Context: an optimization exercise on an open-source flow, tuned for small area, a short achievable clock period and few clock cycles. The choices shown serve that exercise and are no tape-out recipe. RTL that was checked went through simulation tests only; none was proved equivalent to the original. The series may have gaps, and a smaller design here may also do less where the tests do not look. Function not checked in runs 8 to 11 and 16: the RTL went through the layout flow alone.

**flow/config.mk**
```make
export PLATFORM = sky130hd
export DESIGN_NAME = top_axi_lite
export DESIGN_NICKNAME = top_axi_lite
export VERILOG_FILES = /design/flow/design.v
export SDC_FILE = /design/flow/constraint.sdc
export NUM_CORES = 4
export LEC_CHECK = 0
export CAP_MARGIN = 20
export CORE_MARGIN = 2
export CORE_UTILIZATION = 45
export SLEW_MARGIN = 20
```
**flow/constraint.sdc**
```tcl
create_clock -name core_clock -period 3.5 [get_ports {clk}]
set_input_delay 0.7000 -clock core_clock [delete_from_list [all_inputs] [get_ports {clk}]]
set_output_delay 0.7000 -clock core_clock [all_outputs]
set_load 0.01 [all_outputs]
```
**flow/design.v**
```verilog
module top_axi_lite (
    input  logic        clk,
    input  logic        rstn,
    input  logic        start,
    input  logic        mode,        
    input  logic [31:0] addr,
    input  logic [31:0] wdata_in,
    output logic [31:0] rdata_out,
    output logic        done
);
    logic [31:0] mem [0:15];
    always_ff @(posedge clk) begin
        if (start && mode) mem[addr[5:2]] <= wdata_in;
    end
    always_ff @(posedge clk) begin
        rdata_out <= mem[addr[5:2]];
    end
    always_ff @(posedge clk or negedge rstn) begin
        if (!rstn) done <= 1'b0;
        else       done <= start;
    end
endmodule
```
**flow/run.sh**
```bash
#!/bin/bash
# synth_recipe.tcl (not shown) runs the flow's synth.tcl, then flattens the netlist and writes it again
# the make line also repeats each setting of config.mk as NAME=value (left out here)
make -C /OpenROAD-flow-scripts/flow DESIGN_CONFIG=/design/flow/config.mk WORK_HOME=/design/flow/orfs CLKGATE_MAP_FILE= SYNTH_SCRIPT=/design/flow/synth_recipe.tcl finish
```
Run 1, sequential cells grouped by signal name:
The bar under the picture is 50 um long.
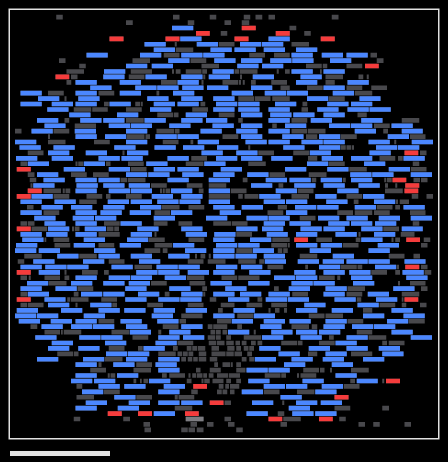
Key: blue = `mem` [flops 512, where spread over the die]; red = `rdata_out` [flops 32, where spread over the die]

Run 1, top view of the die:
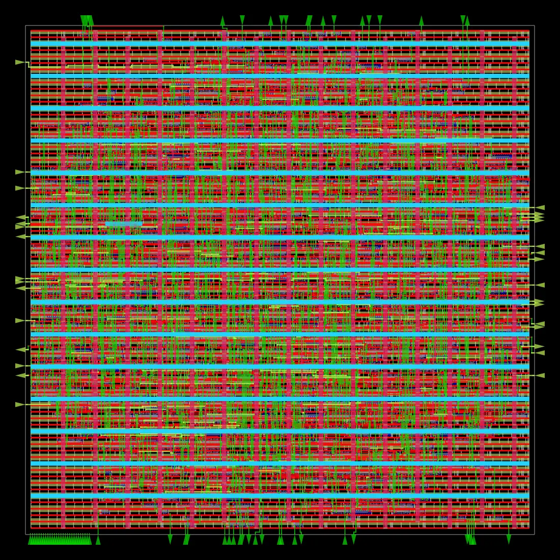
die outline height: 214 um
x dimension of the die: 214 um
number of standard cells in the layout, taps in and fillers out: 1612
aggregate routed wire length: 40.2 mm

Run 1, wires at chosen ports, followed through buffers:
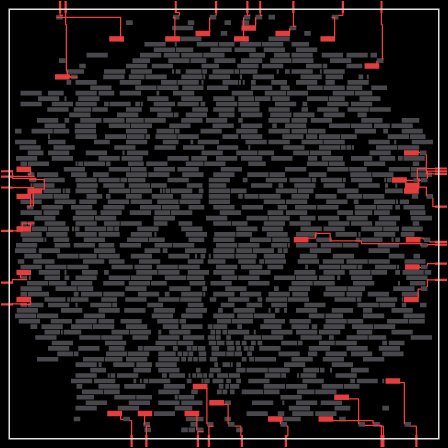
Key: red = `rdata_out` [direction output, end cells 32, buffers 32, wire 679 um]

Run 1, wires after detailed routing:
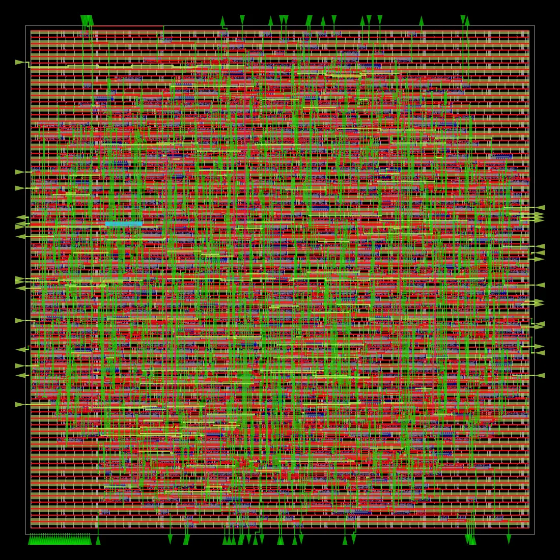
top layer used by detailed routing: met5
post-route met1 wirelength: 16.8 mm
via count: 8925
met2 wire length: 20.7 mm

==> impl_metrics.py, run 1 <==
metrics = {
    "finish": {
        "layout.cells.largest_class": "sequential cells",
        "layout.nonclk_buf_share_pct": 4.99,
        "clkCellAreaFrac_pct": 7.95,
        "antenna_cell_count": 0,
        "seq_share_pct": 67.9,
        "most-common-layout-cells": "512 x edfxtp_1, 128 x mux4_2, 70 x clkdlybuf4s50_1, 64 x a22oi_1, 56 x clkbuf_16",
        "layout_commonest_cell": "edfxtp_1",
        "final-seq-area_sq_um": 16000,
        "layout-drive-gt1-share_pct": 27.7,
        "clock_buffer_cells": 71,
        "finish.utilization_pct": 53.8,
        "non_clock_buffer_count": 119,
        "multi_input_area_sq_um": 3780,
        "max_ffs_per_register": 512,
        "non_clock_inverter_count": 0,
        "fin_area_sq_um": 23600,
        "n_multi_input_combinational_cell": 252,
        "num-fill-cells": 3381,
        "area.growth.synth_to_final_pct": 18.6,
    },
    "synthesis": {
        "synth_compound_gate_area_share_pct": 2.41,
        "synthesis.area_sq_um": 19900,
        "syn_inst": 844,
        "synth_warnings": 1,
        "synth_adder_area_share_pct": 0,
        "portion_of_synthesized_cell_area_occupied_by_the_leading_cell_type_pct": 77.2,
        "synth_async_sr_flop_share_pct": 0.183,
        "synthTopCellsByArea": "edfxtp_1 77%, mux4_2 14%, dfxtp_1 3.2%, a22oi_1 2.4%, nand2_1 0.64%",
        "synthesized_area_fraction_occupied_by_and_or_nand_nor_cells_pct": 1.29,
        "syn-num-nets": 912,
        "post_synth_xor_area_fraction_pct": 0,
        "muxShareOfSynthArea_pct": 14.5,
        "post-synth-top-area-cell": "edfxtp_1",
        "synthFlopType": "edfxtp_1",
        "yosys.cell_count.top_type": "edfxtp_1",
        "avgSynthCellArea_sq_um": 23.6,
        "synth_cell_types": 19,
    },
    "placed_design": {
        "dp.final_hpwl_mm": 21.7,
        "place_area_sq_um": 21700,
        "dp_cells": 1508,
        "numPortBuffers": 72,
    },
    "setup_path": {
        "crit_required_ps": 2800,
        "worst_path_depth": 1,
        "worst_setup_path_end_kind": "primary output",
        "r2r_end": "rdata_out[15]$_DFF_P_",
        "worst-setup-path-type": "flip-flop to primary output",
        "worstSetupEndpoint": "rdata_out[31]",
        "crit_fanout": 1,
    },
    "timing": {
        "maxSlewViolCount": 0,
        "postLayoutSetupSlackWorst_ps": 1290,
        "setup_viol": 0,
        "timing.final.crit_period_ps": 2210,
        "hold-worst-slack_ps": 234,
        "finClkSkew_ps": 14.3,
        "fmax_ghz": 0.452,
        "finalCritPeriodShare_pct": 63.2,
        "unrepaired_setup_endpoints_after_global_routing": "no",
    },
    "global_route": {
        "met2_track_demand_over_resource_in_global_routing_pct": 30.3,
        "global_route.peak_usage_layer": "met2",
        "globalRouteTotalUtil_pct": 17.8,
        "first_pass_grt_wire_length_mm": 60.1,
        "global_route.usage.met3_pct": 3.05,
        "grt_overflow": 0,
        "grt.met1_usage_pct": 23.9,
    },
    "clocking": {
        "post-cts-setup-buffer-count": 0,
        "register_clock_pin_slew_on_the_reported_worst_setup_and_hold_paths_ps": 60,
        "cts_resized": 0,
        "clk_latency_ps": 600,
        "clock_path_buffers": 3,
        "tritoncts": "done",
        "tritoncts_buffers": 55,
    },
    "flow_run": {
        "maxCapViolCount": 0,
    },
    "floorplan": {
        "die-area_sq_um": 46000,
        "row_count": 77,
        "initial_utilization_pct": 45.3,
    },
    "drt": {
        "route.detailed.drc": 0,
        "detail_route.wl_per_cell_um": 24.9,
    },
    "run_status": {
        "run_status": "complete, no violations",
    },
}
Testbench counts for the RTL of run 1, summed over its fixed seeds: cycles 8,000.
Run 1, placed cells, one color a class:
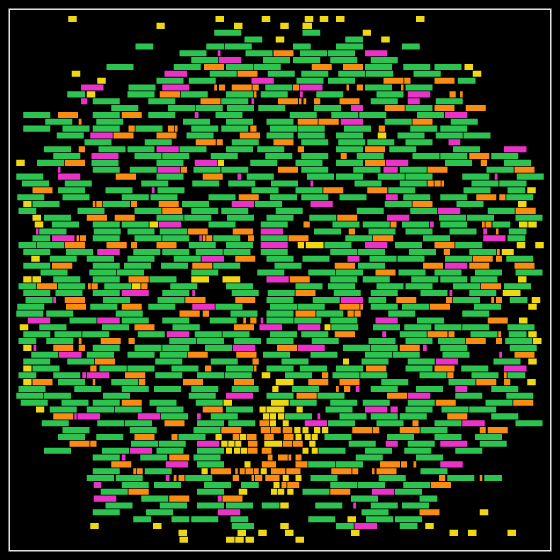

==> run 2, diff against run 1 <==
--- a/flow/config.mk
+++ b/flow/config.mk
@@ -9,3 +9,4 @@
 export CORE_MARGIN = 2
-export CORE_UTILIZATION = 45
+export CORE_UTILIZATION = 55
+export SETUP_SLACK_MARGIN = 1.9
 export SLEW_MARGIN = 20
Run 2, placed cells, one color a class:
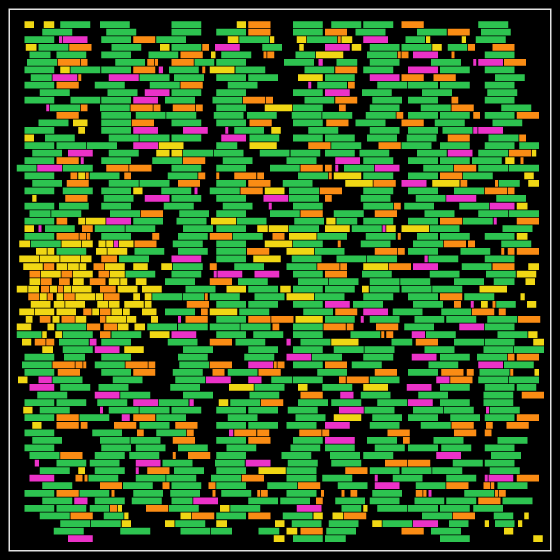
Key: yellow = remaining buffers and delay cells [cells 174]; orange = remaining logic cells [cells 252]; green = registers [cells 545]; magenta = clock drivers and dummy loads [cells 100]

==> run 2 against run 1 <==
Net effect:
- global-route usage grew 7.1 points
- via count grew 7.4%
- worst hold slack gained 26 ps
- final area grew 4.2%
- synthesized area is the same
- sequential share of layout area shrank 2.7 points
- critical path type is now input port to flip-flop
- utilization grew 15 points
- cell count shrank 5.0%
==> impl_metrics.py, run 2 <==
metrics = {
    "setup_path": {
        "r2r_end": "rdata_out[3]$_DFF_P_",
        "worst_setup_path_end_kind": "flip-flop",
        "worst_path_depth": 10,
        "crit_fanout": 8,
        "crit_required_ps": 3790,
        "worst-setup-path-type": "input port to flip-flop",
    },
    "placed_design": {
        "place_area_sq_um": 21500,
        "numPortBuffers": 72,
        "dp.final_hpwl_mm": 20.5,
    },
    "synthesis": {
        "post_synth_xor_area_fraction_pct": 0,
        "synthesized_area_fraction_occupied_by_and_or_nand_nor_cells_pct": 1.29,
        "synth_async_sr_flop_share_pct": 0.183,
        "avgSynthCellArea_sq_um": 23.6,
        "syn-num-nets": 912,
        "synth_warnings": 1,
        "muxShareOfSynthArea_pct": 14.5,
    },
    "finish": {
        "layout-drive-gt1-share_pct": 36.4,
        "layout.cells.largest_class": "sequential cells",
        "seq_share_pct": 65.2,
        "max_ffs_per_register": 512,
        "final-seq-area_sq_um": 16100,
        "finish.utilization_pct": 69.0,
        "most-common-layout-cells": "512 x edfxtp_1, 128 x mux4_2, 63 x clkbuf_16, 61 x a22oi_1, 37 x buf_6",
        "area.growth.synth_to_final_pct": 23.6,
        "layout.nonclk_buf_share_pct": 9.67,
        "number_of_standard_cells_in_the_layout_taps_in_and_fillers_out": 1532,
        "n_multi_input_combinational_cell": 252,
        "num-fill-cells": 2153,
    },
    "global_route": {
        "globalRouteTotalUtil_pct": 24.9,
        "grt_overflow": 0,
    },
    "floorplan": {
        "row_count": 69,
    },
    "timing": {
        "finalCritPeriodShare_pct": 50.5,
        "unrepaired_setup_endpoints_after_global_routing": "yes",
        "postLayoutSetupSlackWorst_ps": 1730,
    },
    "drt": {
        "detailroute.wirelength.met2_mm": 22.1,
        "num_vias": 9586,
    },
    "run_status": {
        "run_status": "complete, no violations",
    },
    "clocking": {
        "tritoncts": "done",
        "cts_resized": 237,
    },
}
Run 2, top view of the die:
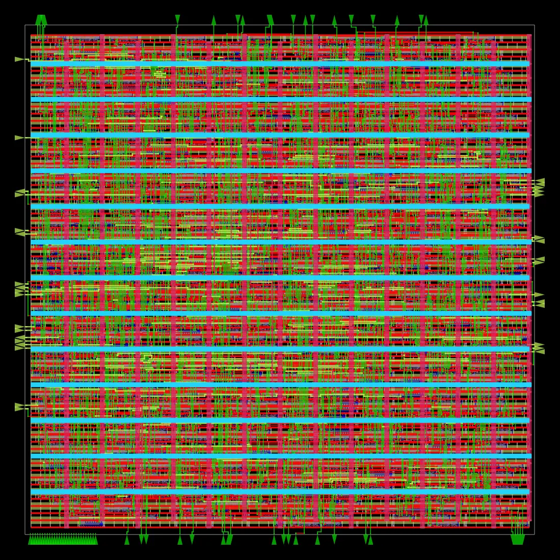
aggregate routed wire length: 46.6 mm
Total Die Area: 37800 sq um
x dimension of the die: 194 um

Run 2, wiring heat map:
The bar under the picture is 50 um long. The die is cut into 39 by 39 equal tiles; white is low, dark blue is high, scaled to the fullest tile. Values are wire area over tile area, all layers added.
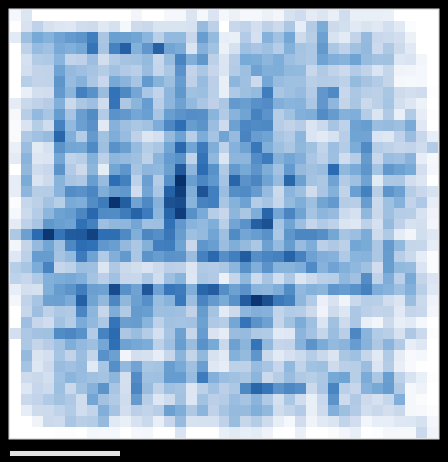

==> run 3, diff against run 2 <==
--- a/flow/config.mk
+++ b/flow/config.mk
@@ -10,3 +10,3 @@
 export CORE_UTILIZATION = 55
-export SETUP_SLACK_MARGIN = 1.9
+export SETUP_SLACK_MARGIN = 1.4
 export SLEW_MARGIN = 20
Run 3, wiring heat map:
The bar under the picture is 50 um long. The die is cut into 39 by 39 equal tiles; white is low, dark blue is high, scaled to the fullest tile. Values are wire area over tile area, all layers added.
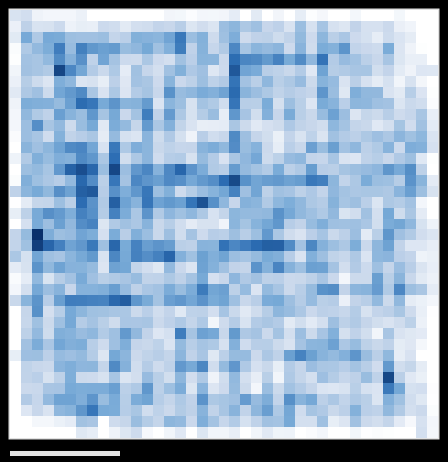
The mean over all tiles is 0.17. The fullest tile reaches 0.52. 16% of the tiles are over half the peak. 5.2% of the tiles are nearly empty.

==> run 3 against run 2 <==
Net effect:
- setup slack worse by 270 ps
- clock skew decreased by 3.7 ps
- largest cell class unchanged
- first-iteration DRC count fell by 5.6%
- still clean
- maximum frequency is 13% lower
- final area is 5.1% lower
- routed wire length down 10%
- highest routed layer unchanged
==> impl_metrics.py, run 3 <==
metrics = {
    "finish": {
        "most-common-layout-cells": "512 x edfxtp_1, 128 x mux4_2, 64 x a22oi_1, 55 x clkbuf_16, 37 x clkdlybuf4s50_1",
        "non_clock_inverter_count": 0,
        "antenna_cell_count": 0,
        "layout.nonclk_buf_share_pct": 5.88,
        "n_multi_input_combinational_cell": 252,
        "area.growth.synth_to_final_pct": 17.3,
        "number_of_standard_cells_in_the_layout_taps_in_and_fillers_out": 1476,
        "layout-drive-gt1-share_pct": 26.7,
        "layout.cells.largest_class": "sequential cells",
        "multi_input_area_sq_um": 3780,
        "num-fill-cells": 2340,
        "layout_commonest_cell": "edfxtp_1",
        "clock_buffer_cells": 81,
        "non_clock_buffer_count": 124,
        "max_ffs_per_register": 512,
        "clkCellAreaFrac_pct": 6.82,
        "fin_area_sq_um": 23400,
    },
    "setup_path": {
        "timing.critical_path.max_delay_family": "buffers and inverters",
        "critPathLaunchType": "input port",
        "crit_required_ps": 4000,
        "worst_setup_path_end_kind": "flip-flop",
        "critPathMaxStageDelay_ps": 520,
        "worst_path_depth": 6,
        "worst-setup-path-type": "input port to flip-flop",
        "critPathSlowestCell": "clkdlybuf4s50_1",
        "most_frequent_cell_on_the_critical_path": "buf_4",
        "reg2reg_slack_ps": 2150,
        "crit_fanout": 32,
        "critical_path_buf_inv_count": 3,
        "worstSetupEndpoint": "rdata_out[24]$_DFF_P_",
        "r2r_end": "rdata_out[24]$_DFF_P_",
    },
    "synthesis": {
        "muxShareOfSynthArea_pct": 14.5,
        "portion_of_synthesized_cell_area_occupied_by_the_leading_cell_type_pct": 77.2,
        "synth_async_sr_flop_share_pct": 0.183,
        "synth_top_family_by_area": "multiplexers",
        "avgSynthCellArea_sq_um": 23.6,
        "synthesis.area_sq_um": 19900,
        "synth_compound_gate_area_share_pct": 2.41,
        "syn-num-nets": 912,
        "synthTopCellsByArea": "edfxtp_1 77%, mux4_2 14%, dfxtp_1 3.2%, a22oi_1 2.4%, nand2_1 0.64%",
        "synth_adder_area_share_pct": 0,
        "synthFlopType": "edfxtp_1",
        "synth_warnings": 1,
        "syn_inst": 844,
        "synth_cell_types": 19,
        "post_synth_xor_area_fraction_pct": 0,
        "post-synth-top-area-cell": "edfxtp_1",
        "synthesized_area_fraction_occupied_by_and_or_nand_nor_cells_pct": 1.29,
        "yosys.cell_count.top_type": "edfxtp_1",
    },
    "floorplan": {
        "row_count": 69,
        "die-area_sq_um": 37800,
        "die_width_um": 194,
        "fp.coreArea_sq_um": 35700,
        "die_h_um": 194,
        "taps": 461,
        "initial_utilization_pct": 55.9,
    },
    "clocking": {
        "tritoncts": "done",
        "root_driver": "clkbuf_16",
        "register_clock_pin_slew_on_the_reported_worst_setup_and_hold_paths_ps": 60,
        "clock_path_buffers": 3,
        "clock_sink_count": 545,
        "cts_resized": 35,
        "post-cts-setup-buffer-count": 6,
        "tritoncts_buffers": 53,
        "clk_latency_ps": 570,
    },
    "drt": {
        "route.detailed.drc": 0,
        "routed_wirelength_mm": 41.8,
        "post_route_met1_wirelength_mm": 18.5,
        "detailroute.wirelength.met2_mm": 20.2,
        "detail-route-antenna-nets": 0,
        "detail_route.wl_per_cell_um": 28.3,
        "num_vias": 9070,
        "drt_first_pass_iters": 7,
        "top_signal_layer_used": "met4",
    },
    "timing": {
        "finClkSkew_ps": 10.3,
        "report.final.hold_viol_count": 0,
        "maxSlewViolCount": 0,
        "fmax_ghz": 0.491,
        "hold-worst-slack_ps": 271,
        "timing.final.crit_period_ps": 2040,
        "postLayoutSetupSlackWorst_ps": 1460,
        "setup_viol": 0,
        "finalCritPeriodShare_pct": 58.2,
        "unrepaired_setup_endpoints_after_global_routing": "no",
    },
    "worst_hold_path": {
        "hold_crit_class": "input port to async pin",
    },
    "placed_design": {
        "numPortBuffers": 72,
        "dp.final_hpwl_mm": 21.2,
        "place_area_sq_um": 21600,
        "dp_cells": 1368,
        "preCtsSetupSlack_ps": 624,
    },
    "global_route": {
        "globalRouteTotalUtil_pct": 22.5,
        "first_pass_grt_wire_length_mm": 61.0,
        "met2_track_demand_over_resource_in_global_routing_pct": 35.2,
        "global_route.peak_usage_layer": "met2",
        "grt_overflow": 0,
        "global_route.usage.met3_pct": 3.56,
        "grt.met1_usage_pct": 33.7,
    },
    "flow_run": {
        "maxCapViolCount": 0,
    },
    "run_status": {
        "run_status": "complete, no violations",
    },
}
Run 3, sequential cells grouped by signal name:
The bar under the picture is 50 um long.
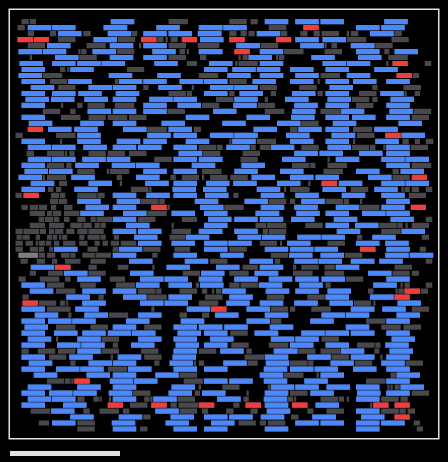
fraction of area in registers: 68.6%
Reg area: 16000 sq um
Finished Core Util: 65.5%

Run 3, wires after detailed routing:
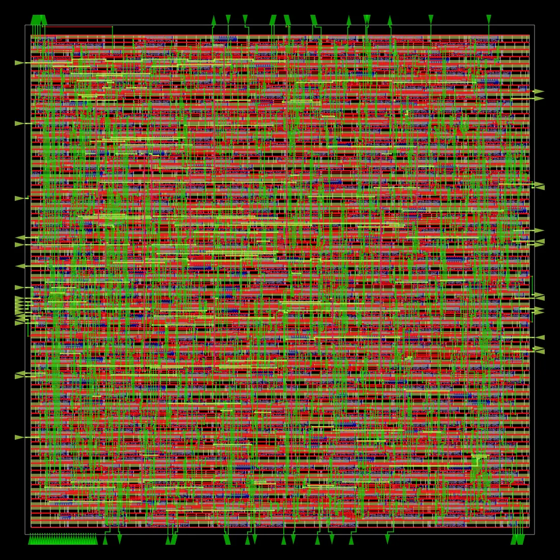

==> run 4, diff against run 3 <==
--- a/flow/config.mk
+++ b/flow/config.mk
@@ -10,3 +10,5 @@
 export CORE_UTILIZATION = 55
-export SETUP_SLACK_MARGIN = 1.4
+export CTS_CLUSTER_DIAMETER = 100
+export CTS_CLUSTER_SIZE = 30
+export SETUP_SLACK_MARGIN = 1.8
 export SLEW_MARGIN = 20
Run 4, wires after detailed routing:
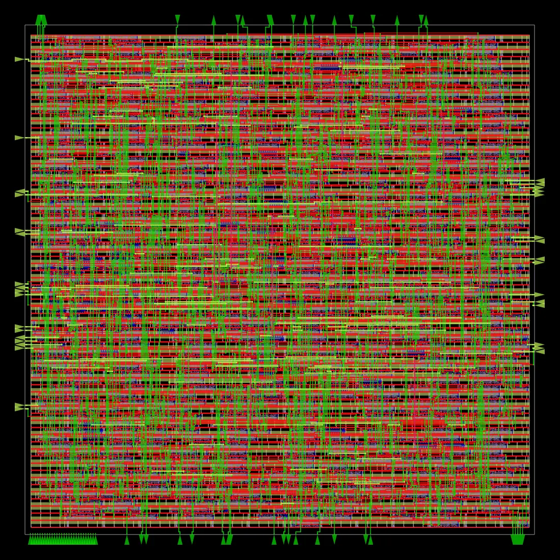
post-route met1 wirelength: 19.1 mm
top layer used by detailed routing: met4

==> run 4 against run 3 <==
Net effect:
- die area unchanged
- register-to-register slack improved by 30 ps
- utilization decreased by 1.7 points
- synthesized area unchanged
- setup slack improved by 290 ps
==> impl_metrics.py, run 4 <==
metrics = {
    "floorplan": {
        "row_count": 69,
        "die-area_sq_um": 37800,
        "fp.coreArea_sq_um": 35700,
    },
    "setup_path": {
        "critical_path_buf_inv_count": 4,
        "crit_fanout": 22,
        "timing.critical_path.max_delay_family": "buffers and inverters",
        "critPathMaxStageDelay_ps": 400,
        "critPathLaunchType": "input port",
        "r2r_end": "rdata_out[0]$_DFF_P_",
        "worstSetupEndpoint": "mem[12][5]$_DFFE_PP_",
        "reg2reg_slack_ps": 2180,
        "critPathSlowestCell": "or3_4",
    },
    "finish": {
        "final-seq-area_sq_um": 16100,
        "antenna_cell_count": 0,
        "layout_commonest_cell": "edfxtp_1",
        "finish.utilization_pct": 63.8,
        "clkCellAreaFrac_pct": 2.93,
        "num-fill-cells": 2373,
        "non_clock_buffer_count": 131,
        "n_multi_input_combinational_cell": 252,
        "layout.nonclk_buf_share_pct": 7.23,
    },
    "global_route": {
        "met2_track_demand_over_resource_in_global_routing_pct": 36.3,
        "globalRouteTotalUtil_pct": 22.8,
        "global_route.usage.met3_pct": 2.69,
    },
    "run_status": {
        "run_status": "complete, no violations",
    },
    "synthesis": {
        "synthFlopType": "edfxtp_1",
        "avgSynthCellArea_sq_um": 23.6,
        "synthesis.area_sq_um": 19900,
        "synth_cell_types": 19,
        "synth_warnings": 1,
        "synth_compound_gate_area_share_pct": 2.41,
    },
    "clocking": {
        "root_driver": "clkbuf_16",
        "cts_resized": 205,
        "register_clock_pin_slew_on_the_reported_worst_setup_and_hold_paths_ps": 110,
    },
    "timing": {
        "finalCritPeriodShare_pct": 50.1,
        "unrepaired_setup_endpoints_after_global_routing": "yes",
        "setup_viol": 0,
        "finClkSkew_ps": 26.5,
    },
    "drt": {
        "routed_wirelength_mm": 42.4,
        "num_vias": 8955,
        "detail-route-antenna-nets": 0,
        "route.detailed.drc": 0,
        "detail_route.wl_per_cell_um": 29.7,
        "drt_first_pass_iters": 15,
    },
    "placed_design": {
        "preCtsSetupSlack_ps": 651,
    },
    "worst_hold_path": {
        "hold_crit_class": "input port to async pin",
    },
}
Run 4, wires at chosen ports, followed through buffers:
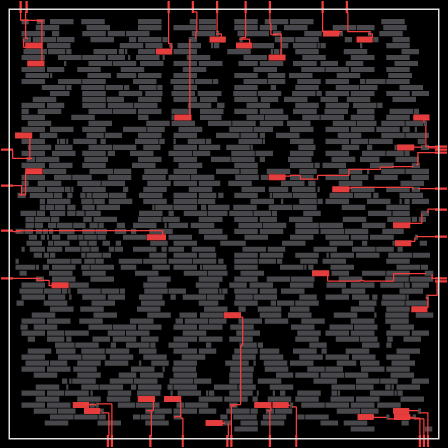
IO buf count: 72
IO Pins: 101

Run 4, sequential cells grouped by signal name:
The bar under the picture is 50 um long.
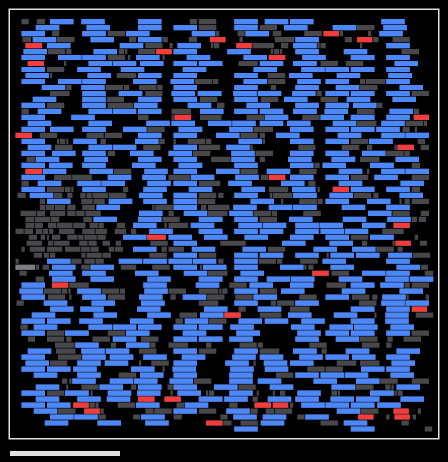

==> run 5, diff against run 4 <==
--- a/flow/config.mk
+++ b/flow/config.mk
@@ -9,5 +9,5 @@
 export CORE_MARGIN = 2
-export CORE_UTILIZATION = 55
-export CTS_CLUSTER_DIAMETER = 100
-export CTS_CLUSTER_SIZE = 30
+export CORE_UTILIZATION = 65
+export CTS_CLUSTER_DIAMETER = 60
+export CTS_CLUSTER_SIZE = 25
 export SETUP_SLACK_MARGIN = 1.8
Run 5, sequential cells grouped by signal name:
The bar under the picture is 50 um long.
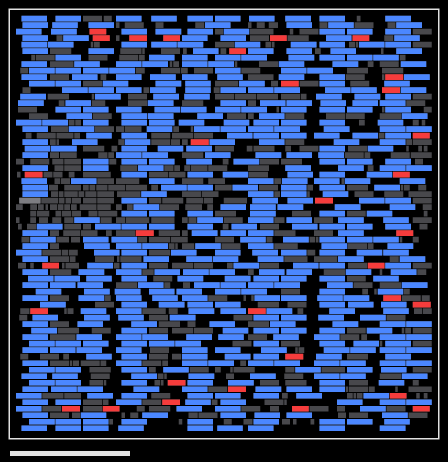
Key: red = `rdata_out` [flops 32, where spread over the die]; blue = `mem` [flops 512, where spread over the die]
Another 1 sequential cells are not colored.

==> run 5 against run 4 <==
Net effect:
- largest cell class unchanged
- setup slack improved by 14 ps
- critical path depth fell by 5
- critical path type is now flip-flop to primary output
- global-route usage rose by 5.8 points
- routed wire length rose by 8.9%
- still clean
- count of clock-buffer cells in the layout rose by 5
- final area rose by 4.0%
==> impl_metrics.py, run 5 <==
metrics = {
    "finish": {
        "layout.cells.largest_class": "sequential cells",
        "clock_buffer_cells": 44,
        "final-seq-area_sq_um": 16100,
        "number_of_standard_cells_in_the_layout_taps_in_and_fillers_out": 1415,
        "antenna_cell_count": 1,
        "layout.nonclk_buf_share_pct": 8.85,
        "n_multi_input_combinational_cell": 252,
        "layout_commonest_cell": "edfxtp_1",
        "area.growth.synth_to_final_pct": 18.8,
        "most-common-layout-cells": "512 x edfxtp_1, 128 x mux4_2, 63 x a22oi_1, 44 x clkbuf_16",
    },
    "clocking": {
        "tritoncts": "done",
        "cts_resized": 208,
        "tritoncts_buffers": 36,
        "clock_sink_count": 545,
        "post-cts-setup-buffer-count": 28,
        "register_clock_pin_slew_on_the_reported_worst_setup_and_hold_paths_ps": 80,
        "clk_latency_ps": 540,
    },
    "synthesis": {
        "synthesis.area_sq_um": 19900,
        "synthTopCellsByArea": "edfxtp_1 77%, mux4_2 14%, dfxtp_1 3.2%, a22oi_1 2.4%, nand2_1 0.64%",
        "synth_warnings": 1,
        "syn_inst": 844,
        "synth_top_family_by_area": "multiplexers",
        "synthesized_area_fraction_occupied_by_and_or_nand_nor_cells_pct": 1.29,
        "post-synth-top-area-cell": "edfxtp_1",
        "synth_adder_area_share_pct": 0,
        "syn-num-nets": 912,
        "synth_cell_types": 19,
        "synth_async_sr_flop_share_pct": 0.183,
        "yosys.cell_count.top_type": "edfxtp_1",
    },
    "global_route": {
        "met2_track_demand_over_resource_in_global_routing_pct": 48.5,
        "grt.met1_usage_pct": 39.2,
        "first_pass_grt_wire_length_mm": 63.1,
        "global_route.peak_usage_layer": "met2",
        "grt_overflow": 0,
        "global_route.usage.met3_pct": 5.45,
        "globalRouteTotalUtil_pct": 28.6,
    },
    "floorplan": {
        "die_h_um": 179,
        "io-pin-count": 101,
        "taps": 396,
    },
    "drt": {
        "route.detailed.drc": 0,
        "detailroute.wirelength.met2_mm": 23.7,
        "drt_first_pass_iters": 5,
        "top_signal_layer_used": "met5",
        "detail-route-antenna-nets": 0,
        "num_vias": 9534,
    },
    "setup_path": {
        "crit_fanout": 1,
        "timing.critical_path.max_delay_family": "flip-flops",
        "critPathLaunchType": "flip-flop",
        "reg2reg_slack_ps": 2120,
        "r2r_end": "rdata_out[30]$_DFF_P_",
        "worstSetupEndpoint": "done",
        "critical_path_buf_inv_count": 1,
        "critPathMaxStageDelay_ps": 380,
        "worst_setup_path_end_kind": "primary output",
    },
    "placed_design": {
        "dp.final_hpwl_mm": 20.6,
        "place_area_sq_um": 21500,
        "preCtsSetupSlack_ps": 602,
        "numPortBuffers": 72,
    },
    "timing": {
        "maxSlewViolCount": 0,
        "postLayoutSetupSlackWorst_ps": 1760,
        "setup_viol": 0,
        "finalCritPeriodShare_pct": 49.7,
        "report.final.hold_viol_count": 0,
    },
    "run_status": {
        "run_status": "complete, no violations",
    },
}
Run 5, top view of the die:
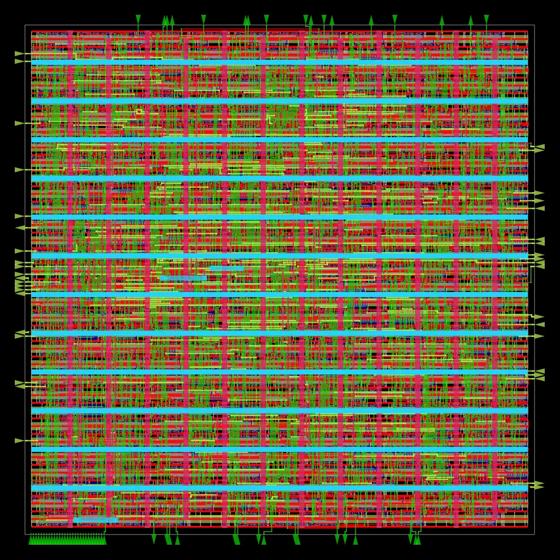
total number of placement rows: 64
aggregate routed wire length: 46.2 mm
Total Die Area: 32100 sq um

Run 5, placed cells, one color a class:
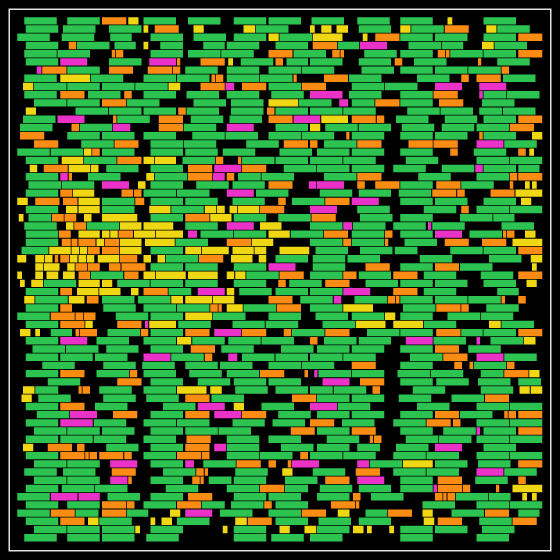

==> run 6, diff against run 5 <==
==> flow/flow/run.sh (new file) <==
#!/bin/bash
# The standard layout, with the ports buffered by buf_4 cells instead of the
# cell buffer_ports picks by itself. Full output in standard.log.
set -euo pipefail
bash standard.sh "BUFFER_PORTS_ARGS=-buffer_cell sky130_fd_sc_hd__buf_4" finish > standard.log 2>&1
==> flow/standard.sh (new file) <==
#!/bin/bash
# synth_recipe.tcl (not shown) runs the flow's synth.tcl, then flattens the netlist and writes it again
# the make line also repeats each setting of config.mk as NAME=value (left out here)
make -C /OpenROAD-flow-scripts/flow DESIGN_CONFIG=/design/flow/config.mk WORK_HOME=/design/flow/orfs CLKGATE_MAP_FILE= SYNTH_SCRIPT=/design/flow/synth_recipe.tcl "${@:-finish}"
--- a/flow/config.mk
+++ b/flow/config.mk
@@ -9,5 +9,5 @@
 export CORE_MARGIN = 2
-export CORE_UTILIZATION = 65
-export CTS_CLUSTER_DIAMETER = 60
-export CTS_CLUSTER_SIZE = 25
+export CORE_UTILIZATION = 55
+export CTS_CLUSTER_DIAMETER = 100
+export CTS_CLUSTER_SIZE = 30
 export SETUP_SLACK_MARGIN = 1.8
removed: flow/run.sh
Run 6, placed cells, one color a class:
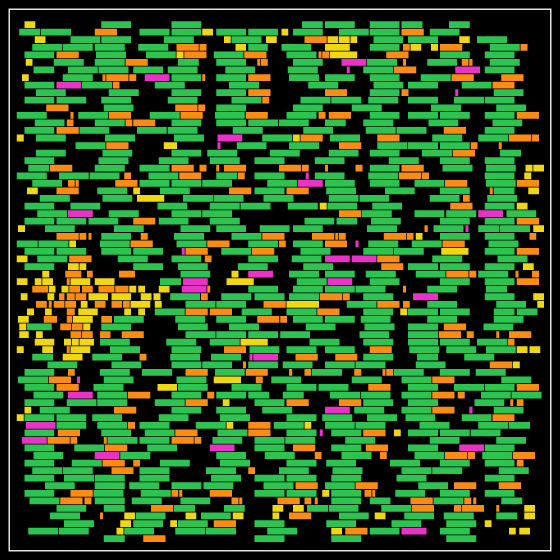
Key: green = registers [cells 545]; magenta = clock drivers and dummy loads [cells 35]; orange = remaining logic cells [cells 252]; yellow = remaining buffers and delay cells [cells 113]

Run 6, wires at chosen ports, followed through buffers:
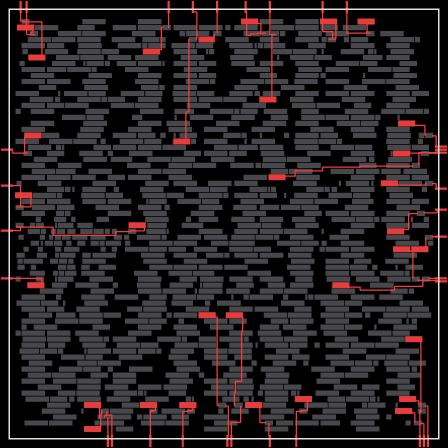
Key: red = `rdata_out` [direction output, end cells 32, buffers 32, wire 963 um]

==> run 6 against run 5 <==
Net effect:
- synthesized area unchanged
- largest cell class unchanged
- flip-flop and latch count did not move
==> impl_metrics.py, run 6 <==
metrics = {
    "drt": {
        "num_vias": 8869,
        "drt_first_pass_iters": 20,
        "top_signal_layer_used": "met4",
        "routed_wirelength_mm": 43.0,
        "detail-route-antenna-nets": 0,
        "post_route_met1_wirelength_mm": 18.0,
        "drt_first_iter_violations": 831,
        "detail_route.wl_per_cell_um": 30.6,
        "route.detailed.drc": 0,
    },
    "setup_path": {
        "worst_path_depth": 1,
        "timing.critical_path.max_delay_family": "flip-flops",
        "r2r_end": "rdata_out[29]$_DFF_P_",
        "crit_required_ps": 2800,
        "worst_setup_path_end_kind": "primary output",
        "critical_path_buf_inv_count": 1,
        "worst-setup-path-type": "flip-flop to primary output",
        "critPathLaunchType": "flip-flop",
        "worstSetupEndpoint": "done",
        "critPathMaxStageDelay_ps": 400,
        "crit_fanout": 1,
        "reg2reg_slack_ps": 2180,
    },
    "global_route": {
        "global_route.usage.met3_pct": 2.97,
        "grt.met1_usage_pct": 33.5,
        "met2_track_demand_over_resource_in_global_routing_pct": 40.0,
        "grt_overflow": 0,
        "globalRouteTotalUtil_pct": 23.4,
        "antenna_found_initial": 0,
        "first_pass_grt_wire_length_mm": 62.4,
    },
    "synthesis": {
        "synth_adder_area_share_pct": 0,
        "synthFlopType": "edfxtp_1",
        "synth_async_sr_flop_share_pct": 0.183,
        "syn_inst": 844,
        "synthesis.area_sq_um": 19900,
        "synth_cell_types": 19,
        "synth_compound_gate_area_share_pct": 2.41,
        "synth_warnings": 1,
        "synth_top_family_by_area": "multiplexers",
        "syn-num-nets": 912,
        "post-synth-top-area-cell": "edfxtp_1",
        "muxShareOfSynthArea_pct": 14.5,
        "avgSynthCellArea_sq_um": 23.6,
        "synthesized_area_fraction_occupied_by_and_or_nand_nor_cells_pct": 1.29,
        "synthTopCellsByArea": "edfxtp_1 77%, mux4_2 14%, dfxtp_1 3.2%, a22oi_1 2.4%, nand2_1 0.64%",
        "yosys.cell_count.top_type": "edfxtp_1",
        "portion_of_synthesized_cell_area_occupied_by_the_leading_cell_type_pct": 77.2,
    },
    "timing": {
        "unrepaired_setup_endpoints_after_global_routing": "yes",
        "hold-worst-slack_ps": 281,
        "maxSlewViolCount": 0,
        "report.final.hold_viol_count": 0,
        "finClkSkew_ps": 29.7,
        "setup_viol": 0,
        "postLayoutSetupSlackWorst_ps": 1720,
        "fmax_ghz": 0.563,
    },
    "finish": {
        "antenna_cell_count": 0,
        "fin_area_sq_um": 22400,
        "clkCellAreaFrac_pct": 2.89,
        "layout_commonest_cell": "edfxtp_1",
        "non_clock_inverter_count": 0,
        "num-fill-cells": 2414,
        "most-common-layout-cells": "512 x edfxtp_1, 128 x mux4_2, 64 x a22oi_1, 54 x buf_4, 37 x buf_6",
        "final-seq-area_sq_um": 16100,
        "clock_buffer_cells": 34,
        "layout.cells.largest_class": "sequential cells",
        "multi_input_area_sq_um": 3780,
        "number_of_standard_cells_in_the_layout_taps_in_and_fillers_out": 1406,
        "layout.nonclk_buf_share_pct": 5.82,
        "n_multi_input_combinational_cell": 252,
        "non_clock_buffer_count": 113,
    },
    "placed_design": {
        "dp_cells": 1359,
        "place_area_sq_um": 21300,
        "preCtsSetupSlack_ps": 707,
    },
    "clocking": {
        "cts_resized": 73,
        "root_driver": "clkbuf_16",
        "tritoncts": "done",
        "clock_path_buffers": 3,
        "clk_latency_ps": 560,
    },
    "floorplan": {
        "die_h_um": 194,
        "io-pin-count": 101,
        "initial_utilization_pct": 55.9,
        "die-area_sq_um": 37800,
        "die_width_um": 194,
        "row_count": 69,
        "fp.coreArea_sq_um": 35700,
    },
    "flow_run": {
        "maxCapViolCount": 0,
    },
    "run_status": {
        "run_status": "complete, no violations",
    },
    "worst_hold_path": {
        "hold_crit_class": "input port to flip-flop",
    },
}
Run 6, wiring heat map:
The bar under the picture is 50 um long. The die is cut into 39 by 39 equal tiles; white is low, dark blue is high, scaled to the fullest tile. Values are wire area over tile area, all layers added.
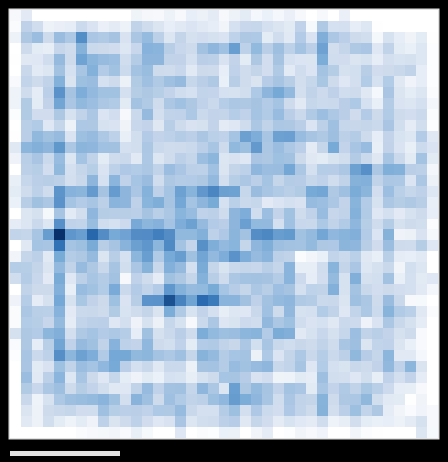

==> run 7, diff against run 6 <==
==> flow/flow/run.sh (replaced) <==
#!/bin/bash
# The standard layout, with the ports buffered by buf_2 cells instead of the
# cell buffer_ports picks by itself. Full output in standard.log.
set -euo pipefail
bash standard.sh "BUFFER_PORTS_ARGS=-buffer_cell sky130_fd_sc_hd__buf_2" finish > standard.log 2>&1
Run 7, wiring heat map:
The bar under the picture is 50 um long. The die is cut into 39 by 39 equal tiles; white is low, dark blue is high, scaled to the fullest tile. Values are wire area over tile area, all layers added.
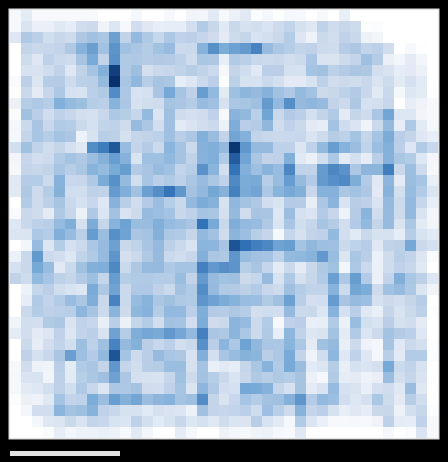
The fullest tile reaches 0.65. The densest ninth of the die: center. 5.3% of the tiles are nearly empty.

==> run 7 against run 6 <==
Net effect:
- die area stayed put
- count of clock-buffer cells in the layout is 5 higher
- cell count is 1.7% higher
==> impl_metrics.py, run 7 <==
metrics = {
    "floorplan": {
        "row_count": 69,
        "fp.coreArea_sq_um": 35700,
        "die_h_um": 194,
        "io-pin-count": 101,
        "taps": 461,
        "initial_utilization_pct": 55.9,
    },
    "synthesis": {
        "synthesis.area_sq_um": 19900,
        "syn-num-nets": 912,
        "synth_top_family_by_area": "multiplexers",
        "synth_adder_area_share_pct": 0,
        "synth_compound_gate_area_share_pct": 2.41,
        "muxShareOfSynthArea_pct": 14.5,
        "synthFlopType": "edfxtp_1",
        "synth_async_sr_flop_share_pct": 0.183,
    },
    "clocking": {
        "post-cts-setup-buffer-count": 5,
        "tritoncts": "done",
    },
    "global_route": {
        "globalRouteTotalUtil_pct": 22.6,
        "global_route.usage.met3_pct": 2.67,
        "global_route.peak_usage_layer": "met2",
        "antenna_found_initial": 2,
        "met2_track_demand_over_resource_in_global_routing_pct": 37.9,
        "grt.met1_usage_pct": 32.7,
    },
    "finish": {
        "layout.cells.largest_class": "sequential cells",
        "finish.utilization_pct": 63.4,
        "final-seq-area_sq_um": 16100,
        "layout_commonest_cell": "edfxtp_1",
        "n_multi_input_combinational_cell": 252,
        "layout.nonclk_buf_share_pct": 6.65,
        "multi_input_area_sq_um": 3790,
        "non_clock_inverter_count": 0,
        "num-fill-cells": 2380,
        "clock_buffer_cells": 39,
        "number_of_standard_cells_in_the_layout_taps_in_and_fillers_out": 1430,
    },
    "placed_design": {
        "preCtsSetupSlack_ps": 627,
        "numPortBuffers": 72,
    },
    "flow_run": {
        "maxCapViolCount": 0,
    },
    "timing": {
        "unrepaired_setup_endpoints_after_global_routing": "yes",
        "fmax_ghz": 0.563,
        "hold-worst-slack_ps": 297,
        "setup_viol": 0,
        "finClkSkew_ps": 31.2,
        "postLayoutSetupSlackWorst_ps": 1720,
        "report.final.hold_viol_count": 0,
    },
    "drt": {
        "drt_first_pass_iters": 20,
        "detailroute.wirelength.met2_mm": 22.0,
        "detail_route.wl_per_cell_um": 30.1,
        "num_vias": 8939,
        "drt_first_iter_violations": 770,
    },
    "setup_path": {
        "critPathLaunchType": "flip-flop",
        "worst-setup-path-type": "flip-flop to primary output",
        "crit_required_ps": 2800,
        "worst_setup_path_end_kind": "primary output",
        "worstSetupEndpoint": "done",
    },
    "run_status": {
        "run_status": "complete, no violations",
    },
}
Run 7, wires at chosen ports, followed through buffers:
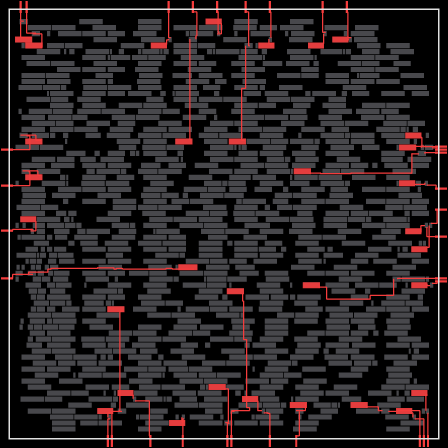
Key: red = `rdata_out` [direction output, end cells 32, buffers 32, wire 943 um]

Run 7, sequential cells grouped by signal name:
The bar under the picture is 50 um long.
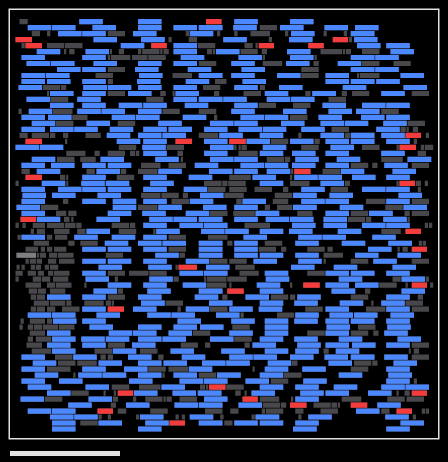

==> run 8, diff against run 7 <==
--- a/flow/design.v
+++ b/flow/design.v
@@ -11,4 +11,14 @@
     logic [31:0] mem [0:15];
+    logic [3:0] lo, hi;
+    logic [15:0] we;
+    always_comb begin
+        for (int j = 0; j < 4; j++) begin
+            lo[j] = (addr[3:2] == 2'(j));
+            hi[j] = start && mode && (addr[5:4] == 2'(j));
+        end
+        for (int i = 0; i < 16; i++) we[i] = hi[i/4] && lo[i%4];
+    end
     always_ff @(posedge clk) begin
-        if (start && mode) mem[addr[5:2]] <= wdata_in;
+        for (int i = 0; i < 16; i++)
+            if (we[i]) mem[i] <= wdata_in;
     end
==> flow/run.sh (new file) <==
#!/bin/bash
# synth_recipe.tcl (not shown) runs the flow's synth.tcl, then flattens the netlist and writes it again
# the make line also repeats each setting of config.mk as NAME=value (left out here)
make -C /OpenROAD-flow-scripts/flow DESIGN_CONFIG=/design/flow/config.mk WORK_HOME=/design/flow/orfs CLKGATE_MAP_FILE= SYNTH_SCRIPT=/design/flow/synth_recipe.tcl finish
removed: flow/flow/run.sh
removed: flow/standard.sh
Run 8, sequential cells grouped by signal name:
The bar under the picture is 50 um long.
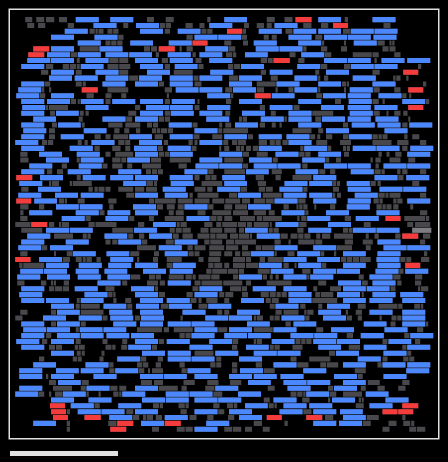
Key: red = `rdata_out` [flops 32, where spread over the die]; blue = `mem` [flops 512, where spread over the die]

==> run 8 against run 7 <==
Net effect:
- first-iteration DRC count up 72%
- non-clock buffer count up 68
- global-route usage up 5.4 points
- register-to-register slack worse by 230 ps
- cell count up 32%
- final area up 9.2%
- synthesized area up 5.0%
==> impl_metrics.py, run 8 <==
metrics = {
    "timing": {
        "report.final.hold_viol_count": 0,
        "finalCritPeriodShare_pct": 50.4,
        "hold-worst-slack_ps": 267,
        "fmax_ghz": 0.567,
        "finClkSkew_ps": 28.9,
    },
    "finish": {
        "clock_buffer_cells": 37,
        "number_of_standard_cells_in_the_layout_taps_in_and_fillers_out": 1894,
        "final-seq-area_sq_um": 16100,
        "non_clock_buffer_count": 199,
        "non_clock_inverter_count": 9,
        "area.growth.synth_to_final_pct": 18.1,
        "most-common-layout-cells": "512 x edfxtp_1, 99 x a22oi_1, 60 x buf_4, 58 x nand3b_1, 43 x and3b_1",
        "multi_input_area_sq_um": 4870,
        "num-fill-cells": 2600,
        "clkCellAreaFrac_pct": 2.67,
        "finish.utilization_pct": 65.7,
        "max_ffs_per_register": 512,
        "antenna_cell_count": 1,
    },
    "setup_path": {
        "crit_required_ps": 2800,
        "timing.critical_path.max_delay_family": "flip-flops",
        "critPathLaunchType": "flip-flop",
        "worst_path_depth": 1,
        "crit_fanout": 1,
        "worst-setup-path-type": "flip-flop to primary output",
        "critPathSlowestCell": "dfrtp_1",
        "reg2reg_slack_ps": 1960,
    },
    "synthesis": {
        "synthesized_area_fraction_occupied_by_and_or_nand_nor_cells_pct": 7.52,
        "synth_top_family_by_area": "compound AO/OA/AOI/OAI gates",
        "synth_warnings": 2,
        "muxShareOfSynthArea_pct": 0.718,
        "synthFlopType": "edfxtp_1",
        "synth_cell_types": 59,
        "syn-num-nets": 1312,
        "yosys.cell_count.top_type": "edfxtp_1",
        "avgSynthCellArea_sq_um": 16.8,
        "portion_of_synthesized_cell_area_occupied_by_the_leading_cell_type_pct": 73.5,
        "synth_adder_area_share_pct": 0,
        "post_synth_xor_area_fraction_pct": 0,
        "syn_inst": 1244,
        "synthTopCellsByArea": "edfxtp_1 74%, a22oi_1 4.1%, dfxtp_1 3.1%, nand3b_1 2.1%, and3b_1 1.8%",
        "synth_compound_gate_area_share_pct": 12.2,
        "synthesis.area_sq_um": 20900,
    },
    "floorplan": {
        "die_h_um": 199,
        "io-pin-count": 101,
        "die-area_sq_um": 39600,
        "die_width_um": 199,
        "fp.coreArea_sq_um": 37600,
        "initial_utilization_pct": 55.6,
        "taps": 511,
    },
    "drt": {
        "post_route_met1_wirelength_mm": 23.1,
        "routed_wirelength_mm": 55.1,
        "num_vias": 12300,
        "top_signal_layer_used": "met4",
        "drt_first_pass_iters": 5,
    },
    "global_route": {
        "global_route.usage.met3_pct": 4.73,
        "grt.met1_usage_pct": 40.0,
        "global_route.peak_usage_layer": "met2",
        "first_pass_grt_wire_length_mm": 79.2,
        "grt_overflow": 0,
        "antenna_found_initial": 1,
        "globalRouteTotalUtil_pct": 28.0,
    },
    "clocking": {
        "cts_resized": 293,
        "tritoncts_buffers": 22,
        "clk_latency_ps": 570,
        "root_driver": "clkbuf_16",
        "register_clock_pin_slew_on_the_reported_worst_setup_and_hold_paths_ps": 110,
        "tritoncts": "done",
    },
    "placed_design": {
        "dp_cells": 1799,
        "place_area_sq_um": 22600,
        "dp.final_hpwl_mm": 29.7,
    },
    "flow_run": {
        "maxCapViolCount": 0,
    },
    "worst_hold_path": {
        "hold_crit_class": "input port to async pin",
    },
    "run_status": {
        "run_status": "complete, no violations",
    },
}
Run 8, wires at chosen ports, followed through buffers:
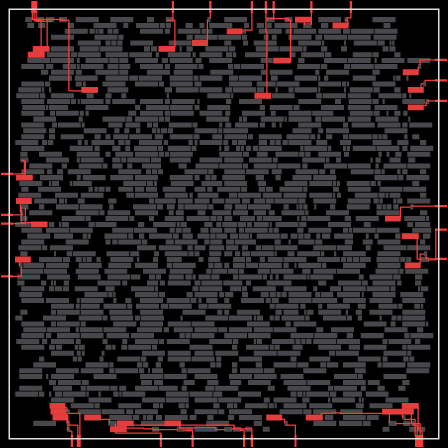
Key: red = `rdata_out` [direction output, end cells 32, buffers 32, wire 767 um]

Run 8, wiring heat map:
The bar under the picture is 50 um long. The die is cut into 40 by 40 equal tiles; white is low, dark blue is high, scaled to the fullest tile. Values are wire area over tile area, all layers added.
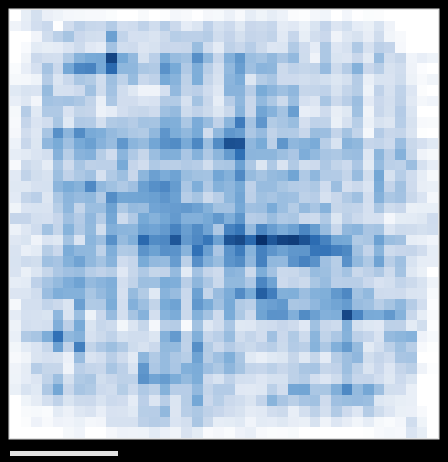

==> run 9, diff against run 8 <==
==> flow/design.v (replaced) <==
module rf_ao22 (
    input  logic a1, a2, b1, b2,
    output logic y
);
    assign y = (a1 & a2) | (b1 & b2);
endmodule
module top_axi_lite (
    input  logic        clk,
    input  logic        rstn,
    input  logic        start,
    input  logic        mode,        
    input  logic [31:0] addr,
    input  logic [31:0] wdata_in,
    output logic [31:0] rdata_out,
    output logic        done
);
    logic [31:0] mem [0:15];
    logic [31:0] mem_d [0:15];
    logic [15:0] we, hold, sel;
    logic [7:0]  part [0:31];   
    logic [31:0] rd;
    always_comb begin
        for (int i = 0; i < 16; i++) begin
            we[i]   = start && mode && (addr[5:2] == 4'(i));
            hold[i] = !we[i];
            sel[i]  = (addr[5:2] == 4'(i));
        end
    end
    for (genvar i = 0; i < 16; i++) begin : g_word
        for (genvar b = 0; b < 32; b++) begin : g_bit
            rf_ao22 u_next (
                .a1(we[i]), .a2(wdata_in[b]), .b1(hold[i]), .b2(mem[i][b]),
                .y(mem_d[i][b])
            );
        end
    end
    always_ff @(posedge clk) begin
        for (int i = 0; i < 16; i++) mem[i] <= mem_d[i];
    end
    for (genvar b = 0; b < 32; b++) begin : g_rd
        for (genvar k = 0; k < 8; k++) begin : g_ao22
            rf_ao22 u_part (
                .a1(sel[2*k]),   .a2(mem[2*k][b]),
                .b1(sel[2*k+1]), .b2(mem[2*k+1][b]),
                .y(part[b][k])
            );
        end
        assign rd[b] = |part[b];
    end
    always_ff @(posedge clk) begin
        rdata_out <= rd;
    end
    always_ff @(posedge clk or negedge rstn) begin
        if (!rstn) done <= 1'b0;
        else       done <= start;
    end
endmodule
--- a/flow/config.mk
+++ b/flow/config.mk
@@ -14 +14,3 @@
 export SLEW_MARGIN = 20
+export SYNTH_HIERARCHICAL = 1
+export SYNTH_MINIMUM_KEEP_SIZE = 0
Run 9, wiring heat map:
The bar under the picture is 50 um long. The die is cut into 38 by 38 equal tiles; white is low, dark blue is high, scaled to the fullest tile. Values are wire area over tile area, all layers added.
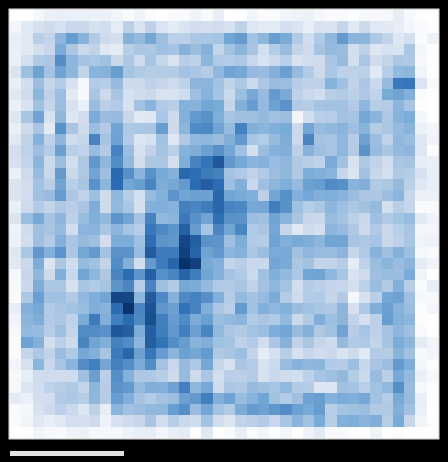
gr usage total: 38.1%
aggregate routed wire length: 69.7 mm
average routed wire per standard cell: 32.0 um
via count: 16100

==> run 9 against run 8 <==
Net effect:
- highest routed layer unchanged
- cell count increased by 15%
- still clean
- flip-flop and latch count unchanged
==> impl_metrics.py, run 9 <==
metrics = {
    "setup_path": {
        "critPathSlowestCell": "nor4_2",
        "crit_fanout": 8,
        "worst_setup_path_end_kind": "flip-flop",
        "crit_required_ps": 3920,
        "critPathMaxStageDelay_ps": 290,
        "worstSetupEndpoint": "rdata_out[29]$_DFF_P_",
        "worst-setup-path-type": "input port to flip-flop",
    },
    "global_route": {
        "global_route.usage.met3_pct": 7.28,
        "antenna_found_initial": 0,
        "met2_track_demand_over_resource_in_global_routing_pct": 59.0,
    },
    "finish": {
        "antenna_cell_count": 1,
        "area.growth.synth_to_final_pct": 24.8,
        "most-common-layout-cells": "766 x a22o_1, 532 x dfxtp_1, 68 x buf_4, 46 x nor4_2, 42 x buf_12",
        "clkCellAreaFrac_pct": 2.61,
        "fin_area_sq_um": 23200,
        "layout.nonclk_buf_share_pct": 10.9,
        "layout_commonest_cell": "a22o_1",
        "number_of_standard_cells_in_the_layout_taps_in_and_fillers_out": 2177,
        "seq_share_pct": 47.2,
        "max_ffs_per_register": 512,
    },
    "synthesis": {
        "yosys.cell_count.top_type": "a22o_1",
        "synthesis.area_sq_um": 18600,
        "portion_of_synthesized_cell_area_occupied_by_the_leading_cell_type_pct": 58.7,
        "synth_warnings": 11,
        "post-synth-top-area-cell": "dfxtp_1",
        "synth_compound_gate_area_share_pct": 36.2,
        "syn_inst": 1482,
        "synth_adder_area_share_pct": 0,
    },
    "placed_design": {
        "dp.final_hpwl_mm": 33.1,
        "numPortBuffers": 72,
    },
    "drt": {
        "top_signal_layer_used": "met4",
        "detailroute.wirelength.met2_mm": 30.8,
        "detail-route-antenna-nets": 0,
    },
    "clocking": {
        "cts_resized": 282,
        "register_clock_pin_slew_on_the_reported_worst_setup_and_hold_paths_ps": 100,
        "clock_path_buffers": 3,
    },
    "timing": {
        "report.final.hold_viol_count": 0,
    },
    "floorplan": {
        "fp.coreArea_sq_um": 33400,
        "io-pin-count": 101,
        "row_count": 67,
        "die-area_sq_um": 35200,
    },
    "run_status": {
        "run_status": "complete, no violations",
    },
    "worst_hold_path": {
        "hold_crit_class": "input port to async pin",
    },
}
Run 9, sequential cells grouped by signal name:
The bar under the picture is 50 um long.
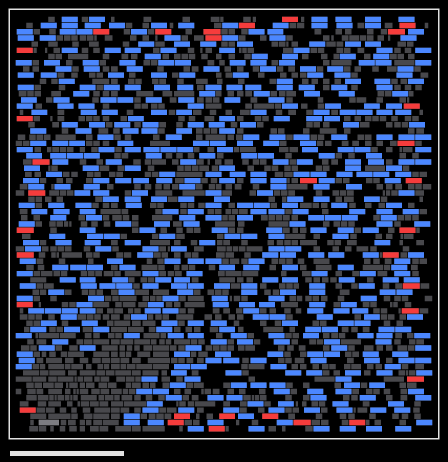
Key: red = `rdata_out` [flops 32, where spread over the die]; blue = `mem` [flops 512, where spread over the die]

Run 9, placed cells, one color a class:
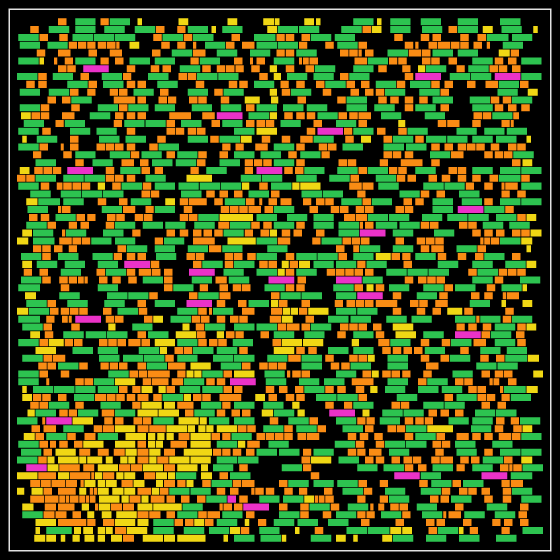

==> run 10, diff against run 9 <==
==> flow/flow/run.sh (new file) <==
#!/bin/bash
# The standard layout, with the ports buffered by buf_4 cells instead of the
# cell buffer_ports picks by itself. Full output in standard.log.
set -euo pipefail
bash standard.sh "BUFFER_PORTS_ARGS=-buffer_cell sky130_fd_sc_hd__buf_4" finish > standard.log 2>&1
==> flow/standard.sh (new file) <==
#!/bin/bash
# synth_recipe.tcl (not shown) runs the flow's synth.tcl, then flattens the netlist and writes it again
# the make line also repeats each setting of config.mk as NAME=value (left out here)
make -C /OpenROAD-flow-scripts/flow DESIGN_CONFIG=/design/flow/config.mk WORK_HOME=/design/flow/orfs CLKGATE_MAP_FILE= SYNTH_SCRIPT=/design/flow/synth_recipe.tcl "${@:-finish}"
removed: flow/run.sh
Run 10, placed cells, one color a class:
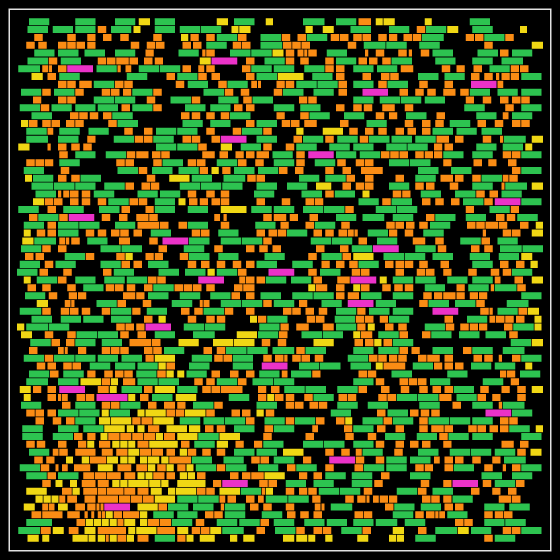
Key: magenta = clock drivers and dummy loads [cells 24]; green = registers [cells 545]; orange = remaining logic cells [cells 936]; yellow = remaining buffers and delay cells [cells 184]

==> run 10 against run 9 <==
Net effect:
- cell count is 1.8% lower
- synthesized area unchanged
- utilization fell by 2.1 points
- clock skew rose by 8.0 ps
- global-route usage fell by 1.7 points
- setup slack gained 80 ps
- final area decreased by 3.0%
- non-clock buffer count shrank 34
- critical path depth fell by 9
- sequential share of layout area increased by 1.6 points
- register-to-register slack improved by 40 ps
==> impl_metrics.py, run 10 <==
metrics = {
    "setup_path": {
        "reg2reg_slack_ps": 2320,
        "timing.critical_path.max_delay_family": "flip-flops",
        "critPathMaxStageDelay_ps": 380,
        "worst_setup_path_end_kind": "primary output",
        "crit_fanout": 1,
    },
    "timing": {
        "postLayoutSetupSlackWorst_ps": 1730,
        "finalCritPeriodShare_pct": 50.5,
    },
    "finish": {
        "number_of_standard_cells_in_the_layout_taps_in_and_fillers_out": 2137,
        "clkCellAreaFrac_pct": 2.70,
        "seq_share_pct": 48.8,
        "layout_commonest_cell": "a22o_1",
        "clock_buffer_cells": 23,
        "area.growth.synth_to_final_pct": 21.0,
        "layout.cells.largest_class": "sequential cells",
        "most-common-layout-cells": "767 x a22o_1, 514 x dfxtp_1, 99 x buf_4, 47 x buf_6, 38 x nand2_1",
        "layout-drive-gt1-share_pct": 19.5,
    },
    "global_route": {
        "met2_track_demand_over_resource_in_global_routing_pct": 58.4,
        "globalRouteTotalUtil_pct": 36.5,
        "global_route.usage.met3_pct": 8.70,
        "grt_overflow": 0,
        "global_route.peak_usage_layer": "met2",
    },
    "placed_design": {
        "dp.final_hpwl_mm": 32.4,
        "dp_cells": 2043,
    },
    "floorplan": {
        "die_h_um": 188,
        "row_count": 67,
        "io-pin-count": 101,
        "taps": 448,
    },
    "drt": {
        "drt_first_pass_iters": 7,
        "routed_wirelength_mm": 66.7,
        "post_route_met1_wirelength_mm": 26.1,
        "top_signal_layer_used": "met4",
        "route.detailed.drc": 0,
    },
    "clocking": {
        "clock_sink_count": 545,
        "tritoncts": "done",
        "clk_latency_ps": 580,
    },
    "synthesis": {
        "synth_compound_gate_area_share_pct": 36.2,
        "post-synth-top-area-cell": "dfxtp_1",
        "synth_adder_area_share_pct": 0,
        "synthFlopType": "dfxtp_1",
        "synth_async_sr_flop_share_pct": 0.183,
        "syn_inst": 1482,
        "synthesis.area_sq_um": 18600,
        "synth_top_family_by_area": "compound AO/OA/AOI/OAI gates",
        "synthTopCellsByArea": "dfxtp_1 59%, a22o_1 36%, nor4_1 2.2%, nand2_1 0.93%, nor2_1 0.44%",
        "synth_cell_types": 22,
    },
    "run_status": {
        "run_status": "complete, no violations",
    },
    "worst_hold_path": {
        "hold_crit_class": "input port to flip-flop",
    },
    "flow_run": {
        "maxCapViolCount": 0,
    },
}
Run 10, sequential cells grouped by signal name:
The bar under the picture is 50 um long.
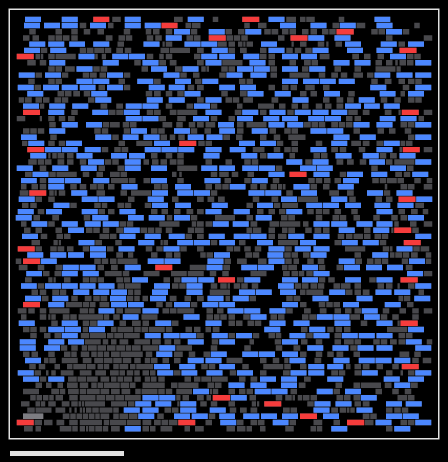
Key: red = `rdata_out` [flops 32, where spread over the die]; blue = `mem` [flops 512, where spread over the die]
Another 1 sequential cells are not colored.

Run 10, wires at chosen ports, followed through buffers:
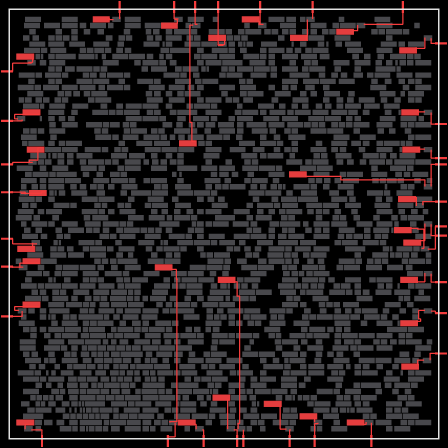

==> run 11, diff against run 10 <==
--- a/flow/design.v
+++ b/flow/design.v
@@ -5,2 +5,8 @@
     assign y = (a1 & a2) | (b1 & b2);
+endmodule
+module rf_aoi222 (
+    input  logic a1, a2, b1, b2, c1, c2,
+    output logic y
+);
+    assign y = !((a1 & a2) | (b1 & b2) | (c1 & c2));
 endmodule
@@ -19,3 +25,3 @@
     logic [15:0] we, hold, sel;
-    logic [7:0]  part [0:31];   
+    logic [5:0]  part [0:31];
     logic [31:0] rd;
@@ -40,6 +46,7 @@
     for (genvar b = 0; b < 32; b++) begin : g_rd
-        for (genvar k = 0; k < 8; k++) begin : g_ao22
-            rf_ao22 u_part (
-                .a1(sel[2*k]),   .a2(mem[2*k][b]),
-                .b1(sel[2*k+1]), .b2(mem[2*k+1][b]),
+        for (genvar k = 0; k < 5; k++) begin : g_aoi222
+            rf_aoi222 u_part (
+                .a1(sel[3*k]),   .a2(mem[3*k][b]),
+                .b1(sel[3*k+1]), .b2(mem[3*k+1][b]),
+                .c1(sel[3*k+2]), .c2(mem[3*k+2][b]),
                 .y(part[b][k])
@@ -47,3 +54,4 @@
         end
-        assign rd[b] = |part[b];
+        assign part[b][5] = !(sel[15] && mem[15][b]);
+        assign rd[b] = !(&part[b]);
     end
==> flow/run.sh (new file) <==
#!/bin/bash
# synth_recipe.tcl (not shown) runs the flow's synth.tcl, then flattens the netlist and writes it again
# the make line also repeats each setting of config.mk as NAME=value (left out here)
make -C /OpenROAD-flow-scripts/flow DESIGN_CONFIG=/design/flow/config.mk WORK_HOME=/design/flow/orfs CLKGATE_MAP_FILE= SYNTH_SCRIPT=/design/flow/synth_recipe.tcl finish
removed: flow/flow/run.sh
removed: flow/standard.sh
Run 11, wires at chosen ports, followed through buffers:
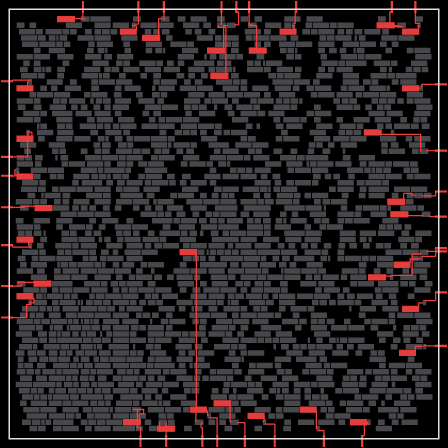
Key: red = `rdata_out` [direction output, end cells 32, buffers 32, wire 601 um]

Run 11, placed cells, one color a class:
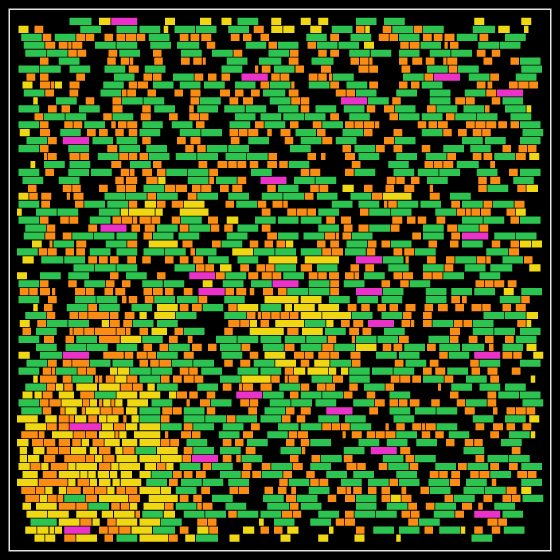
Key: yellow = remaining buffers and delay cells [cells 211]; green = registers [cells 545]; magenta = clock drivers and dummy loads [cells 24]; orange = remaining logic cells [cells 846]

==> run 11 against run 10 <==
Net effect:
- clock skew hardly changed
- global-route usage is 3.7 points higher
- critical endpoint is now rdata_out[0]$_DFF_P_
- largest cell class unchanged
==> impl_metrics.py, run 11 <==
metrics = {
    "global_route": {
        "antenna_found_initial": 2,
        "met2_track_demand_over_resource_in_global_routing_pct": 61.3,
        "global_route.peak_usage_layer": "met2",
        "globalRouteTotalUtil_pct": 40.1,
        "grt.met1_usage_pct": 52.9,
    },
    "synthesis": {
        "synthesis.area_sq_um": 18000,
        "synthTopCellsByArea": "dfxtp_1 61%, a22o_1 25%, a222oi_1 8.9%, a211o_1 1.6%, nand3_1 1.0%",
        "synth_compound_gate_area_share_pct": 35.4,
        "synth_warnings": 12,
        "syn-num-nets": 1460,
        "synthFlopType": "dfxtp_1",
        "post_synth_xor_area_fraction_pct": 0,
        "synth_async_sr_flop_share_pct": 0.183,
        "yosys.cell_count.top_type": "dfxtp_1",
        "avgSynthCellArea_sq_um": 12.9,
    },
    "placed_design": {
        "preCtsSetupSlack_ps": 103,
        "place_area_sq_um": 20000,
        "numPortBuffers": 72,
        "dp_cells": 1943,
        "dp.final_hpwl_mm": 30.6,
    },
    "setup_path": {
        "r2r_end": "rdata_out[0]$_DFF_P_",
        "critPathMaxStageDelay_ps": 530,
        "timing.critical_path.max_delay_family": "compound AO/OA/AOI/OAI gates",
        "worst-setup-path-type": "input port to flip-flop",
        "worst_setup_path_end_kind": "flip-flop",
        "critPathLaunchType": "input port",
        "worst_path_depth": 10,
        "critPathSlowestCell": "a222oi_1",
    },
    "floorplan": {
        "initial_utilization_pct": 55.5,
        "row_count": 66,
        "taps": 442,
        "io-pin-count": 101,
        "fp.coreArea_sq_um": 32400,
        "die-area_sq_um": 34100,
    },
    "drt": {
        "drt_first_iter_violations": 2764,
        "detailroute.wirelength.met2_mm": 30.4,
        "routed_wirelength_mm": 70.4,
        "detail_route.wl_per_cell_um": 34.0,
        "drt_first_pass_iters": 7,
        "route.detailed.drc": 0,
        "top_signal_layer_used": "met4",
        "post_route_met1_wirelength_mm": 26.8,
    },
    "timing": {
        "unrepaired_setup_endpoints_after_global_routing": "yes",
        "hold-worst-slack_ps": 271,
        "setup_viol": 0,
        "report.final.hold_viol_count": 0,
        "finClkSkew_ps": 26.1,
        "maxSlewViolCount": 0,
    },
    "clocking": {
        "tritoncts": "done",
        "root_driver": "clkbuf_16",
        "tritoncts_buffers": 22,
        "register_clock_pin_slew_on_the_reported_worst_setup_and_hold_paths_ps": 110,
        "clock_sink_count": 545,
        "cts_resized": 266,
    },
    "worst_hold_path": {
        "hold_crit_class": "input port to async pin",
    },
    "finish": {
        "layout.cells.largest_class": "sequential cells",
        "layout.nonclk_buf_share_pct": 12.3,
        "seq_share_pct": 48.9,
        "non_clock_inverter_count": 0,
        "layout-drive-gt1-share_pct": 17.3,
        "multi_input_area_sq_um": 7520,
        "finish.utilization_pct": 69.1,
        "layout_commonest_cell": "dfxtp_1",
        "num-fill-cells": 2392,
        "final-seq-area_sq_um": 10900,
        "fin_area_sq_um": 22400,
        "antenna_cell_count": 2,
        "clock_buffer_cells": 23,
    },
    "run_status": {
        "run_status": "complete, no violations",
    },
    "flow_run": {
        "maxCapViolCount": 0,
    },
}
Run 11, wires after detailed routing:
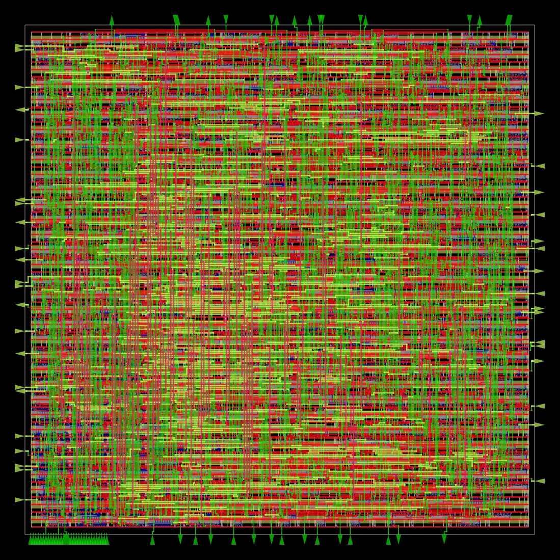

==> run 12, diff against run 11 <==
==> flow/design.v (replaced) <==
module rf_ao22 (
    input  logic a1, a2, b1, b2,
    output logic y
);
    assign y = (a1 & a2) | (b1 & b2);
endmodule
module rf_and2 (
    input  logic a, b,
    output logic y
);
    assign y = a & b;
endmodule
module rf_nand2 (
    input  logic a, b,
    output logic y
);
    assign y = !(a & b);
endmodule
module rf_nor2 (
    input  logic a, b,
    output logic y
);
    assign y = !(a | b);
endmodule
module rf_nand4 (
    input  logic a, b, c, d,
    output logic y
);
    assign y = !(a & b & c & d);
endmodule
module top_axi_lite (
    input  logic        clk,
    input  logic        rstn,
    input  logic        start,
    input  logic        mode,        
    input  logic [31:0] addr,
    input  logic [31:0] wdata_in,
    output logic [31:0] rdata_out,
    output logic        done
);
    logic [31:0] mem [0:15];
    logic [31:0] mem_d [0:15];
    logic [31:0] rd;
    logic [3:0] lo, hi, whi;
    always_comb begin
        for (int j = 0; j < 4; j++) begin
            lo[j]  = (addr[3:2] == 2'(j));
            hi[j]  = (addr[5:4] == 2'(j));
            whi[j] = start && mode && (addr[5:4] == 2'(j));
        end
    end
    logic [15:0] we [0:1];
    logic [15:0] hold [0:1];
    logic [15:0] sel [0:1];
    for (genvar h = 0; h < 2; h++) begin : g_half
        for (genvar i = 0; i < 16; i++) begin : g_word
            rf_and2  u_we   (.a(whi[i/4]), .b(lo[i%4]), .y(we[h][i]));
            rf_nand2 u_hold (.a(whi[i/4]), .b(lo[i%4]), .y(hold[h][i]));
            rf_and2  u_sel  (.a(hi[i/4]),  .b(lo[i%4]), .y(sel[h][i]));
        end
    end
    for (genvar i = 0; i < 16; i++) begin : g_word
        for (genvar b = 0; b < 32; b++) begin : g_bit
            rf_ao22 u_next (
                .a1(we[b/16][i]), .a2(wdata_in[b]), .b1(hold[b/16][i]), .b2(mem[i][b]),
                .y(mem_d[i][b])
            );
        end
    end
    always_ff @(posedge clk) begin
        for (int i = 0; i < 16; i++) mem[i] <= mem_d[i];
    end
    logic [7:0] part [0:31];
    logic [3:0] quad [0:31];
    for (genvar b = 0; b < 32; b++) begin : g_rd
        for (genvar k = 0; k < 8; k++) begin : g_ao22
            rf_ao22 u_part (
                .a1(sel[b/16][2*k]),   .a2(mem[2*k][b]),
                .b1(sel[b/16][2*k+1]), .b2(mem[2*k+1][b]),
                .y(part[b][k])
            );
        end
        for (genvar k = 0; k < 4; k++) begin : g_nor2
            rf_nor2 u_quad (.a(part[b][2*k]), .b(part[b][2*k+1]), .y(quad[b][k]));
        end
        rf_nand4 u_rd (.a(quad[b][0]), .b(quad[b][1]), .c(quad[b][2]), .d(quad[b][3]), .y(rd[b]));
    end
    always_ff @(posedge clk) begin
        rdata_out <= rd;
    end
    always_ff @(posedge clk or negedge rstn) begin
        if (!rstn) done <= 1'b0;
        else       done <= start;
    end
endmodule
==> flow/flow/run.sh (new file) <==
#!/bin/bash
# The standard layout, with the ports buffered by buf_4 cells instead of the
# cell buffer_ports picks by itself. Full output in standard.log.
set -euo pipefail
bash standard.sh "BUFFER_PORTS_ARGS=-buffer_cell sky130_fd_sc_hd__buf_4" finish > standard.log 2>&1
==> flow/standard.sh (new file) <==
#!/bin/bash
# synth_recipe.tcl (not shown) runs the flow's synth.tcl, then flattens the netlist and writes it again
# the make line also repeats each setting of config.mk as NAME=value (left out here)
make -C /OpenROAD-flow-scripts/flow DESIGN_CONFIG=/design/flow/config.mk WORK_HOME=/design/flow/orfs CLKGATE_MAP_FILE= SYNTH_SCRIPT=/design/flow/synth_recipe.tcl "${@:-finish}"
removed: flow/run.sh
Run 12, wires after detailed routing:
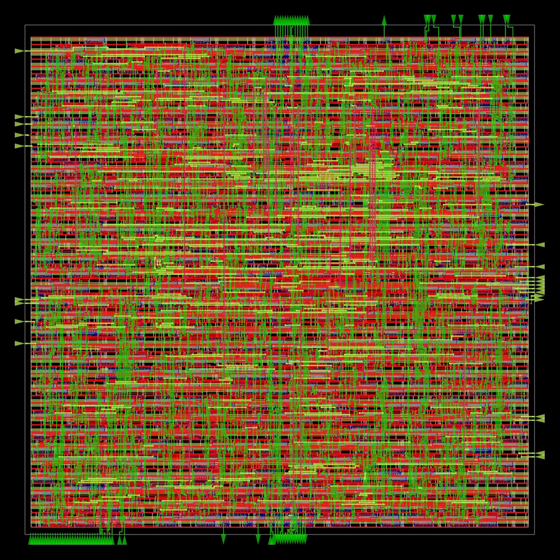
aggregate routed wire length: 56.7 mm
met2 wire length: 23.4 mm

Run 12, top view of the die:
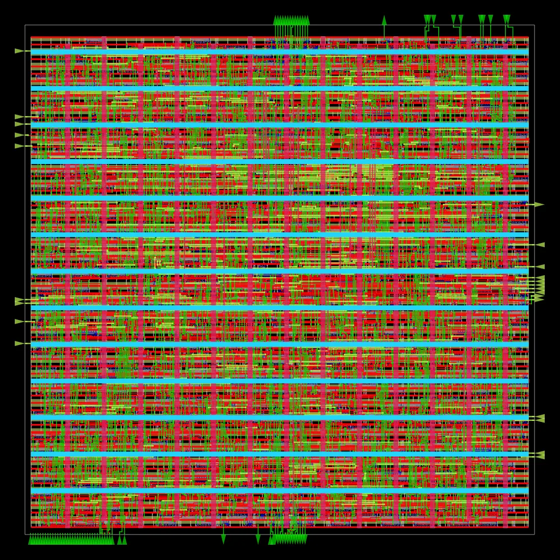
total non-filler cell area in the finished layout: 21200 sq um
Total Die Area: 35900 sq um

==> run 12 against run 11 <==
Net effect:
- final area down 5.1%
- utilization down 6.1 points
- routed wire length down 19%
- count of clock-buffer cells in the layout up 1
- synthesized cell count up 14%
- critical path depth down 9
- cell count up 3.1%
- setup slack better by 200 ps
- clock skew up 0.68 ps
- critical path type is now flip-flop to primary output
- largest cell class unchanged
==> impl_metrics.py, run 12 <==
metrics = {
    "drt": {
        "drt_first_pass_iters": 5,
        "detail-route-antenna-nets": 0,
        "route.detailed.drc": 0,
        "drt_first_iter_violations": 1157,
        "num_vias": 14800,
        "top_signal_layer_used": "met4",
        "detail_route.wl_per_cell_um": 26.6,
    },
    "global_route": {
        "antenna_found_initial": 0,
        "first_pass_grt_wire_length_mm": 84.8,
        "met2_track_demand_over_resource_in_global_routing_pct": 43.0,
        "global_route.peak_usage_layer": "met1",
        "grt.met1_usage_pct": 48.3,
        "global_route.usage.met3_pct": 5.67,
        "grt_overflow": 0,
        "globalRouteTotalUtil_pct": 30.5,
    },
    "placed_design": {
        "dp_cells": 2101,
        "numPortBuffers": 72,
        "dp.final_hpwl_mm": 35.0,
        "preCtsSetupSlack_ps": 949,
        "place_area_sq_um": 20200,
    },
    "floorplan": {
        "die_h_um": 190,
        "row_count": 67,
        "io-pin-count": 101,
        "fp.coreArea_sq_um": 33700,
        "initial_utilization_pct": 56.2,
        "taps": 448,
    },
    "timing": {
        "report.final.hold_viol_count": 0,
        "tightestPinTransition_ps": 664,
        "finalCritPeriodShare_pct": 50.7,
        "unrepaired_setup_endpoints_after_global_routing": "yes",
        "setup_viol": 0,
        "timing.final.crit_period_ps": 1770,
        "hold-worst-slack_ps": 303,
        "maxSlewViolCount": 0,
        "fmax_ghz": 0.564,
        "postLayoutSetupSlackWorst_ps": 1730,
        "finClkSkew_ps": 26.8,
    },
    "finish": {
        "number_of_standard_cells_in_the_layout_taps_in_and_fillers_out": 2135,
        "max_ffs_per_register": 512,
        "layout_commonest_cell": "a22o_1",
        "seq_share_pct": 51.6,
        "non_clock_buffer_count": 78,
        "layout-drive-gt1-share_pct": 16.1,
        "clock_buffer_cells": 24,
        "num-fill-cells": 2696,
        "layout.nonclk_buf_share_pct": 3.47,
        "clkCellAreaFrac_pct": 2.87,
        "n_multi_input_combinational_cell": 1039,
        "non_clock_inverter_count": 0,
        "most-common-layout-cells": "768 x a22o_1, 514 x dfxtp_1, 95 x nor2_1, 42 x buf_4, 40 x and2_2",
        "finish.utilization_pct": 63.0,
        "antenna_cell_count": 0,
        "area.growth.synth_to_final_pct": 12.2,
        "final-seq-area_sq_um": 11000,
        "layout.cells.largest_class": "sequential cells",
    },
    "synthesis": {
        "synth_compound_gate_area_share_pct": 35.5,
        "synth_cell_types": 12,
        "synthesis.area_sq_um": 18900,
        "synth_async_sr_flop_share_pct": 0.183,
        "portion_of_synthesized_cell_area_occupied_by_the_leading_cell_type_pct": 57.5,
        "synthesized_area_fraction_occupied_by_and_or_nand_nor_cells_pct": 6.81,
        "post-synth-top-area-cell": "dfxtp_1",
        "synthFlopType": "dfxtp_1",
        "syn_inst": 1581,
        "synth_warnings": 15,
        "avgSynthCellArea_sq_um": 12.0,
        "muxShareOfSynthArea_pct": 0,
        "yosys.cell_count.top_type": "a22o_1",
        "syn-num-nets": 1649,
        "synth_adder_area_share_pct": 0,
    },
    "setup_path": {
        "critPathSlowestCell": "dfrtp_1",
        "timing.critical_path.max_delay_family": "flip-flops",
        "critical_path_buf_inv_count": 1,
        "reg2reg_slack_ps": 2340,
        "worstSetupEndpoint": "done",
        "worst_setup_path_end_kind": "primary output",
        "critPathLaunchType": "flip-flop",
        "worst_path_depth": 1,
        "critPathMaxStageDelay_ps": 390,
        "crit_required_ps": 2800,
        "crit_fanout": 1,
        "worst-setup-path-type": "flip-flop to primary output",
    },
    "clocking": {
        "tritoncts": "done",
        "post-cts-setup-buffer-count": 5,
        "tritoncts_buffers": 22,
        "root_driver": "clkbuf_16",
        "clock_path_buffers": 3,
        "cts_resized": 93,
        "clock_sink_count": 545,
        "clk_latency_ps": 570,
        "register_clock_pin_slew_on_the_reported_worst_setup_and_hold_paths_ps": 110,
    },
    "run_status": {
        "run_status": "complete, no violations",
    },
    "worst_hold_path": {
        "hold-path-cell-count": 1,
        "hold_crit_class": "input port to flip-flop",
    },
    "flow_run": {
        "maxCapViolCount": 0,
    },
}
Testbench counts for the RTL of run 12, summed over its fixed seeds: cycles 8,000.
Run 12, sequential cells grouped by signal name:
The bar under the picture is 50 um long.
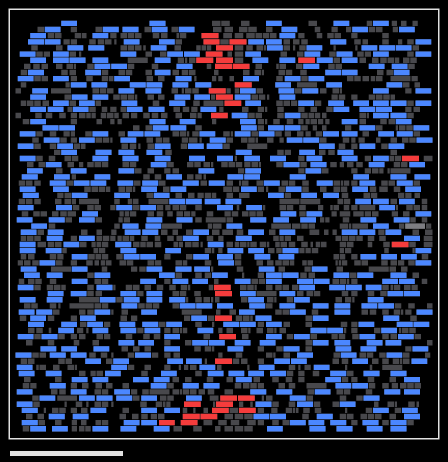

==> run 13, diff against run 12 <==
--- a/flow/config.mk
+++ b/flow/config.mk
@@ -12,3 +12,3 @@
 export CTS_CLUSTER_SIZE = 30
-export SETUP_SLACK_MARGIN = 1.8
+export SETUP_SLACK_MARGIN = 1.75
 export SLEW_MARGIN = 20
Run 13, sequential cells grouped by signal name:
The bar under the picture is 50 um long.
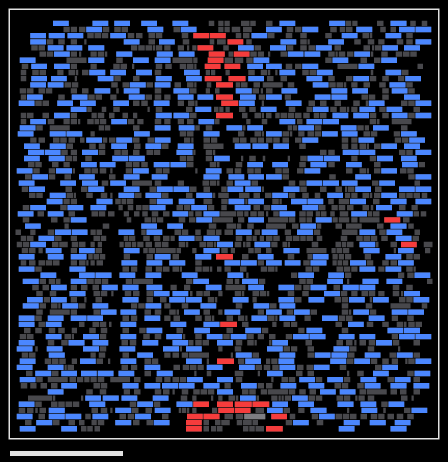
Key: red = `rdata_out` [flops 32, where a vertical strip down the middle]; blue = `mem` [flops 512, where spread over the die]
Another 1 sequential cells are not colored.

Run 13, wires at chosen ports, followed through buffers:
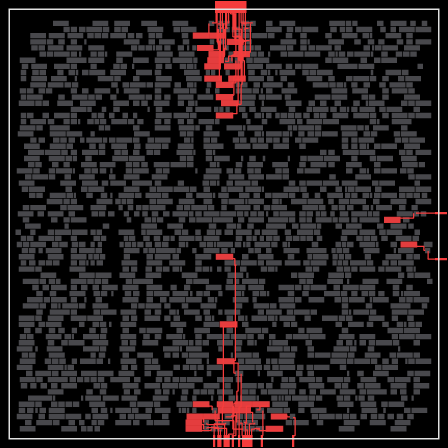
Key: red = `rdata_out` [direction output, end cells 32, buffers 32, wire 854 um]

==> run 13 against run 12 <==
Net effect:
- highest routed layer unchanged
- critical endpoint unchanged
- register-to-register slack lost 80 ps
- still clean
- routed wire length grew 0.83%
- synthesized cell count is the same
- clock skew grew 4.4 ps
- first-iteration DRC count grew 6.2%
- non-clock buffer count grew 4
- utilization shrank 0.36 points
- count of clock-buffer cells in the layout is the same
- worst hold slack lost 10 ps
- flip-flop and latch count is the same
==> impl_metrics.py, run 13 <==
metrics = {
    "global_route": {
        "met2_track_demand_over_resource_in_global_routing_pct": 43.6,
        "global_route.peak_usage_layer": "met1",
        "globalRouteTotalUtil_pct": 31.0,
        "first_pass_grt_wire_length_mm": 86.5,
        "grt.met1_usage_pct": 49.7,
    },
    "synthesis": {
        "synthFlopType": "dfxtp_1",
        "synth_cell_types": 12,
        "synthesized_area_fraction_occupied_by_and_or_nand_nor_cells_pct": 6.81,
        "synthesis.area_sq_um": 18900,
        "syn_inst": 1581,
        "synth_compound_gate_area_share_pct": 35.5,
        "yosys.cell_count.top_type": "a22o_1",
        "portion_of_synthesized_cell_area_occupied_by_the_leading_cell_type_pct": 57.5,
        "synthTopCellsByArea": "dfxtp_1 58%, a22o_1 36%, nor2_1 2.6%, and2_1 2.2%, nand4_1 1.1%",
        "avgSynthCellArea_sq_um": 12.0,
        "synth_warnings": 15,
        "synth_adder_area_share_pct": 0,
    },
    "flow_run": {
        "maxCapViolCount": 0,
    },
    "clocking": {
        "root_driver": "clkbuf_16",
        "register_clock_pin_slew_on_the_reported_worst_setup_and_hold_paths_ps": 120,
        "tritoncts_buffers": 22,
        "clk_latency_ps": 560,
    },
    "setup_path": {
        "critical_path_buf_inv_count": 1,
        "critPathSlowestCell": "dfrtp_2",
        "worstSetupEndpoint": "done",
        "critPathMaxStageDelay_ps": 480,
        "worst_path_depth": 1,
        "worst-setup-path-type": "flip-flop to primary output",
        "worst_setup_path_end_kind": "primary output",
    },
    "finish": {
        "max_ffs_per_register": 512,
        "multi_input_area_sq_um": 8310,
        "most-common-layout-cells": "768 x a22o_1, 532 x dfxtp_1, 117 x nor2_1, 65 x buf_4, 36 x and2_2",
        "layout_commonest_cell": "a22o_1",
        "layout.cells.largest_class": "sequential cells",
        "non_clock_buffer_count": 82,
        "seq_share_pct": 51.8,
        "number_of_standard_cells_in_the_layout_taps_in_and_fillers_out": 2139,
    },
    "placed_design": {
        "dp.final_hpwl_mm": 35.3,
        "numPortBuffers": 72,
        "dp_cells": 2101,
    },
    "floorplan": {
        "fp.coreArea_sq_um": 33700,
        "row_count": 67,
        "io-pin-count": 101,
        "die_width_um": 190,
        "initial_utilization_pct": 56.2,
    },
    "timing": {
        "timing.final.crit_period_ps": 1890,
        "setup_viol": 0,
        "fmax_ghz": 0.530,
        "hold-worst-slack_ps": 293,
        "unrepaired_setup_endpoints_after_global_routing": "yes",
        "tightestPinTransition_ps": 680,
        "postLayoutSetupSlackWorst_ps": 1610,
    },
    "drt": {
        "top_signal_layer_used": "met4",
        "drt_first_iter_violations": 1229,
        "detail_route.wl_per_cell_um": 26.7,
        "detail-route-antenna-nets": 0,
        "post_route_met1_wirelength_mm": 27.2,
        "route.detailed.drc": 0,
        "num_vias": 14900,
    },
    "run_status": {
        "run_status": "complete, no violations",
    },
    "worst_hold_path": {
        "hold_crit_class": "input port to flip-flop",
        "hold-path-cell-count": 1,
    },
}
Run 13, wires after detailed routing:
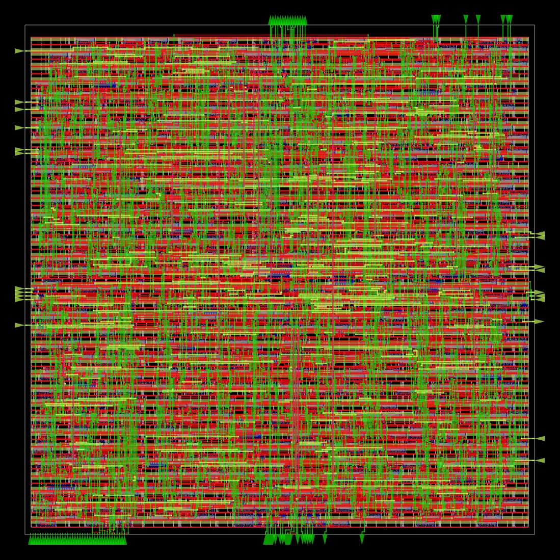

==> run 14, diff against run 13 <==
--- a/flow/design.v
+++ b/flow/design.v
@@ -17,14 +17,2 @@
     assign y = !(a & b);
-endmodule
-module rf_nor2 (
-    input  logic a, b,
-    output logic y
-);
-    assign y = !(a | b);
-endmodule
-module rf_nand4 (
-    input  logic a, b, c, d,
-    output logic y
-);
-    assign y = !(a & b & c & d);
 endmodule
@@ -73,3 +61,2 @@
     logic [7:0] part [0:31];
-    logic [3:0] quad [0:31];
     for (genvar b = 0; b < 32; b++) begin : g_rd
@@ -82,6 +69,3 @@
         end
-        for (genvar k = 0; k < 4; k++) begin : g_nor2
-            rf_nor2 u_quad (.a(part[b][2*k]), .b(part[b][2*k+1]), .y(quad[b][k]));
-        end
-        rf_nand4 u_rd (.a(quad[b][0]), .b(quad[b][1]), .c(quad[b][2]), .d(quad[b][3]), .y(rd[b]));
+        assign rd[b] = |part[b];
     end
--- a/flow/config.mk
+++ b/flow/config.mk
@@ -9,6 +9,6 @@
 export CORE_MARGIN = 2
-export CORE_UTILIZATION = 55
+export CORE_UTILIZATION = 65
 export CTS_CLUSTER_DIAMETER = 100
 export CTS_CLUSTER_SIZE = 30
-export SETUP_SLACK_MARGIN = 1.75
+export SETUP_SLACK_MARGIN = 1.8
 export SLEW_MARGIN = 20
Run 14, wires after detailed routing:
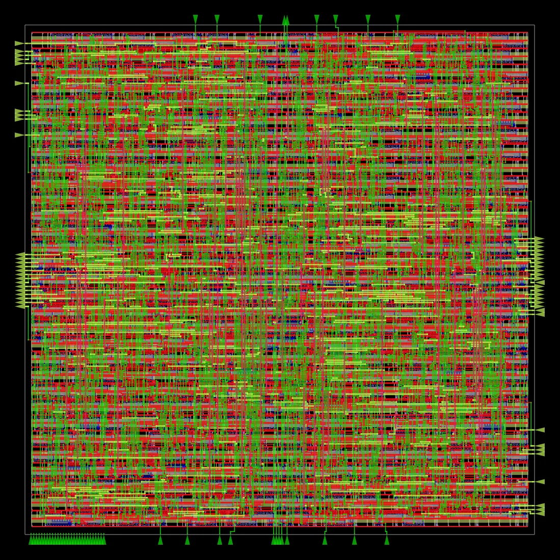
met2 wire length: 26.0 mm
average routed wire per standard cell: 27.8 um
aggregate routed wire length: 55.9 mm

==> run 14 against run 13 <==
Net effect:
- still clean on timing, DRC and antenna
- first-iteration DRC count grew 43%
- setup slack lost 44 ps
- register-to-register slack got worse by 50 ps
- worst hold slack gained 5.3 ps
- maximum frequency is 2.3% lower
- via count rose by 0.58%
- flip-flop and latch count did not move
- cell count is 6.1% lower
- utilization up 12 points
==> impl_metrics.py, run 14 <==
metrics = {
    "global_route": {
        "global_route.peak_usage_layer": "met2",
        "antenna_found_initial": 0,
        "met2_track_demand_over_resource_in_global_routing_pct": 56.0,
        "globalRouteTotalUtil_pct": 35.3,
        "global_route.usage.met3_pct": 3.24,
        "grt.met1_usage_pct": 48.7,
    },
    "synthesis": {
        "synthesized_area_fraction_occupied_by_and_or_nand_nor_cells_pct": 5.97,
        "yosys.cell_count.top_type": "a22o_1",
        "muxShareOfSynthArea_pct": 0,
        "synthesis.area_sq_um": 18800,
        "post_synth_xor_area_fraction_pct": 0,
        "synth_warnings": 14,
        "synth_compound_gate_area_share_pct": 35.8,
        "synthFlopType": "dfxtp_1",
        "synth_top_family_by_area": "compound AO/OA/AOI/OAI gates",
        "syn_inst": 1520,
        "synth_adder_area_share_pct": 0,
        "synth_async_sr_flop_share_pct": 0.183,
        "synthTopCellsByArea": "dfxtp_1 58%, a22o_1 36%, and2_1 2.2%, nor4_1 2.1%, nand2_1 1.3%",
    },
    "timing": {
        "hold-worst-slack_ps": 298,
        "tightestPinTransition_ps": 751,
        "setup_viol": 0,
        "report.final.hold_viol_count": 0,
        "postLayoutSetupSlackWorst_ps": 1570,
        "fmax_ghz": 0.518,
        "finalCritPeriodShare_pct": 55.1,
        "unrepaired_setup_endpoints_after_global_routing": "yes",
    },
    "finish": {
        "non_clock_buffer_count": 76,
        "non_clock_inverter_count": 1,
        "final-seq-area_sq_um": 11000,
        "most-common-layout-cells": "768 x a22o_1, 512 x dfxtp_1, 40 x buf_4, 34 x and2_4",
        "multi_input_area_sq_um": 8440,
        "seq_share_pct": 51.7,
        "layout.nonclk_buf_share_pct": 3.40,
        "clock_buffer_cells": 24,
        "layout.cells.largest_class": "sequential cells",
        "antenna_cell_count": 0,
        "area.growth.synth_to_final_pct": 13.0,
        "number_of_standard_cells_in_the_layout_taps_in_and_fillers_out": 2009,
        "num-fill-cells": 2030,
    },
    "floorplan": {
        "io-pin-count": 101,
        "die_width_um": 174,
        "row_count": 62,
        "die-area_sq_um": 30200,
        "fp.coreArea_sq_um": 28500,
    },
    "setup_path": {
        "critPathLaunchType": "input port",
        "critical_path_buf_inv_count": 1,
        "worst_path_depth": 5,
        "crit_fanout": 16,
        "crit_required_ps": 3950,
        "critPathSlowestCell": "nor2_2",
    },
    "clocking": {
        "clock_path_buffers": 3,
        "clk_latency_ps": 570,
        "root_driver": "clkbuf_16",
        "post-cts-setup-buffer-count": 1,
    },
    "run_status": {
        "run_status": "complete, no violations",
    },
    "drt": {
        "post_route_met1_wirelength_mm": 23.0,
        "detail-route-antenna-nets": 0,
        "drt_first_iter_violations": 1760,
    },
    "worst_hold_path": {
        "hold-path-cell-count": 1,
    },
    "flow_run": {
        "maxCapViolCount": 0,
    },
}
Testbench counts for the RTL of run 14, summed over its fixed seeds: cycles 8,000.
Run 14, wiring heat map:
The bar under the picture is 50 um long. The die is cut into 35 by 35 equal tiles; white is low, dark blue is high, scaled to the fullest tile. Values are wire area over tile area, all layers added.
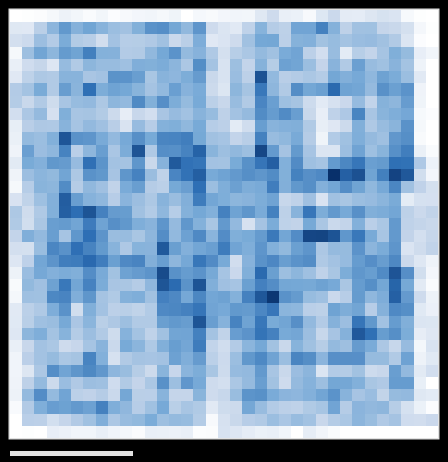
The densest ninth of the die: center. The mean over all tiles is 0.31. 2.7% of the tiles are nearly empty. 31% of the tiles are over half the peak. The fullest tile reaches 0.77.

Run 14, wires at chosen ports, followed through buffers:
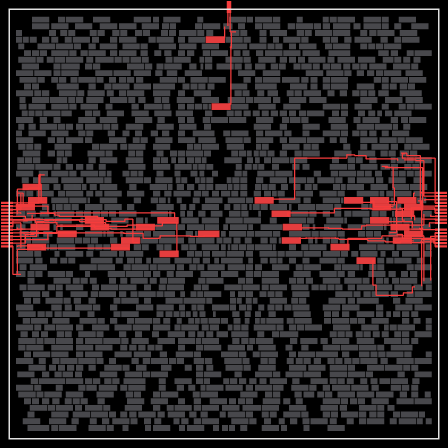

==> run 15, diff against run 14 <==
--- a/flow/config.mk
+++ b/flow/config.mk
@@ -9,3 +9,3 @@
 export CORE_MARGIN = 2
-export CORE_UTILIZATION = 65
+export CORE_UTILIZATION = 55
 export CTS_CLUSTER_DIAMETER = 100
Run 15, wires at chosen ports, followed through buffers:
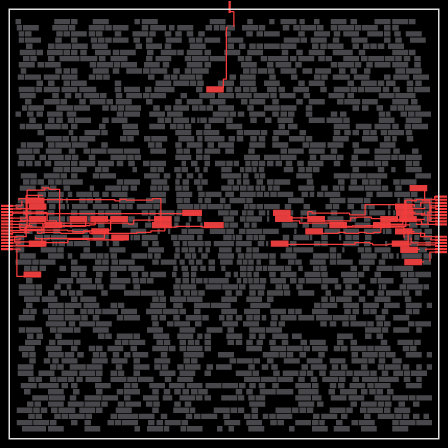
Key: red = `rdata_out` [direction output, end cells 32, buffers 32, wire 1350 um]

Run 15, placed cells, one color a class:
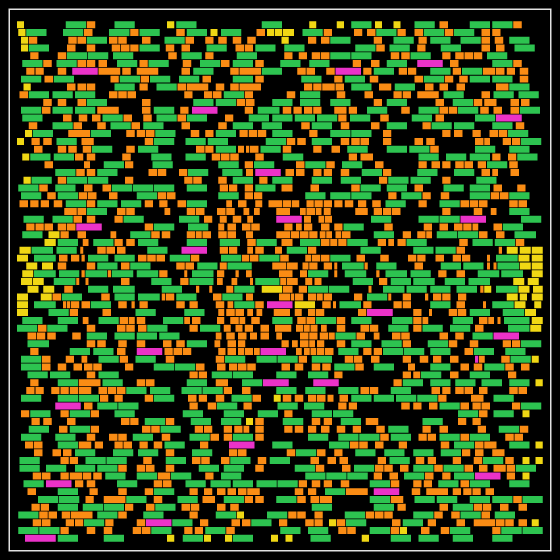
fraction of area in registers: 51.2%
total number of placement rows: 67

==> run 15 against run 14 <==
Net effect:
- still clean
- worst hold slack gained 5.6 ps
- first-iteration DRC count is 27% lower
- sequential share of layout area shrank 0.48 points
- final area grew 0.96%
- non-clock buffer count stayed put
- global-route usage fell by 4.0 points
- synthesized cell count unchanged
- setup slack better by 160 ps
- die area increased by 18%
- count of clock-buffer cells in the layout unchanged
- via count is 1.8% lower
- critical endpoint is now rdata_out[22]
- largest cell class unchanged
==> impl_metrics.py, run 15 <==
metrics = {
    "finish": {
        "non_clock_buffer_count": 76,
        "num-fill-cells": 2636,
        "final-seq-area_sq_um": 11000,
        "clock_buffer_cells": 24,
        "layout.cells.largest_class": "sequential cells",
        "layout.nonclk_buf_share_pct": 3.37,
        "multi_input_area_sq_um": 8560,
        "finish.utilization_pct": 63.9,
        "max_ffs_per_register": 512,
        "layout_commonest_cell": "a22o_1",
        "clkCellAreaFrac_pct": 2.85,
        "area.growth.synth_to_final_pct": 14.1,
        "antenna_cell_count": 0,
        "number_of_standard_cells_in_the_layout_taps_in_and_fillers_out": 2076,
        "fin_area_sq_um": 21400,
        "most-common-layout-cells": "768 x a22o_1, 512 x dfxtp_1, 40 x buf_4, 35 x and2_4, 34 x and2_2",
    },
    "placed_design": {
        "numPortBuffers": 72,
        "place_area_sq_um": 20000,
        "preCtsSetupSlack_ps": 900,
    },
    "drt": {
        "routed_wirelength_mm": 58.2,
        "drt_first_pass_iters": 5,
        "detail_route.wl_per_cell_um": 28.0,
        "detail-route-antenna-nets": 0,
        "detailroute.wirelength.met2_mm": 27.8,
        "top_signal_layer_used": "met4",
        "post_route_met1_wirelength_mm": 24.6,
        "drt_first_iter_violations": 1290,
        "route.detailed.drc": 0,
        "num_vias": 14800,
    },
    "synthesis": {
        "muxShareOfSynthArea_pct": 0,
        "synthesized_area_fraction_occupied_by_and_or_nand_nor_cells_pct": 5.97,
        "post-synth-top-area-cell": "dfxtp_1",
        "synth_warnings": 14,
        "synthesis.area_sq_um": 18800,
        "synth_adder_area_share_pct": 0,
        "synthTopCellsByArea": "dfxtp_1 58%, a22o_1 36%, and2_1 2.2%, nor4_1 2.1%, nand2_1 1.3%",
        "yosys.cell_count.top_type": "a22o_1",
        "post_synth_xor_area_fraction_pct": 0,
        "synth_async_sr_flop_share_pct": 0.183,
        "synth_cell_types": 12,
        "avgSynthCellArea_sq_um": 12.3,
        "synth_top_family_by_area": "compound AO/OA/AOI/OAI gates",
        "portion_of_synthesized_cell_area_occupied_by_the_leading_cell_type_pct": 58.0,
        "synthFlopType": "dfxtp_1",
        "syn_inst": 1520,
        "syn-num-nets": 1588,
        "synth_compound_gate_area_share_pct": 35.8,
    },
    "timing": {
        "unrepaired_setup_endpoints_after_global_routing": "yes",
        "fmax_ghz": 0.564,
        "postLayoutSetupSlackWorst_ps": 1730,
        "tightestPinTransition_ps": 514,
        "maxSlewHeadroom_pct": 65.6,
        "setup_viol": 0,
        "finalCritPeriodShare_pct": 50.6,
        "finClkSkew_ps": 31.9,
        "maxSlewViolCount": 0,
        "report.final.hold_viol_count": 0,
    },
    "setup_path": {
        "crit_required_ps": 2800,
        "critical_path_buf_inv_count": 1,
        "critPathSlowestCell": "dfxtp_4",
        "r2r_end": "rdata_out[2]$_DFF_P_",
        "crit_fanout": 1,
        "critPathLaunchType": "flip-flop",
        "timing.critical_path.max_delay_family": "flip-flops",
        "worst_path_depth": 1,
        "worst_setup_path_end_kind": "primary output",
        "worst-setup-path-type": "flip-flop to primary output",
        "worstSetupEndpoint": "rdata_out[22]",
        "reg2reg_slack_ps": 2260,
        "critPathMaxStageDelay_ps": 380,
    },
    "floorplan": {
        "taps": 448,
        "io-pin-count": 101,
        "die_width_um": 189,
        "initial_utilization_pct": 56.0,
        "die_h_um": 189,
        "die-area_sq_um": 35600,
    },
    "global_route": {
        "global_route.usage.met3_pct": 4.00,
        "met2_track_demand_over_resource_in_global_routing_pct": 52.2,
        "global_route.peak_usage_layer": "met2",
        "grt_overflow": 0,
        "grt.met1_usage_pct": 41.5,
        "first_pass_grt_wire_length_mm": 86.8,
        "globalRouteTotalUtil_pct": 31.3,
        "antenna_found_initial": 0,
    },
    "clocking": {
        "tritoncts": "done",
        "register_clock_pin_slew_on_the_reported_worst_setup_and_hold_paths_ps": 110,
        "clock_sink_count": 545,
        "clock_path_buffers": 3,
        "clk_latency_ps": 570,
    },
    "worst_hold_path": {
        "hold-path-cell-count": 1,
        "hold_crit_class": "input port to flip-flop",
    },
    "run_status": {
        "run_status": "complete, no violations",
    },
}
Run 15, wiring heat map:
The bar under the picture is 50 um long. The die is cut into 38 by 38 equal tiles; white is low, dark blue is high, scaled to the fullest tile. Values are wire area over tile area, all layers added.
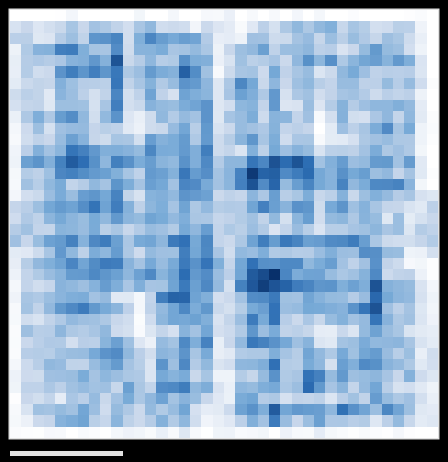

==> run 16, diff against run 15 <==
--- a/flow/design.v
+++ b/flow/design.v
@@ -1,18 +1,18 @@
-module rf_ao22 (
-    input  logic a1, a2, b1, b2,
-    output logic y
-);
+module rf_inv (input logic a, output logic y);
+    assign y = !a;
+endmodule
+module rf_nand2 (input logic a, b, output logic y);
+    assign y = !(a & b);
+endmodule
+module rf_nor2 (input logic a, b, output logic y);
+    assign y = !(a | b);
+endmodule
+module rf_nor3 (input logic a, b, c, output logic y);
+    assign y = !(a | b | c);
+endmodule
+module rf_nand4 (input logic a, b, c, d, output logic y);
+    assign y = !(a & b & c & d);
+endmodule
+module rf_ao22 (input logic a1, a2, b1, b2, output logic y);
     assign y = (a1 & a2) | (b1 & b2);
-endmodule
-module rf_and2 (
-    input  logic a, b,
-    output logic y
-);
-    assign y = a & b;
-endmodule
-module rf_nand2 (
-    input  logic a, b,
-    output logic y
-);
-    assign y = !(a & b);
 endmodule
@@ -31,9 +31,17 @@
     logic [31:0] rd;
-    logic [3:0] lo, hi, whi;
-    always_comb begin
-        for (int j = 0; j < 4; j++) begin
-            lo[j]  = (addr[3:2] == 2'(j));
-            hi[j]  = (addr[5:4] == 2'(j));
-            whi[j] = start && mode && (addr[5:4] == 2'(j));
-        end
+    logic [5:2] a, an;
+    assign a = addr[5:2];
+    for (genvar n = 2; n < 6; n++) begin : g_an
+        rf_inv u_an (.a(a[n]), .y(an[n]));
+    end
+    logic [3:0] lo, lon, hin, whi, whin;
+    logic       wmn;
+    rf_nand2 u_wmn (.a(start), .b(mode), .y(wmn));
+    for (genvar j = 0; j < 4; j++) begin : g_pre
+        localparam bit B0 = j[0], B1 = j[1];
+        rf_nor2  u_lo   (.a(B1 ? an[3] : a[3]), .b(B0 ? an[2] : a[2]), .y(lo[j]));
+        rf_nand2 u_lon  (.a(B1 ? a[3] : an[3]), .b(B0 ? a[2] : an[2]), .y(lon[j]));
+        rf_nand2 u_hin  (.a(B1 ? a[5] : an[5]), .b(B0 ? a[4] : an[4]), .y(hin[j]));
+        rf_nor3  u_whi  (.a(wmn), .b(B1 ? an[5] : a[5]), .c(B0 ? an[4] : a[4]), .y(whi[j]));
+        rf_nand4 u_whin (.a(start), .b(mode), .c(B1 ? a[5] : an[5]), .d(B0 ? a[4] : an[4]), .y(whin[j]));
     end
@@ -44,5 +52,5 @@
         for (genvar i = 0; i < 16; i++) begin : g_word
-            rf_and2  u_we   (.a(whi[i/4]), .b(lo[i%4]), .y(we[h][i]));
-            rf_nand2 u_hold (.a(whi[i/4]), .b(lo[i%4]), .y(hold[h][i]));
-            rf_and2  u_sel  (.a(hi[i/4]),  .b(lo[i%4]), .y(sel[h][i]));
+            rf_nor2  u_we   (.a(whin[i/4]), .b(lon[i%4]), .y(we[h][i]));
+            rf_nand2 u_hold (.a(whi[i/4]),  .b(lo[i%4]),  .y(hold[h][i]));
+            rf_nor2  u_sel  (.a(hin[i/4]),  .b(lon[i%4]), .y(sel[h][i]));
         end
@@ -61,2 +69,3 @@
     logic [7:0] part [0:31];
+    logic [3:0] quad [0:31];
     for (genvar b = 0; b < 32; b++) begin : g_rd
@@ -69,3 +78,6 @@
         end
-        assign rd[b] = |part[b];
+        for (genvar k = 0; k < 4; k++) begin : g_nor2
+            rf_nor2 u_quad (.a(part[b][2*k]), .b(part[b][2*k+1]), .y(quad[b][k]));
+        end
+        rf_nand4 u_rd (.a(quad[b][0]), .b(quad[b][1]), .c(quad[b][2]), .d(quad[b][3]), .y(rd[b]));
     end
Run 16, wiring heat map:
The bar under the picture is 50 um long. The die is cut into 38 by 38 equal tiles; white is low, dark blue is high, scaled to the fullest tile. Values are wire area over tile area, all layers added.
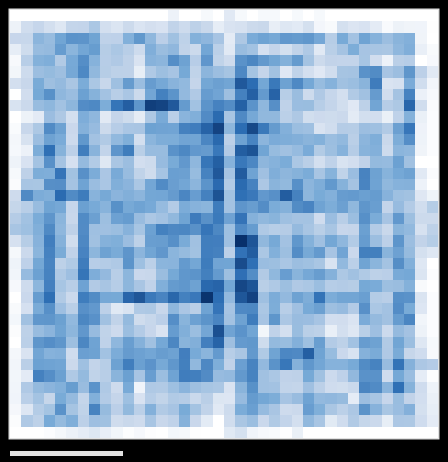
via count: 15300
aggregate routed wire length: 57.1 mm
gr usage total: 30.4%

==> run 16 against run 15 <==
Net effect:
- still clean
- non-clock buffer count up 106
- clock skew shrank 5.6 ps
- final area is 5.5% higher
- via count up 3.8%
- flip-flop and latch count is the same
- worst hold slack better by 56 ps
- cell count grew 8.5%
- count of clock-buffer cells in the layout unchanged
- first-iteration DRC count rose by 0.54%
- critical endpoint is now done
- largest cell class unchanged
==> impl_metrics.py, run 16 <==
metrics = {
    "run_status": {
        "run_status": "complete, no violations",
    },
    "timing": {
        "timing.final.crit_period_ps": 1760,
        "finClkSkew_ps": 26.2,
        "fmax_ghz": 0.567,
        "report.final.hold_viol_count": 0,
        "hold-worst-slack_ps": 360,
    },
    "synthesis": {
        "syn_inst": 1594,
        "synth_compound_gate_area_share_pct": 35.8,
        "synth_cell_types": 8,
        "synth_async_sr_flop_share_pct": 0.183,
        "yosys.cell_count.top_type": "a22o_1",
        "synth_warnings": 15,
        "syn-num-nets": 1662,
        "synthesized_area_fraction_occupied_by_and_or_nand_nor_cells_pct": 6.14,
        "avgSynthCellArea_sq_um": 11.8,
    },
    "setup_path": {
        "worst_path_depth": 1,
        "crit_fanout": 1,
        "r2r_end": "rdata_out[11]$_DFF_P_",
        "timing.critical_path.max_delay_family": "flip-flops",
    },
    "clocking": {
        "post-cts-setup-buffer-count": 43,
        "clock_sink_count": 545,
        "clock_path_buffers": 3,
    },
    "floorplan": {
        "io-pin-count": 101,
        "initial_utilization_pct": 56.0,
        "fp.coreArea_sq_um": 33600,
    },
    "drt": {
        "drt_first_pass_iters": 5,
        "top_signal_layer_used": "met4",
    },
    "worst_hold_path": {
        "hold-path-cell-count": 1,
        "hold_crit_class": "input port to flip-flop",
    },
    "flow_run": {
        "maxCapViolCount": 0,
    },
    "finish": {
        "max_ffs_per_register": 512,
        "layout.cells.largest_class": "sequential cells",
        "final-seq-area_sq_um": 11000,
        "antenna_cell_count": 0,
        "fin_area_sq_um": 22600,
        "most-common-layout-cells": "768 x a22o_1, 514 x dfxtp_1, 114 x buf_4, 97 x nor2_1, 53 x nor2_4",
        "multi_input_area_sq_um": 8580,
    },
    "placed_design": {
        "preCtsSetupSlack_ps": 665,
    },
}
Run 16, wires after detailed routing:
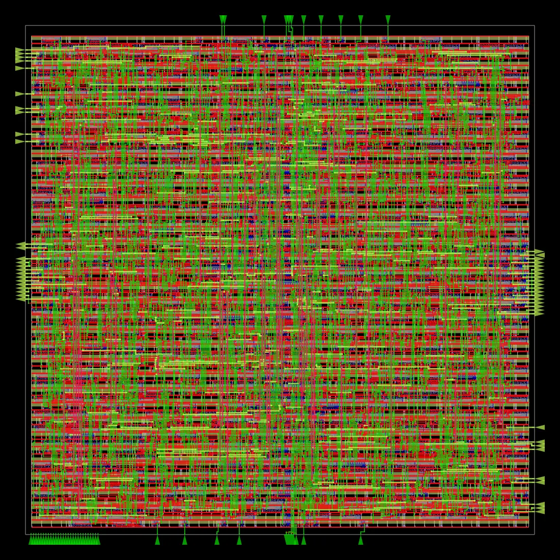
post-route met1 wirelength: 23.4 mm
routed wl met3: 3.18 mm
met2 wire length: 27.4 mm
average routed wire per standard cell: 25.4 um


==> screenshots <==
Wires after detailed routing.
shot_01.png
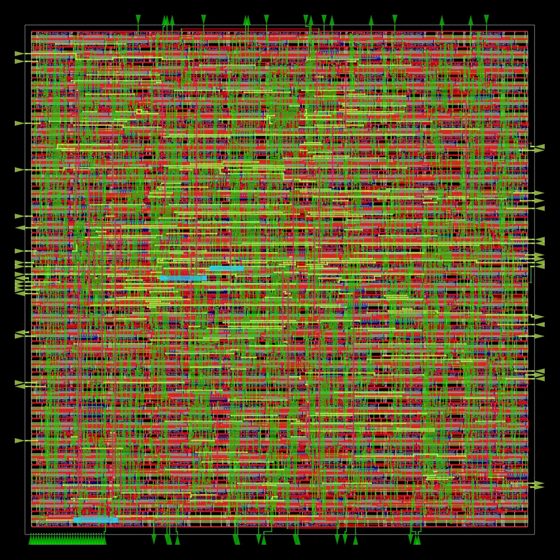
shot_02.png
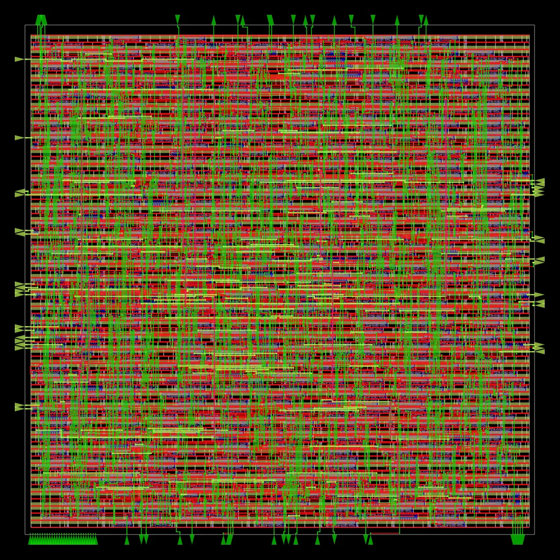
shot_03.png
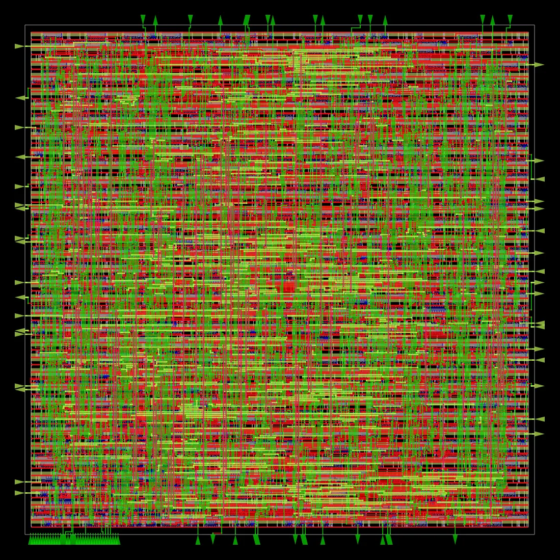
shot_04.png
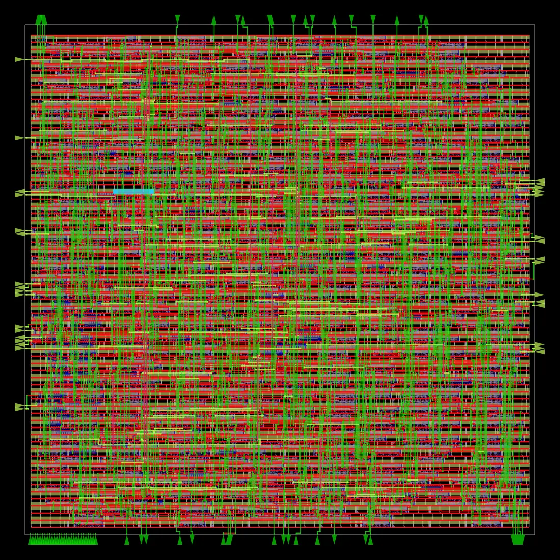
shot_05.png
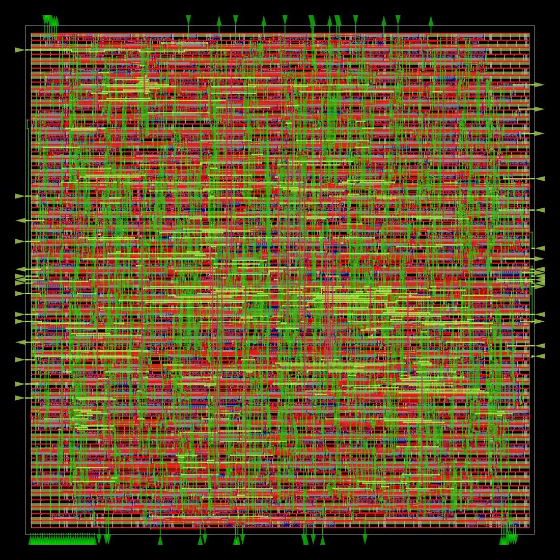
shot_06.png
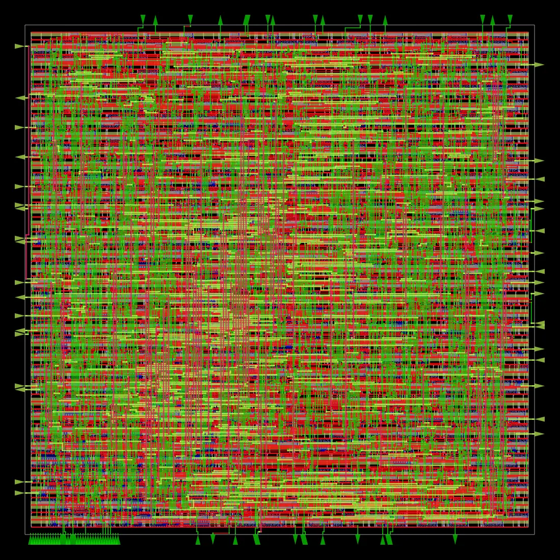
For run 9, see shot_06.png.
For run 6, see shot_02.png.
For run 5, see shot_01.png.
For run 8, see shot_05.png.
For run 7, see shot_04.png.
For run 10, see shot_03.png.


==> notes/layouts.md <==
Pictures saved along the way, in no particular order.

Sequential cells grouped by signal name.
The bar under the picture is 50 um long.
(a)
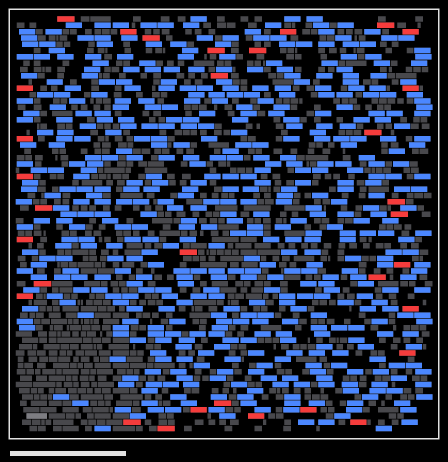
(b)
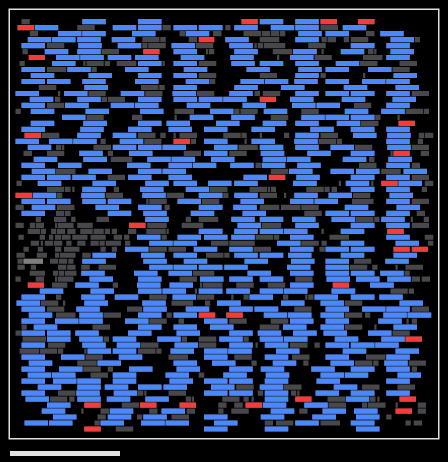
(c)
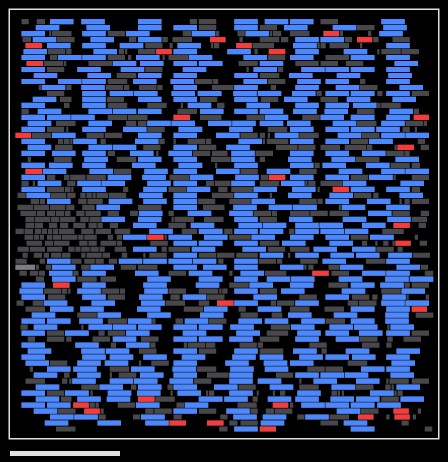
(d)
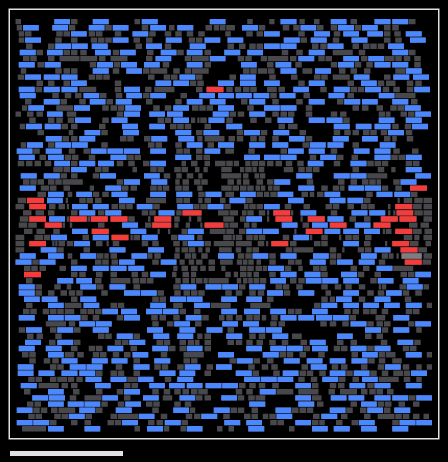
(e)
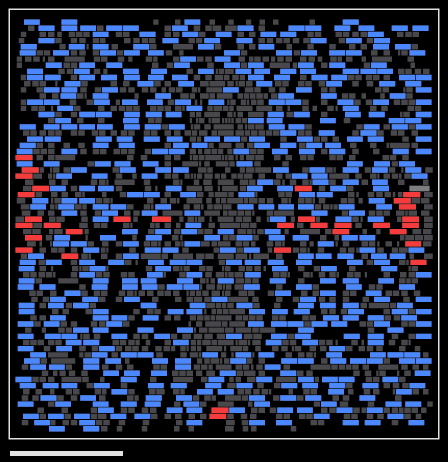
| picture | from |
|---|---|
| (d) | run 15 |
| (a) | run 11 |
| (b) | run 6 |
| (e) | run 16 |
| (c) | run 2 |

==> port drivers added, routing unchanged <==
How much do the figures lean on ideal ports? The routed layouts below were timed once more, with nothing changed but the port constraints. Step 1: set_driving_cell puts a clkbuf_16 on clk and a buf_2 on each other input, an assumption about the parent block. Step 2 adds t to the input delays and takes it off the output delays; t is the mean of the earliest and latest rising clock arrival at the registers after step 1. Input paths then give back, and output paths get back, about the clock's delay inside the block. a / b / c = no drivers / after step 1 / after step 2; a / b = the first two.
| run | t (ns) | setup slack, ns | hold WS [ns] | worst setup path at the end |
|---|---|---|---|---|
| run 1 | 0.644 | 1.289 / 1.237 / 0.689 | 0.234 / 0.205 / 0.667 | input to register |
| run 2 | 0.633 | 1.731 / 1.687 / 1.064 | 0.259 / 0.230 / 0.658 | input to register |
| run 3 | 0.623 | 1.461 / 1.492 / 0.870 | 0.271 / 0.236 / 0.666 | input to register |
| run 4 | 0.584 | 1.746 / 1.699 / 1.118 | 0.274 / 0.245 / 0.676 | input to register |
| run 5 | 0.579 | 1.761 / 1.647 / 1.068 | 0.313 / 0.285 / 0.672 | input to register |
| run 6 | 0.592 | 1.723 / 1.673 / 1.157 | 0.281 / 0.257 / 0.679 | input to register |
| run 7 | 0.594 | 1.725 / 1.670 / 1.081 | 0.297 / 0.262 / 0.678 | input to register |
| run 8 | 0.607 | 1.736 / 1.632 / 1.026 | 0.267 / 0.243 / 0.483 | input to register |
| run 9 | 0.614 | 1.654 / 1.674 / 1.060 | 0.270 / 0.242 / 0.481 | input to register |
| run 10 | 0.621 | 1.734 / 1.676 / 1.149 | 0.330 / 0.296 / 0.479 | input to register |
| run 11 | 0.621 | 1.532 / 1.557 / 0.936 | 0.271 / 0.236 / 0.481 | input to register |
| run 12 | 0.613 | 1.727 / 1.671 / 1.158 | 0.303 / 0.328 / 0.479 | input to register |
| run 13 | 0.605 | 1.615 / 1.559 / 1.128 | 0.293 / 0.265 / 0.480 | input to register |
| run 14 | 0.611 | 1.570 / 1.603 / 0.992 | 0.298 / 0.278 / 0.478 | input to register |
| run 15 | 0.610 | 1.728 / 1.670 / 1.155 | 0.304 / 0.277 / 0.480 | input to register |
| run 16 | 0.605 | 1.737 / 1.680 / 1.104 | 0.360 / 0.325 / 0.480 | input to register |
After both steps every run listed still meets setup and hold. The setup slack of run 8, which loses most, moves by -0.104 ns with the drivers and by -0.710 ns with both steps.
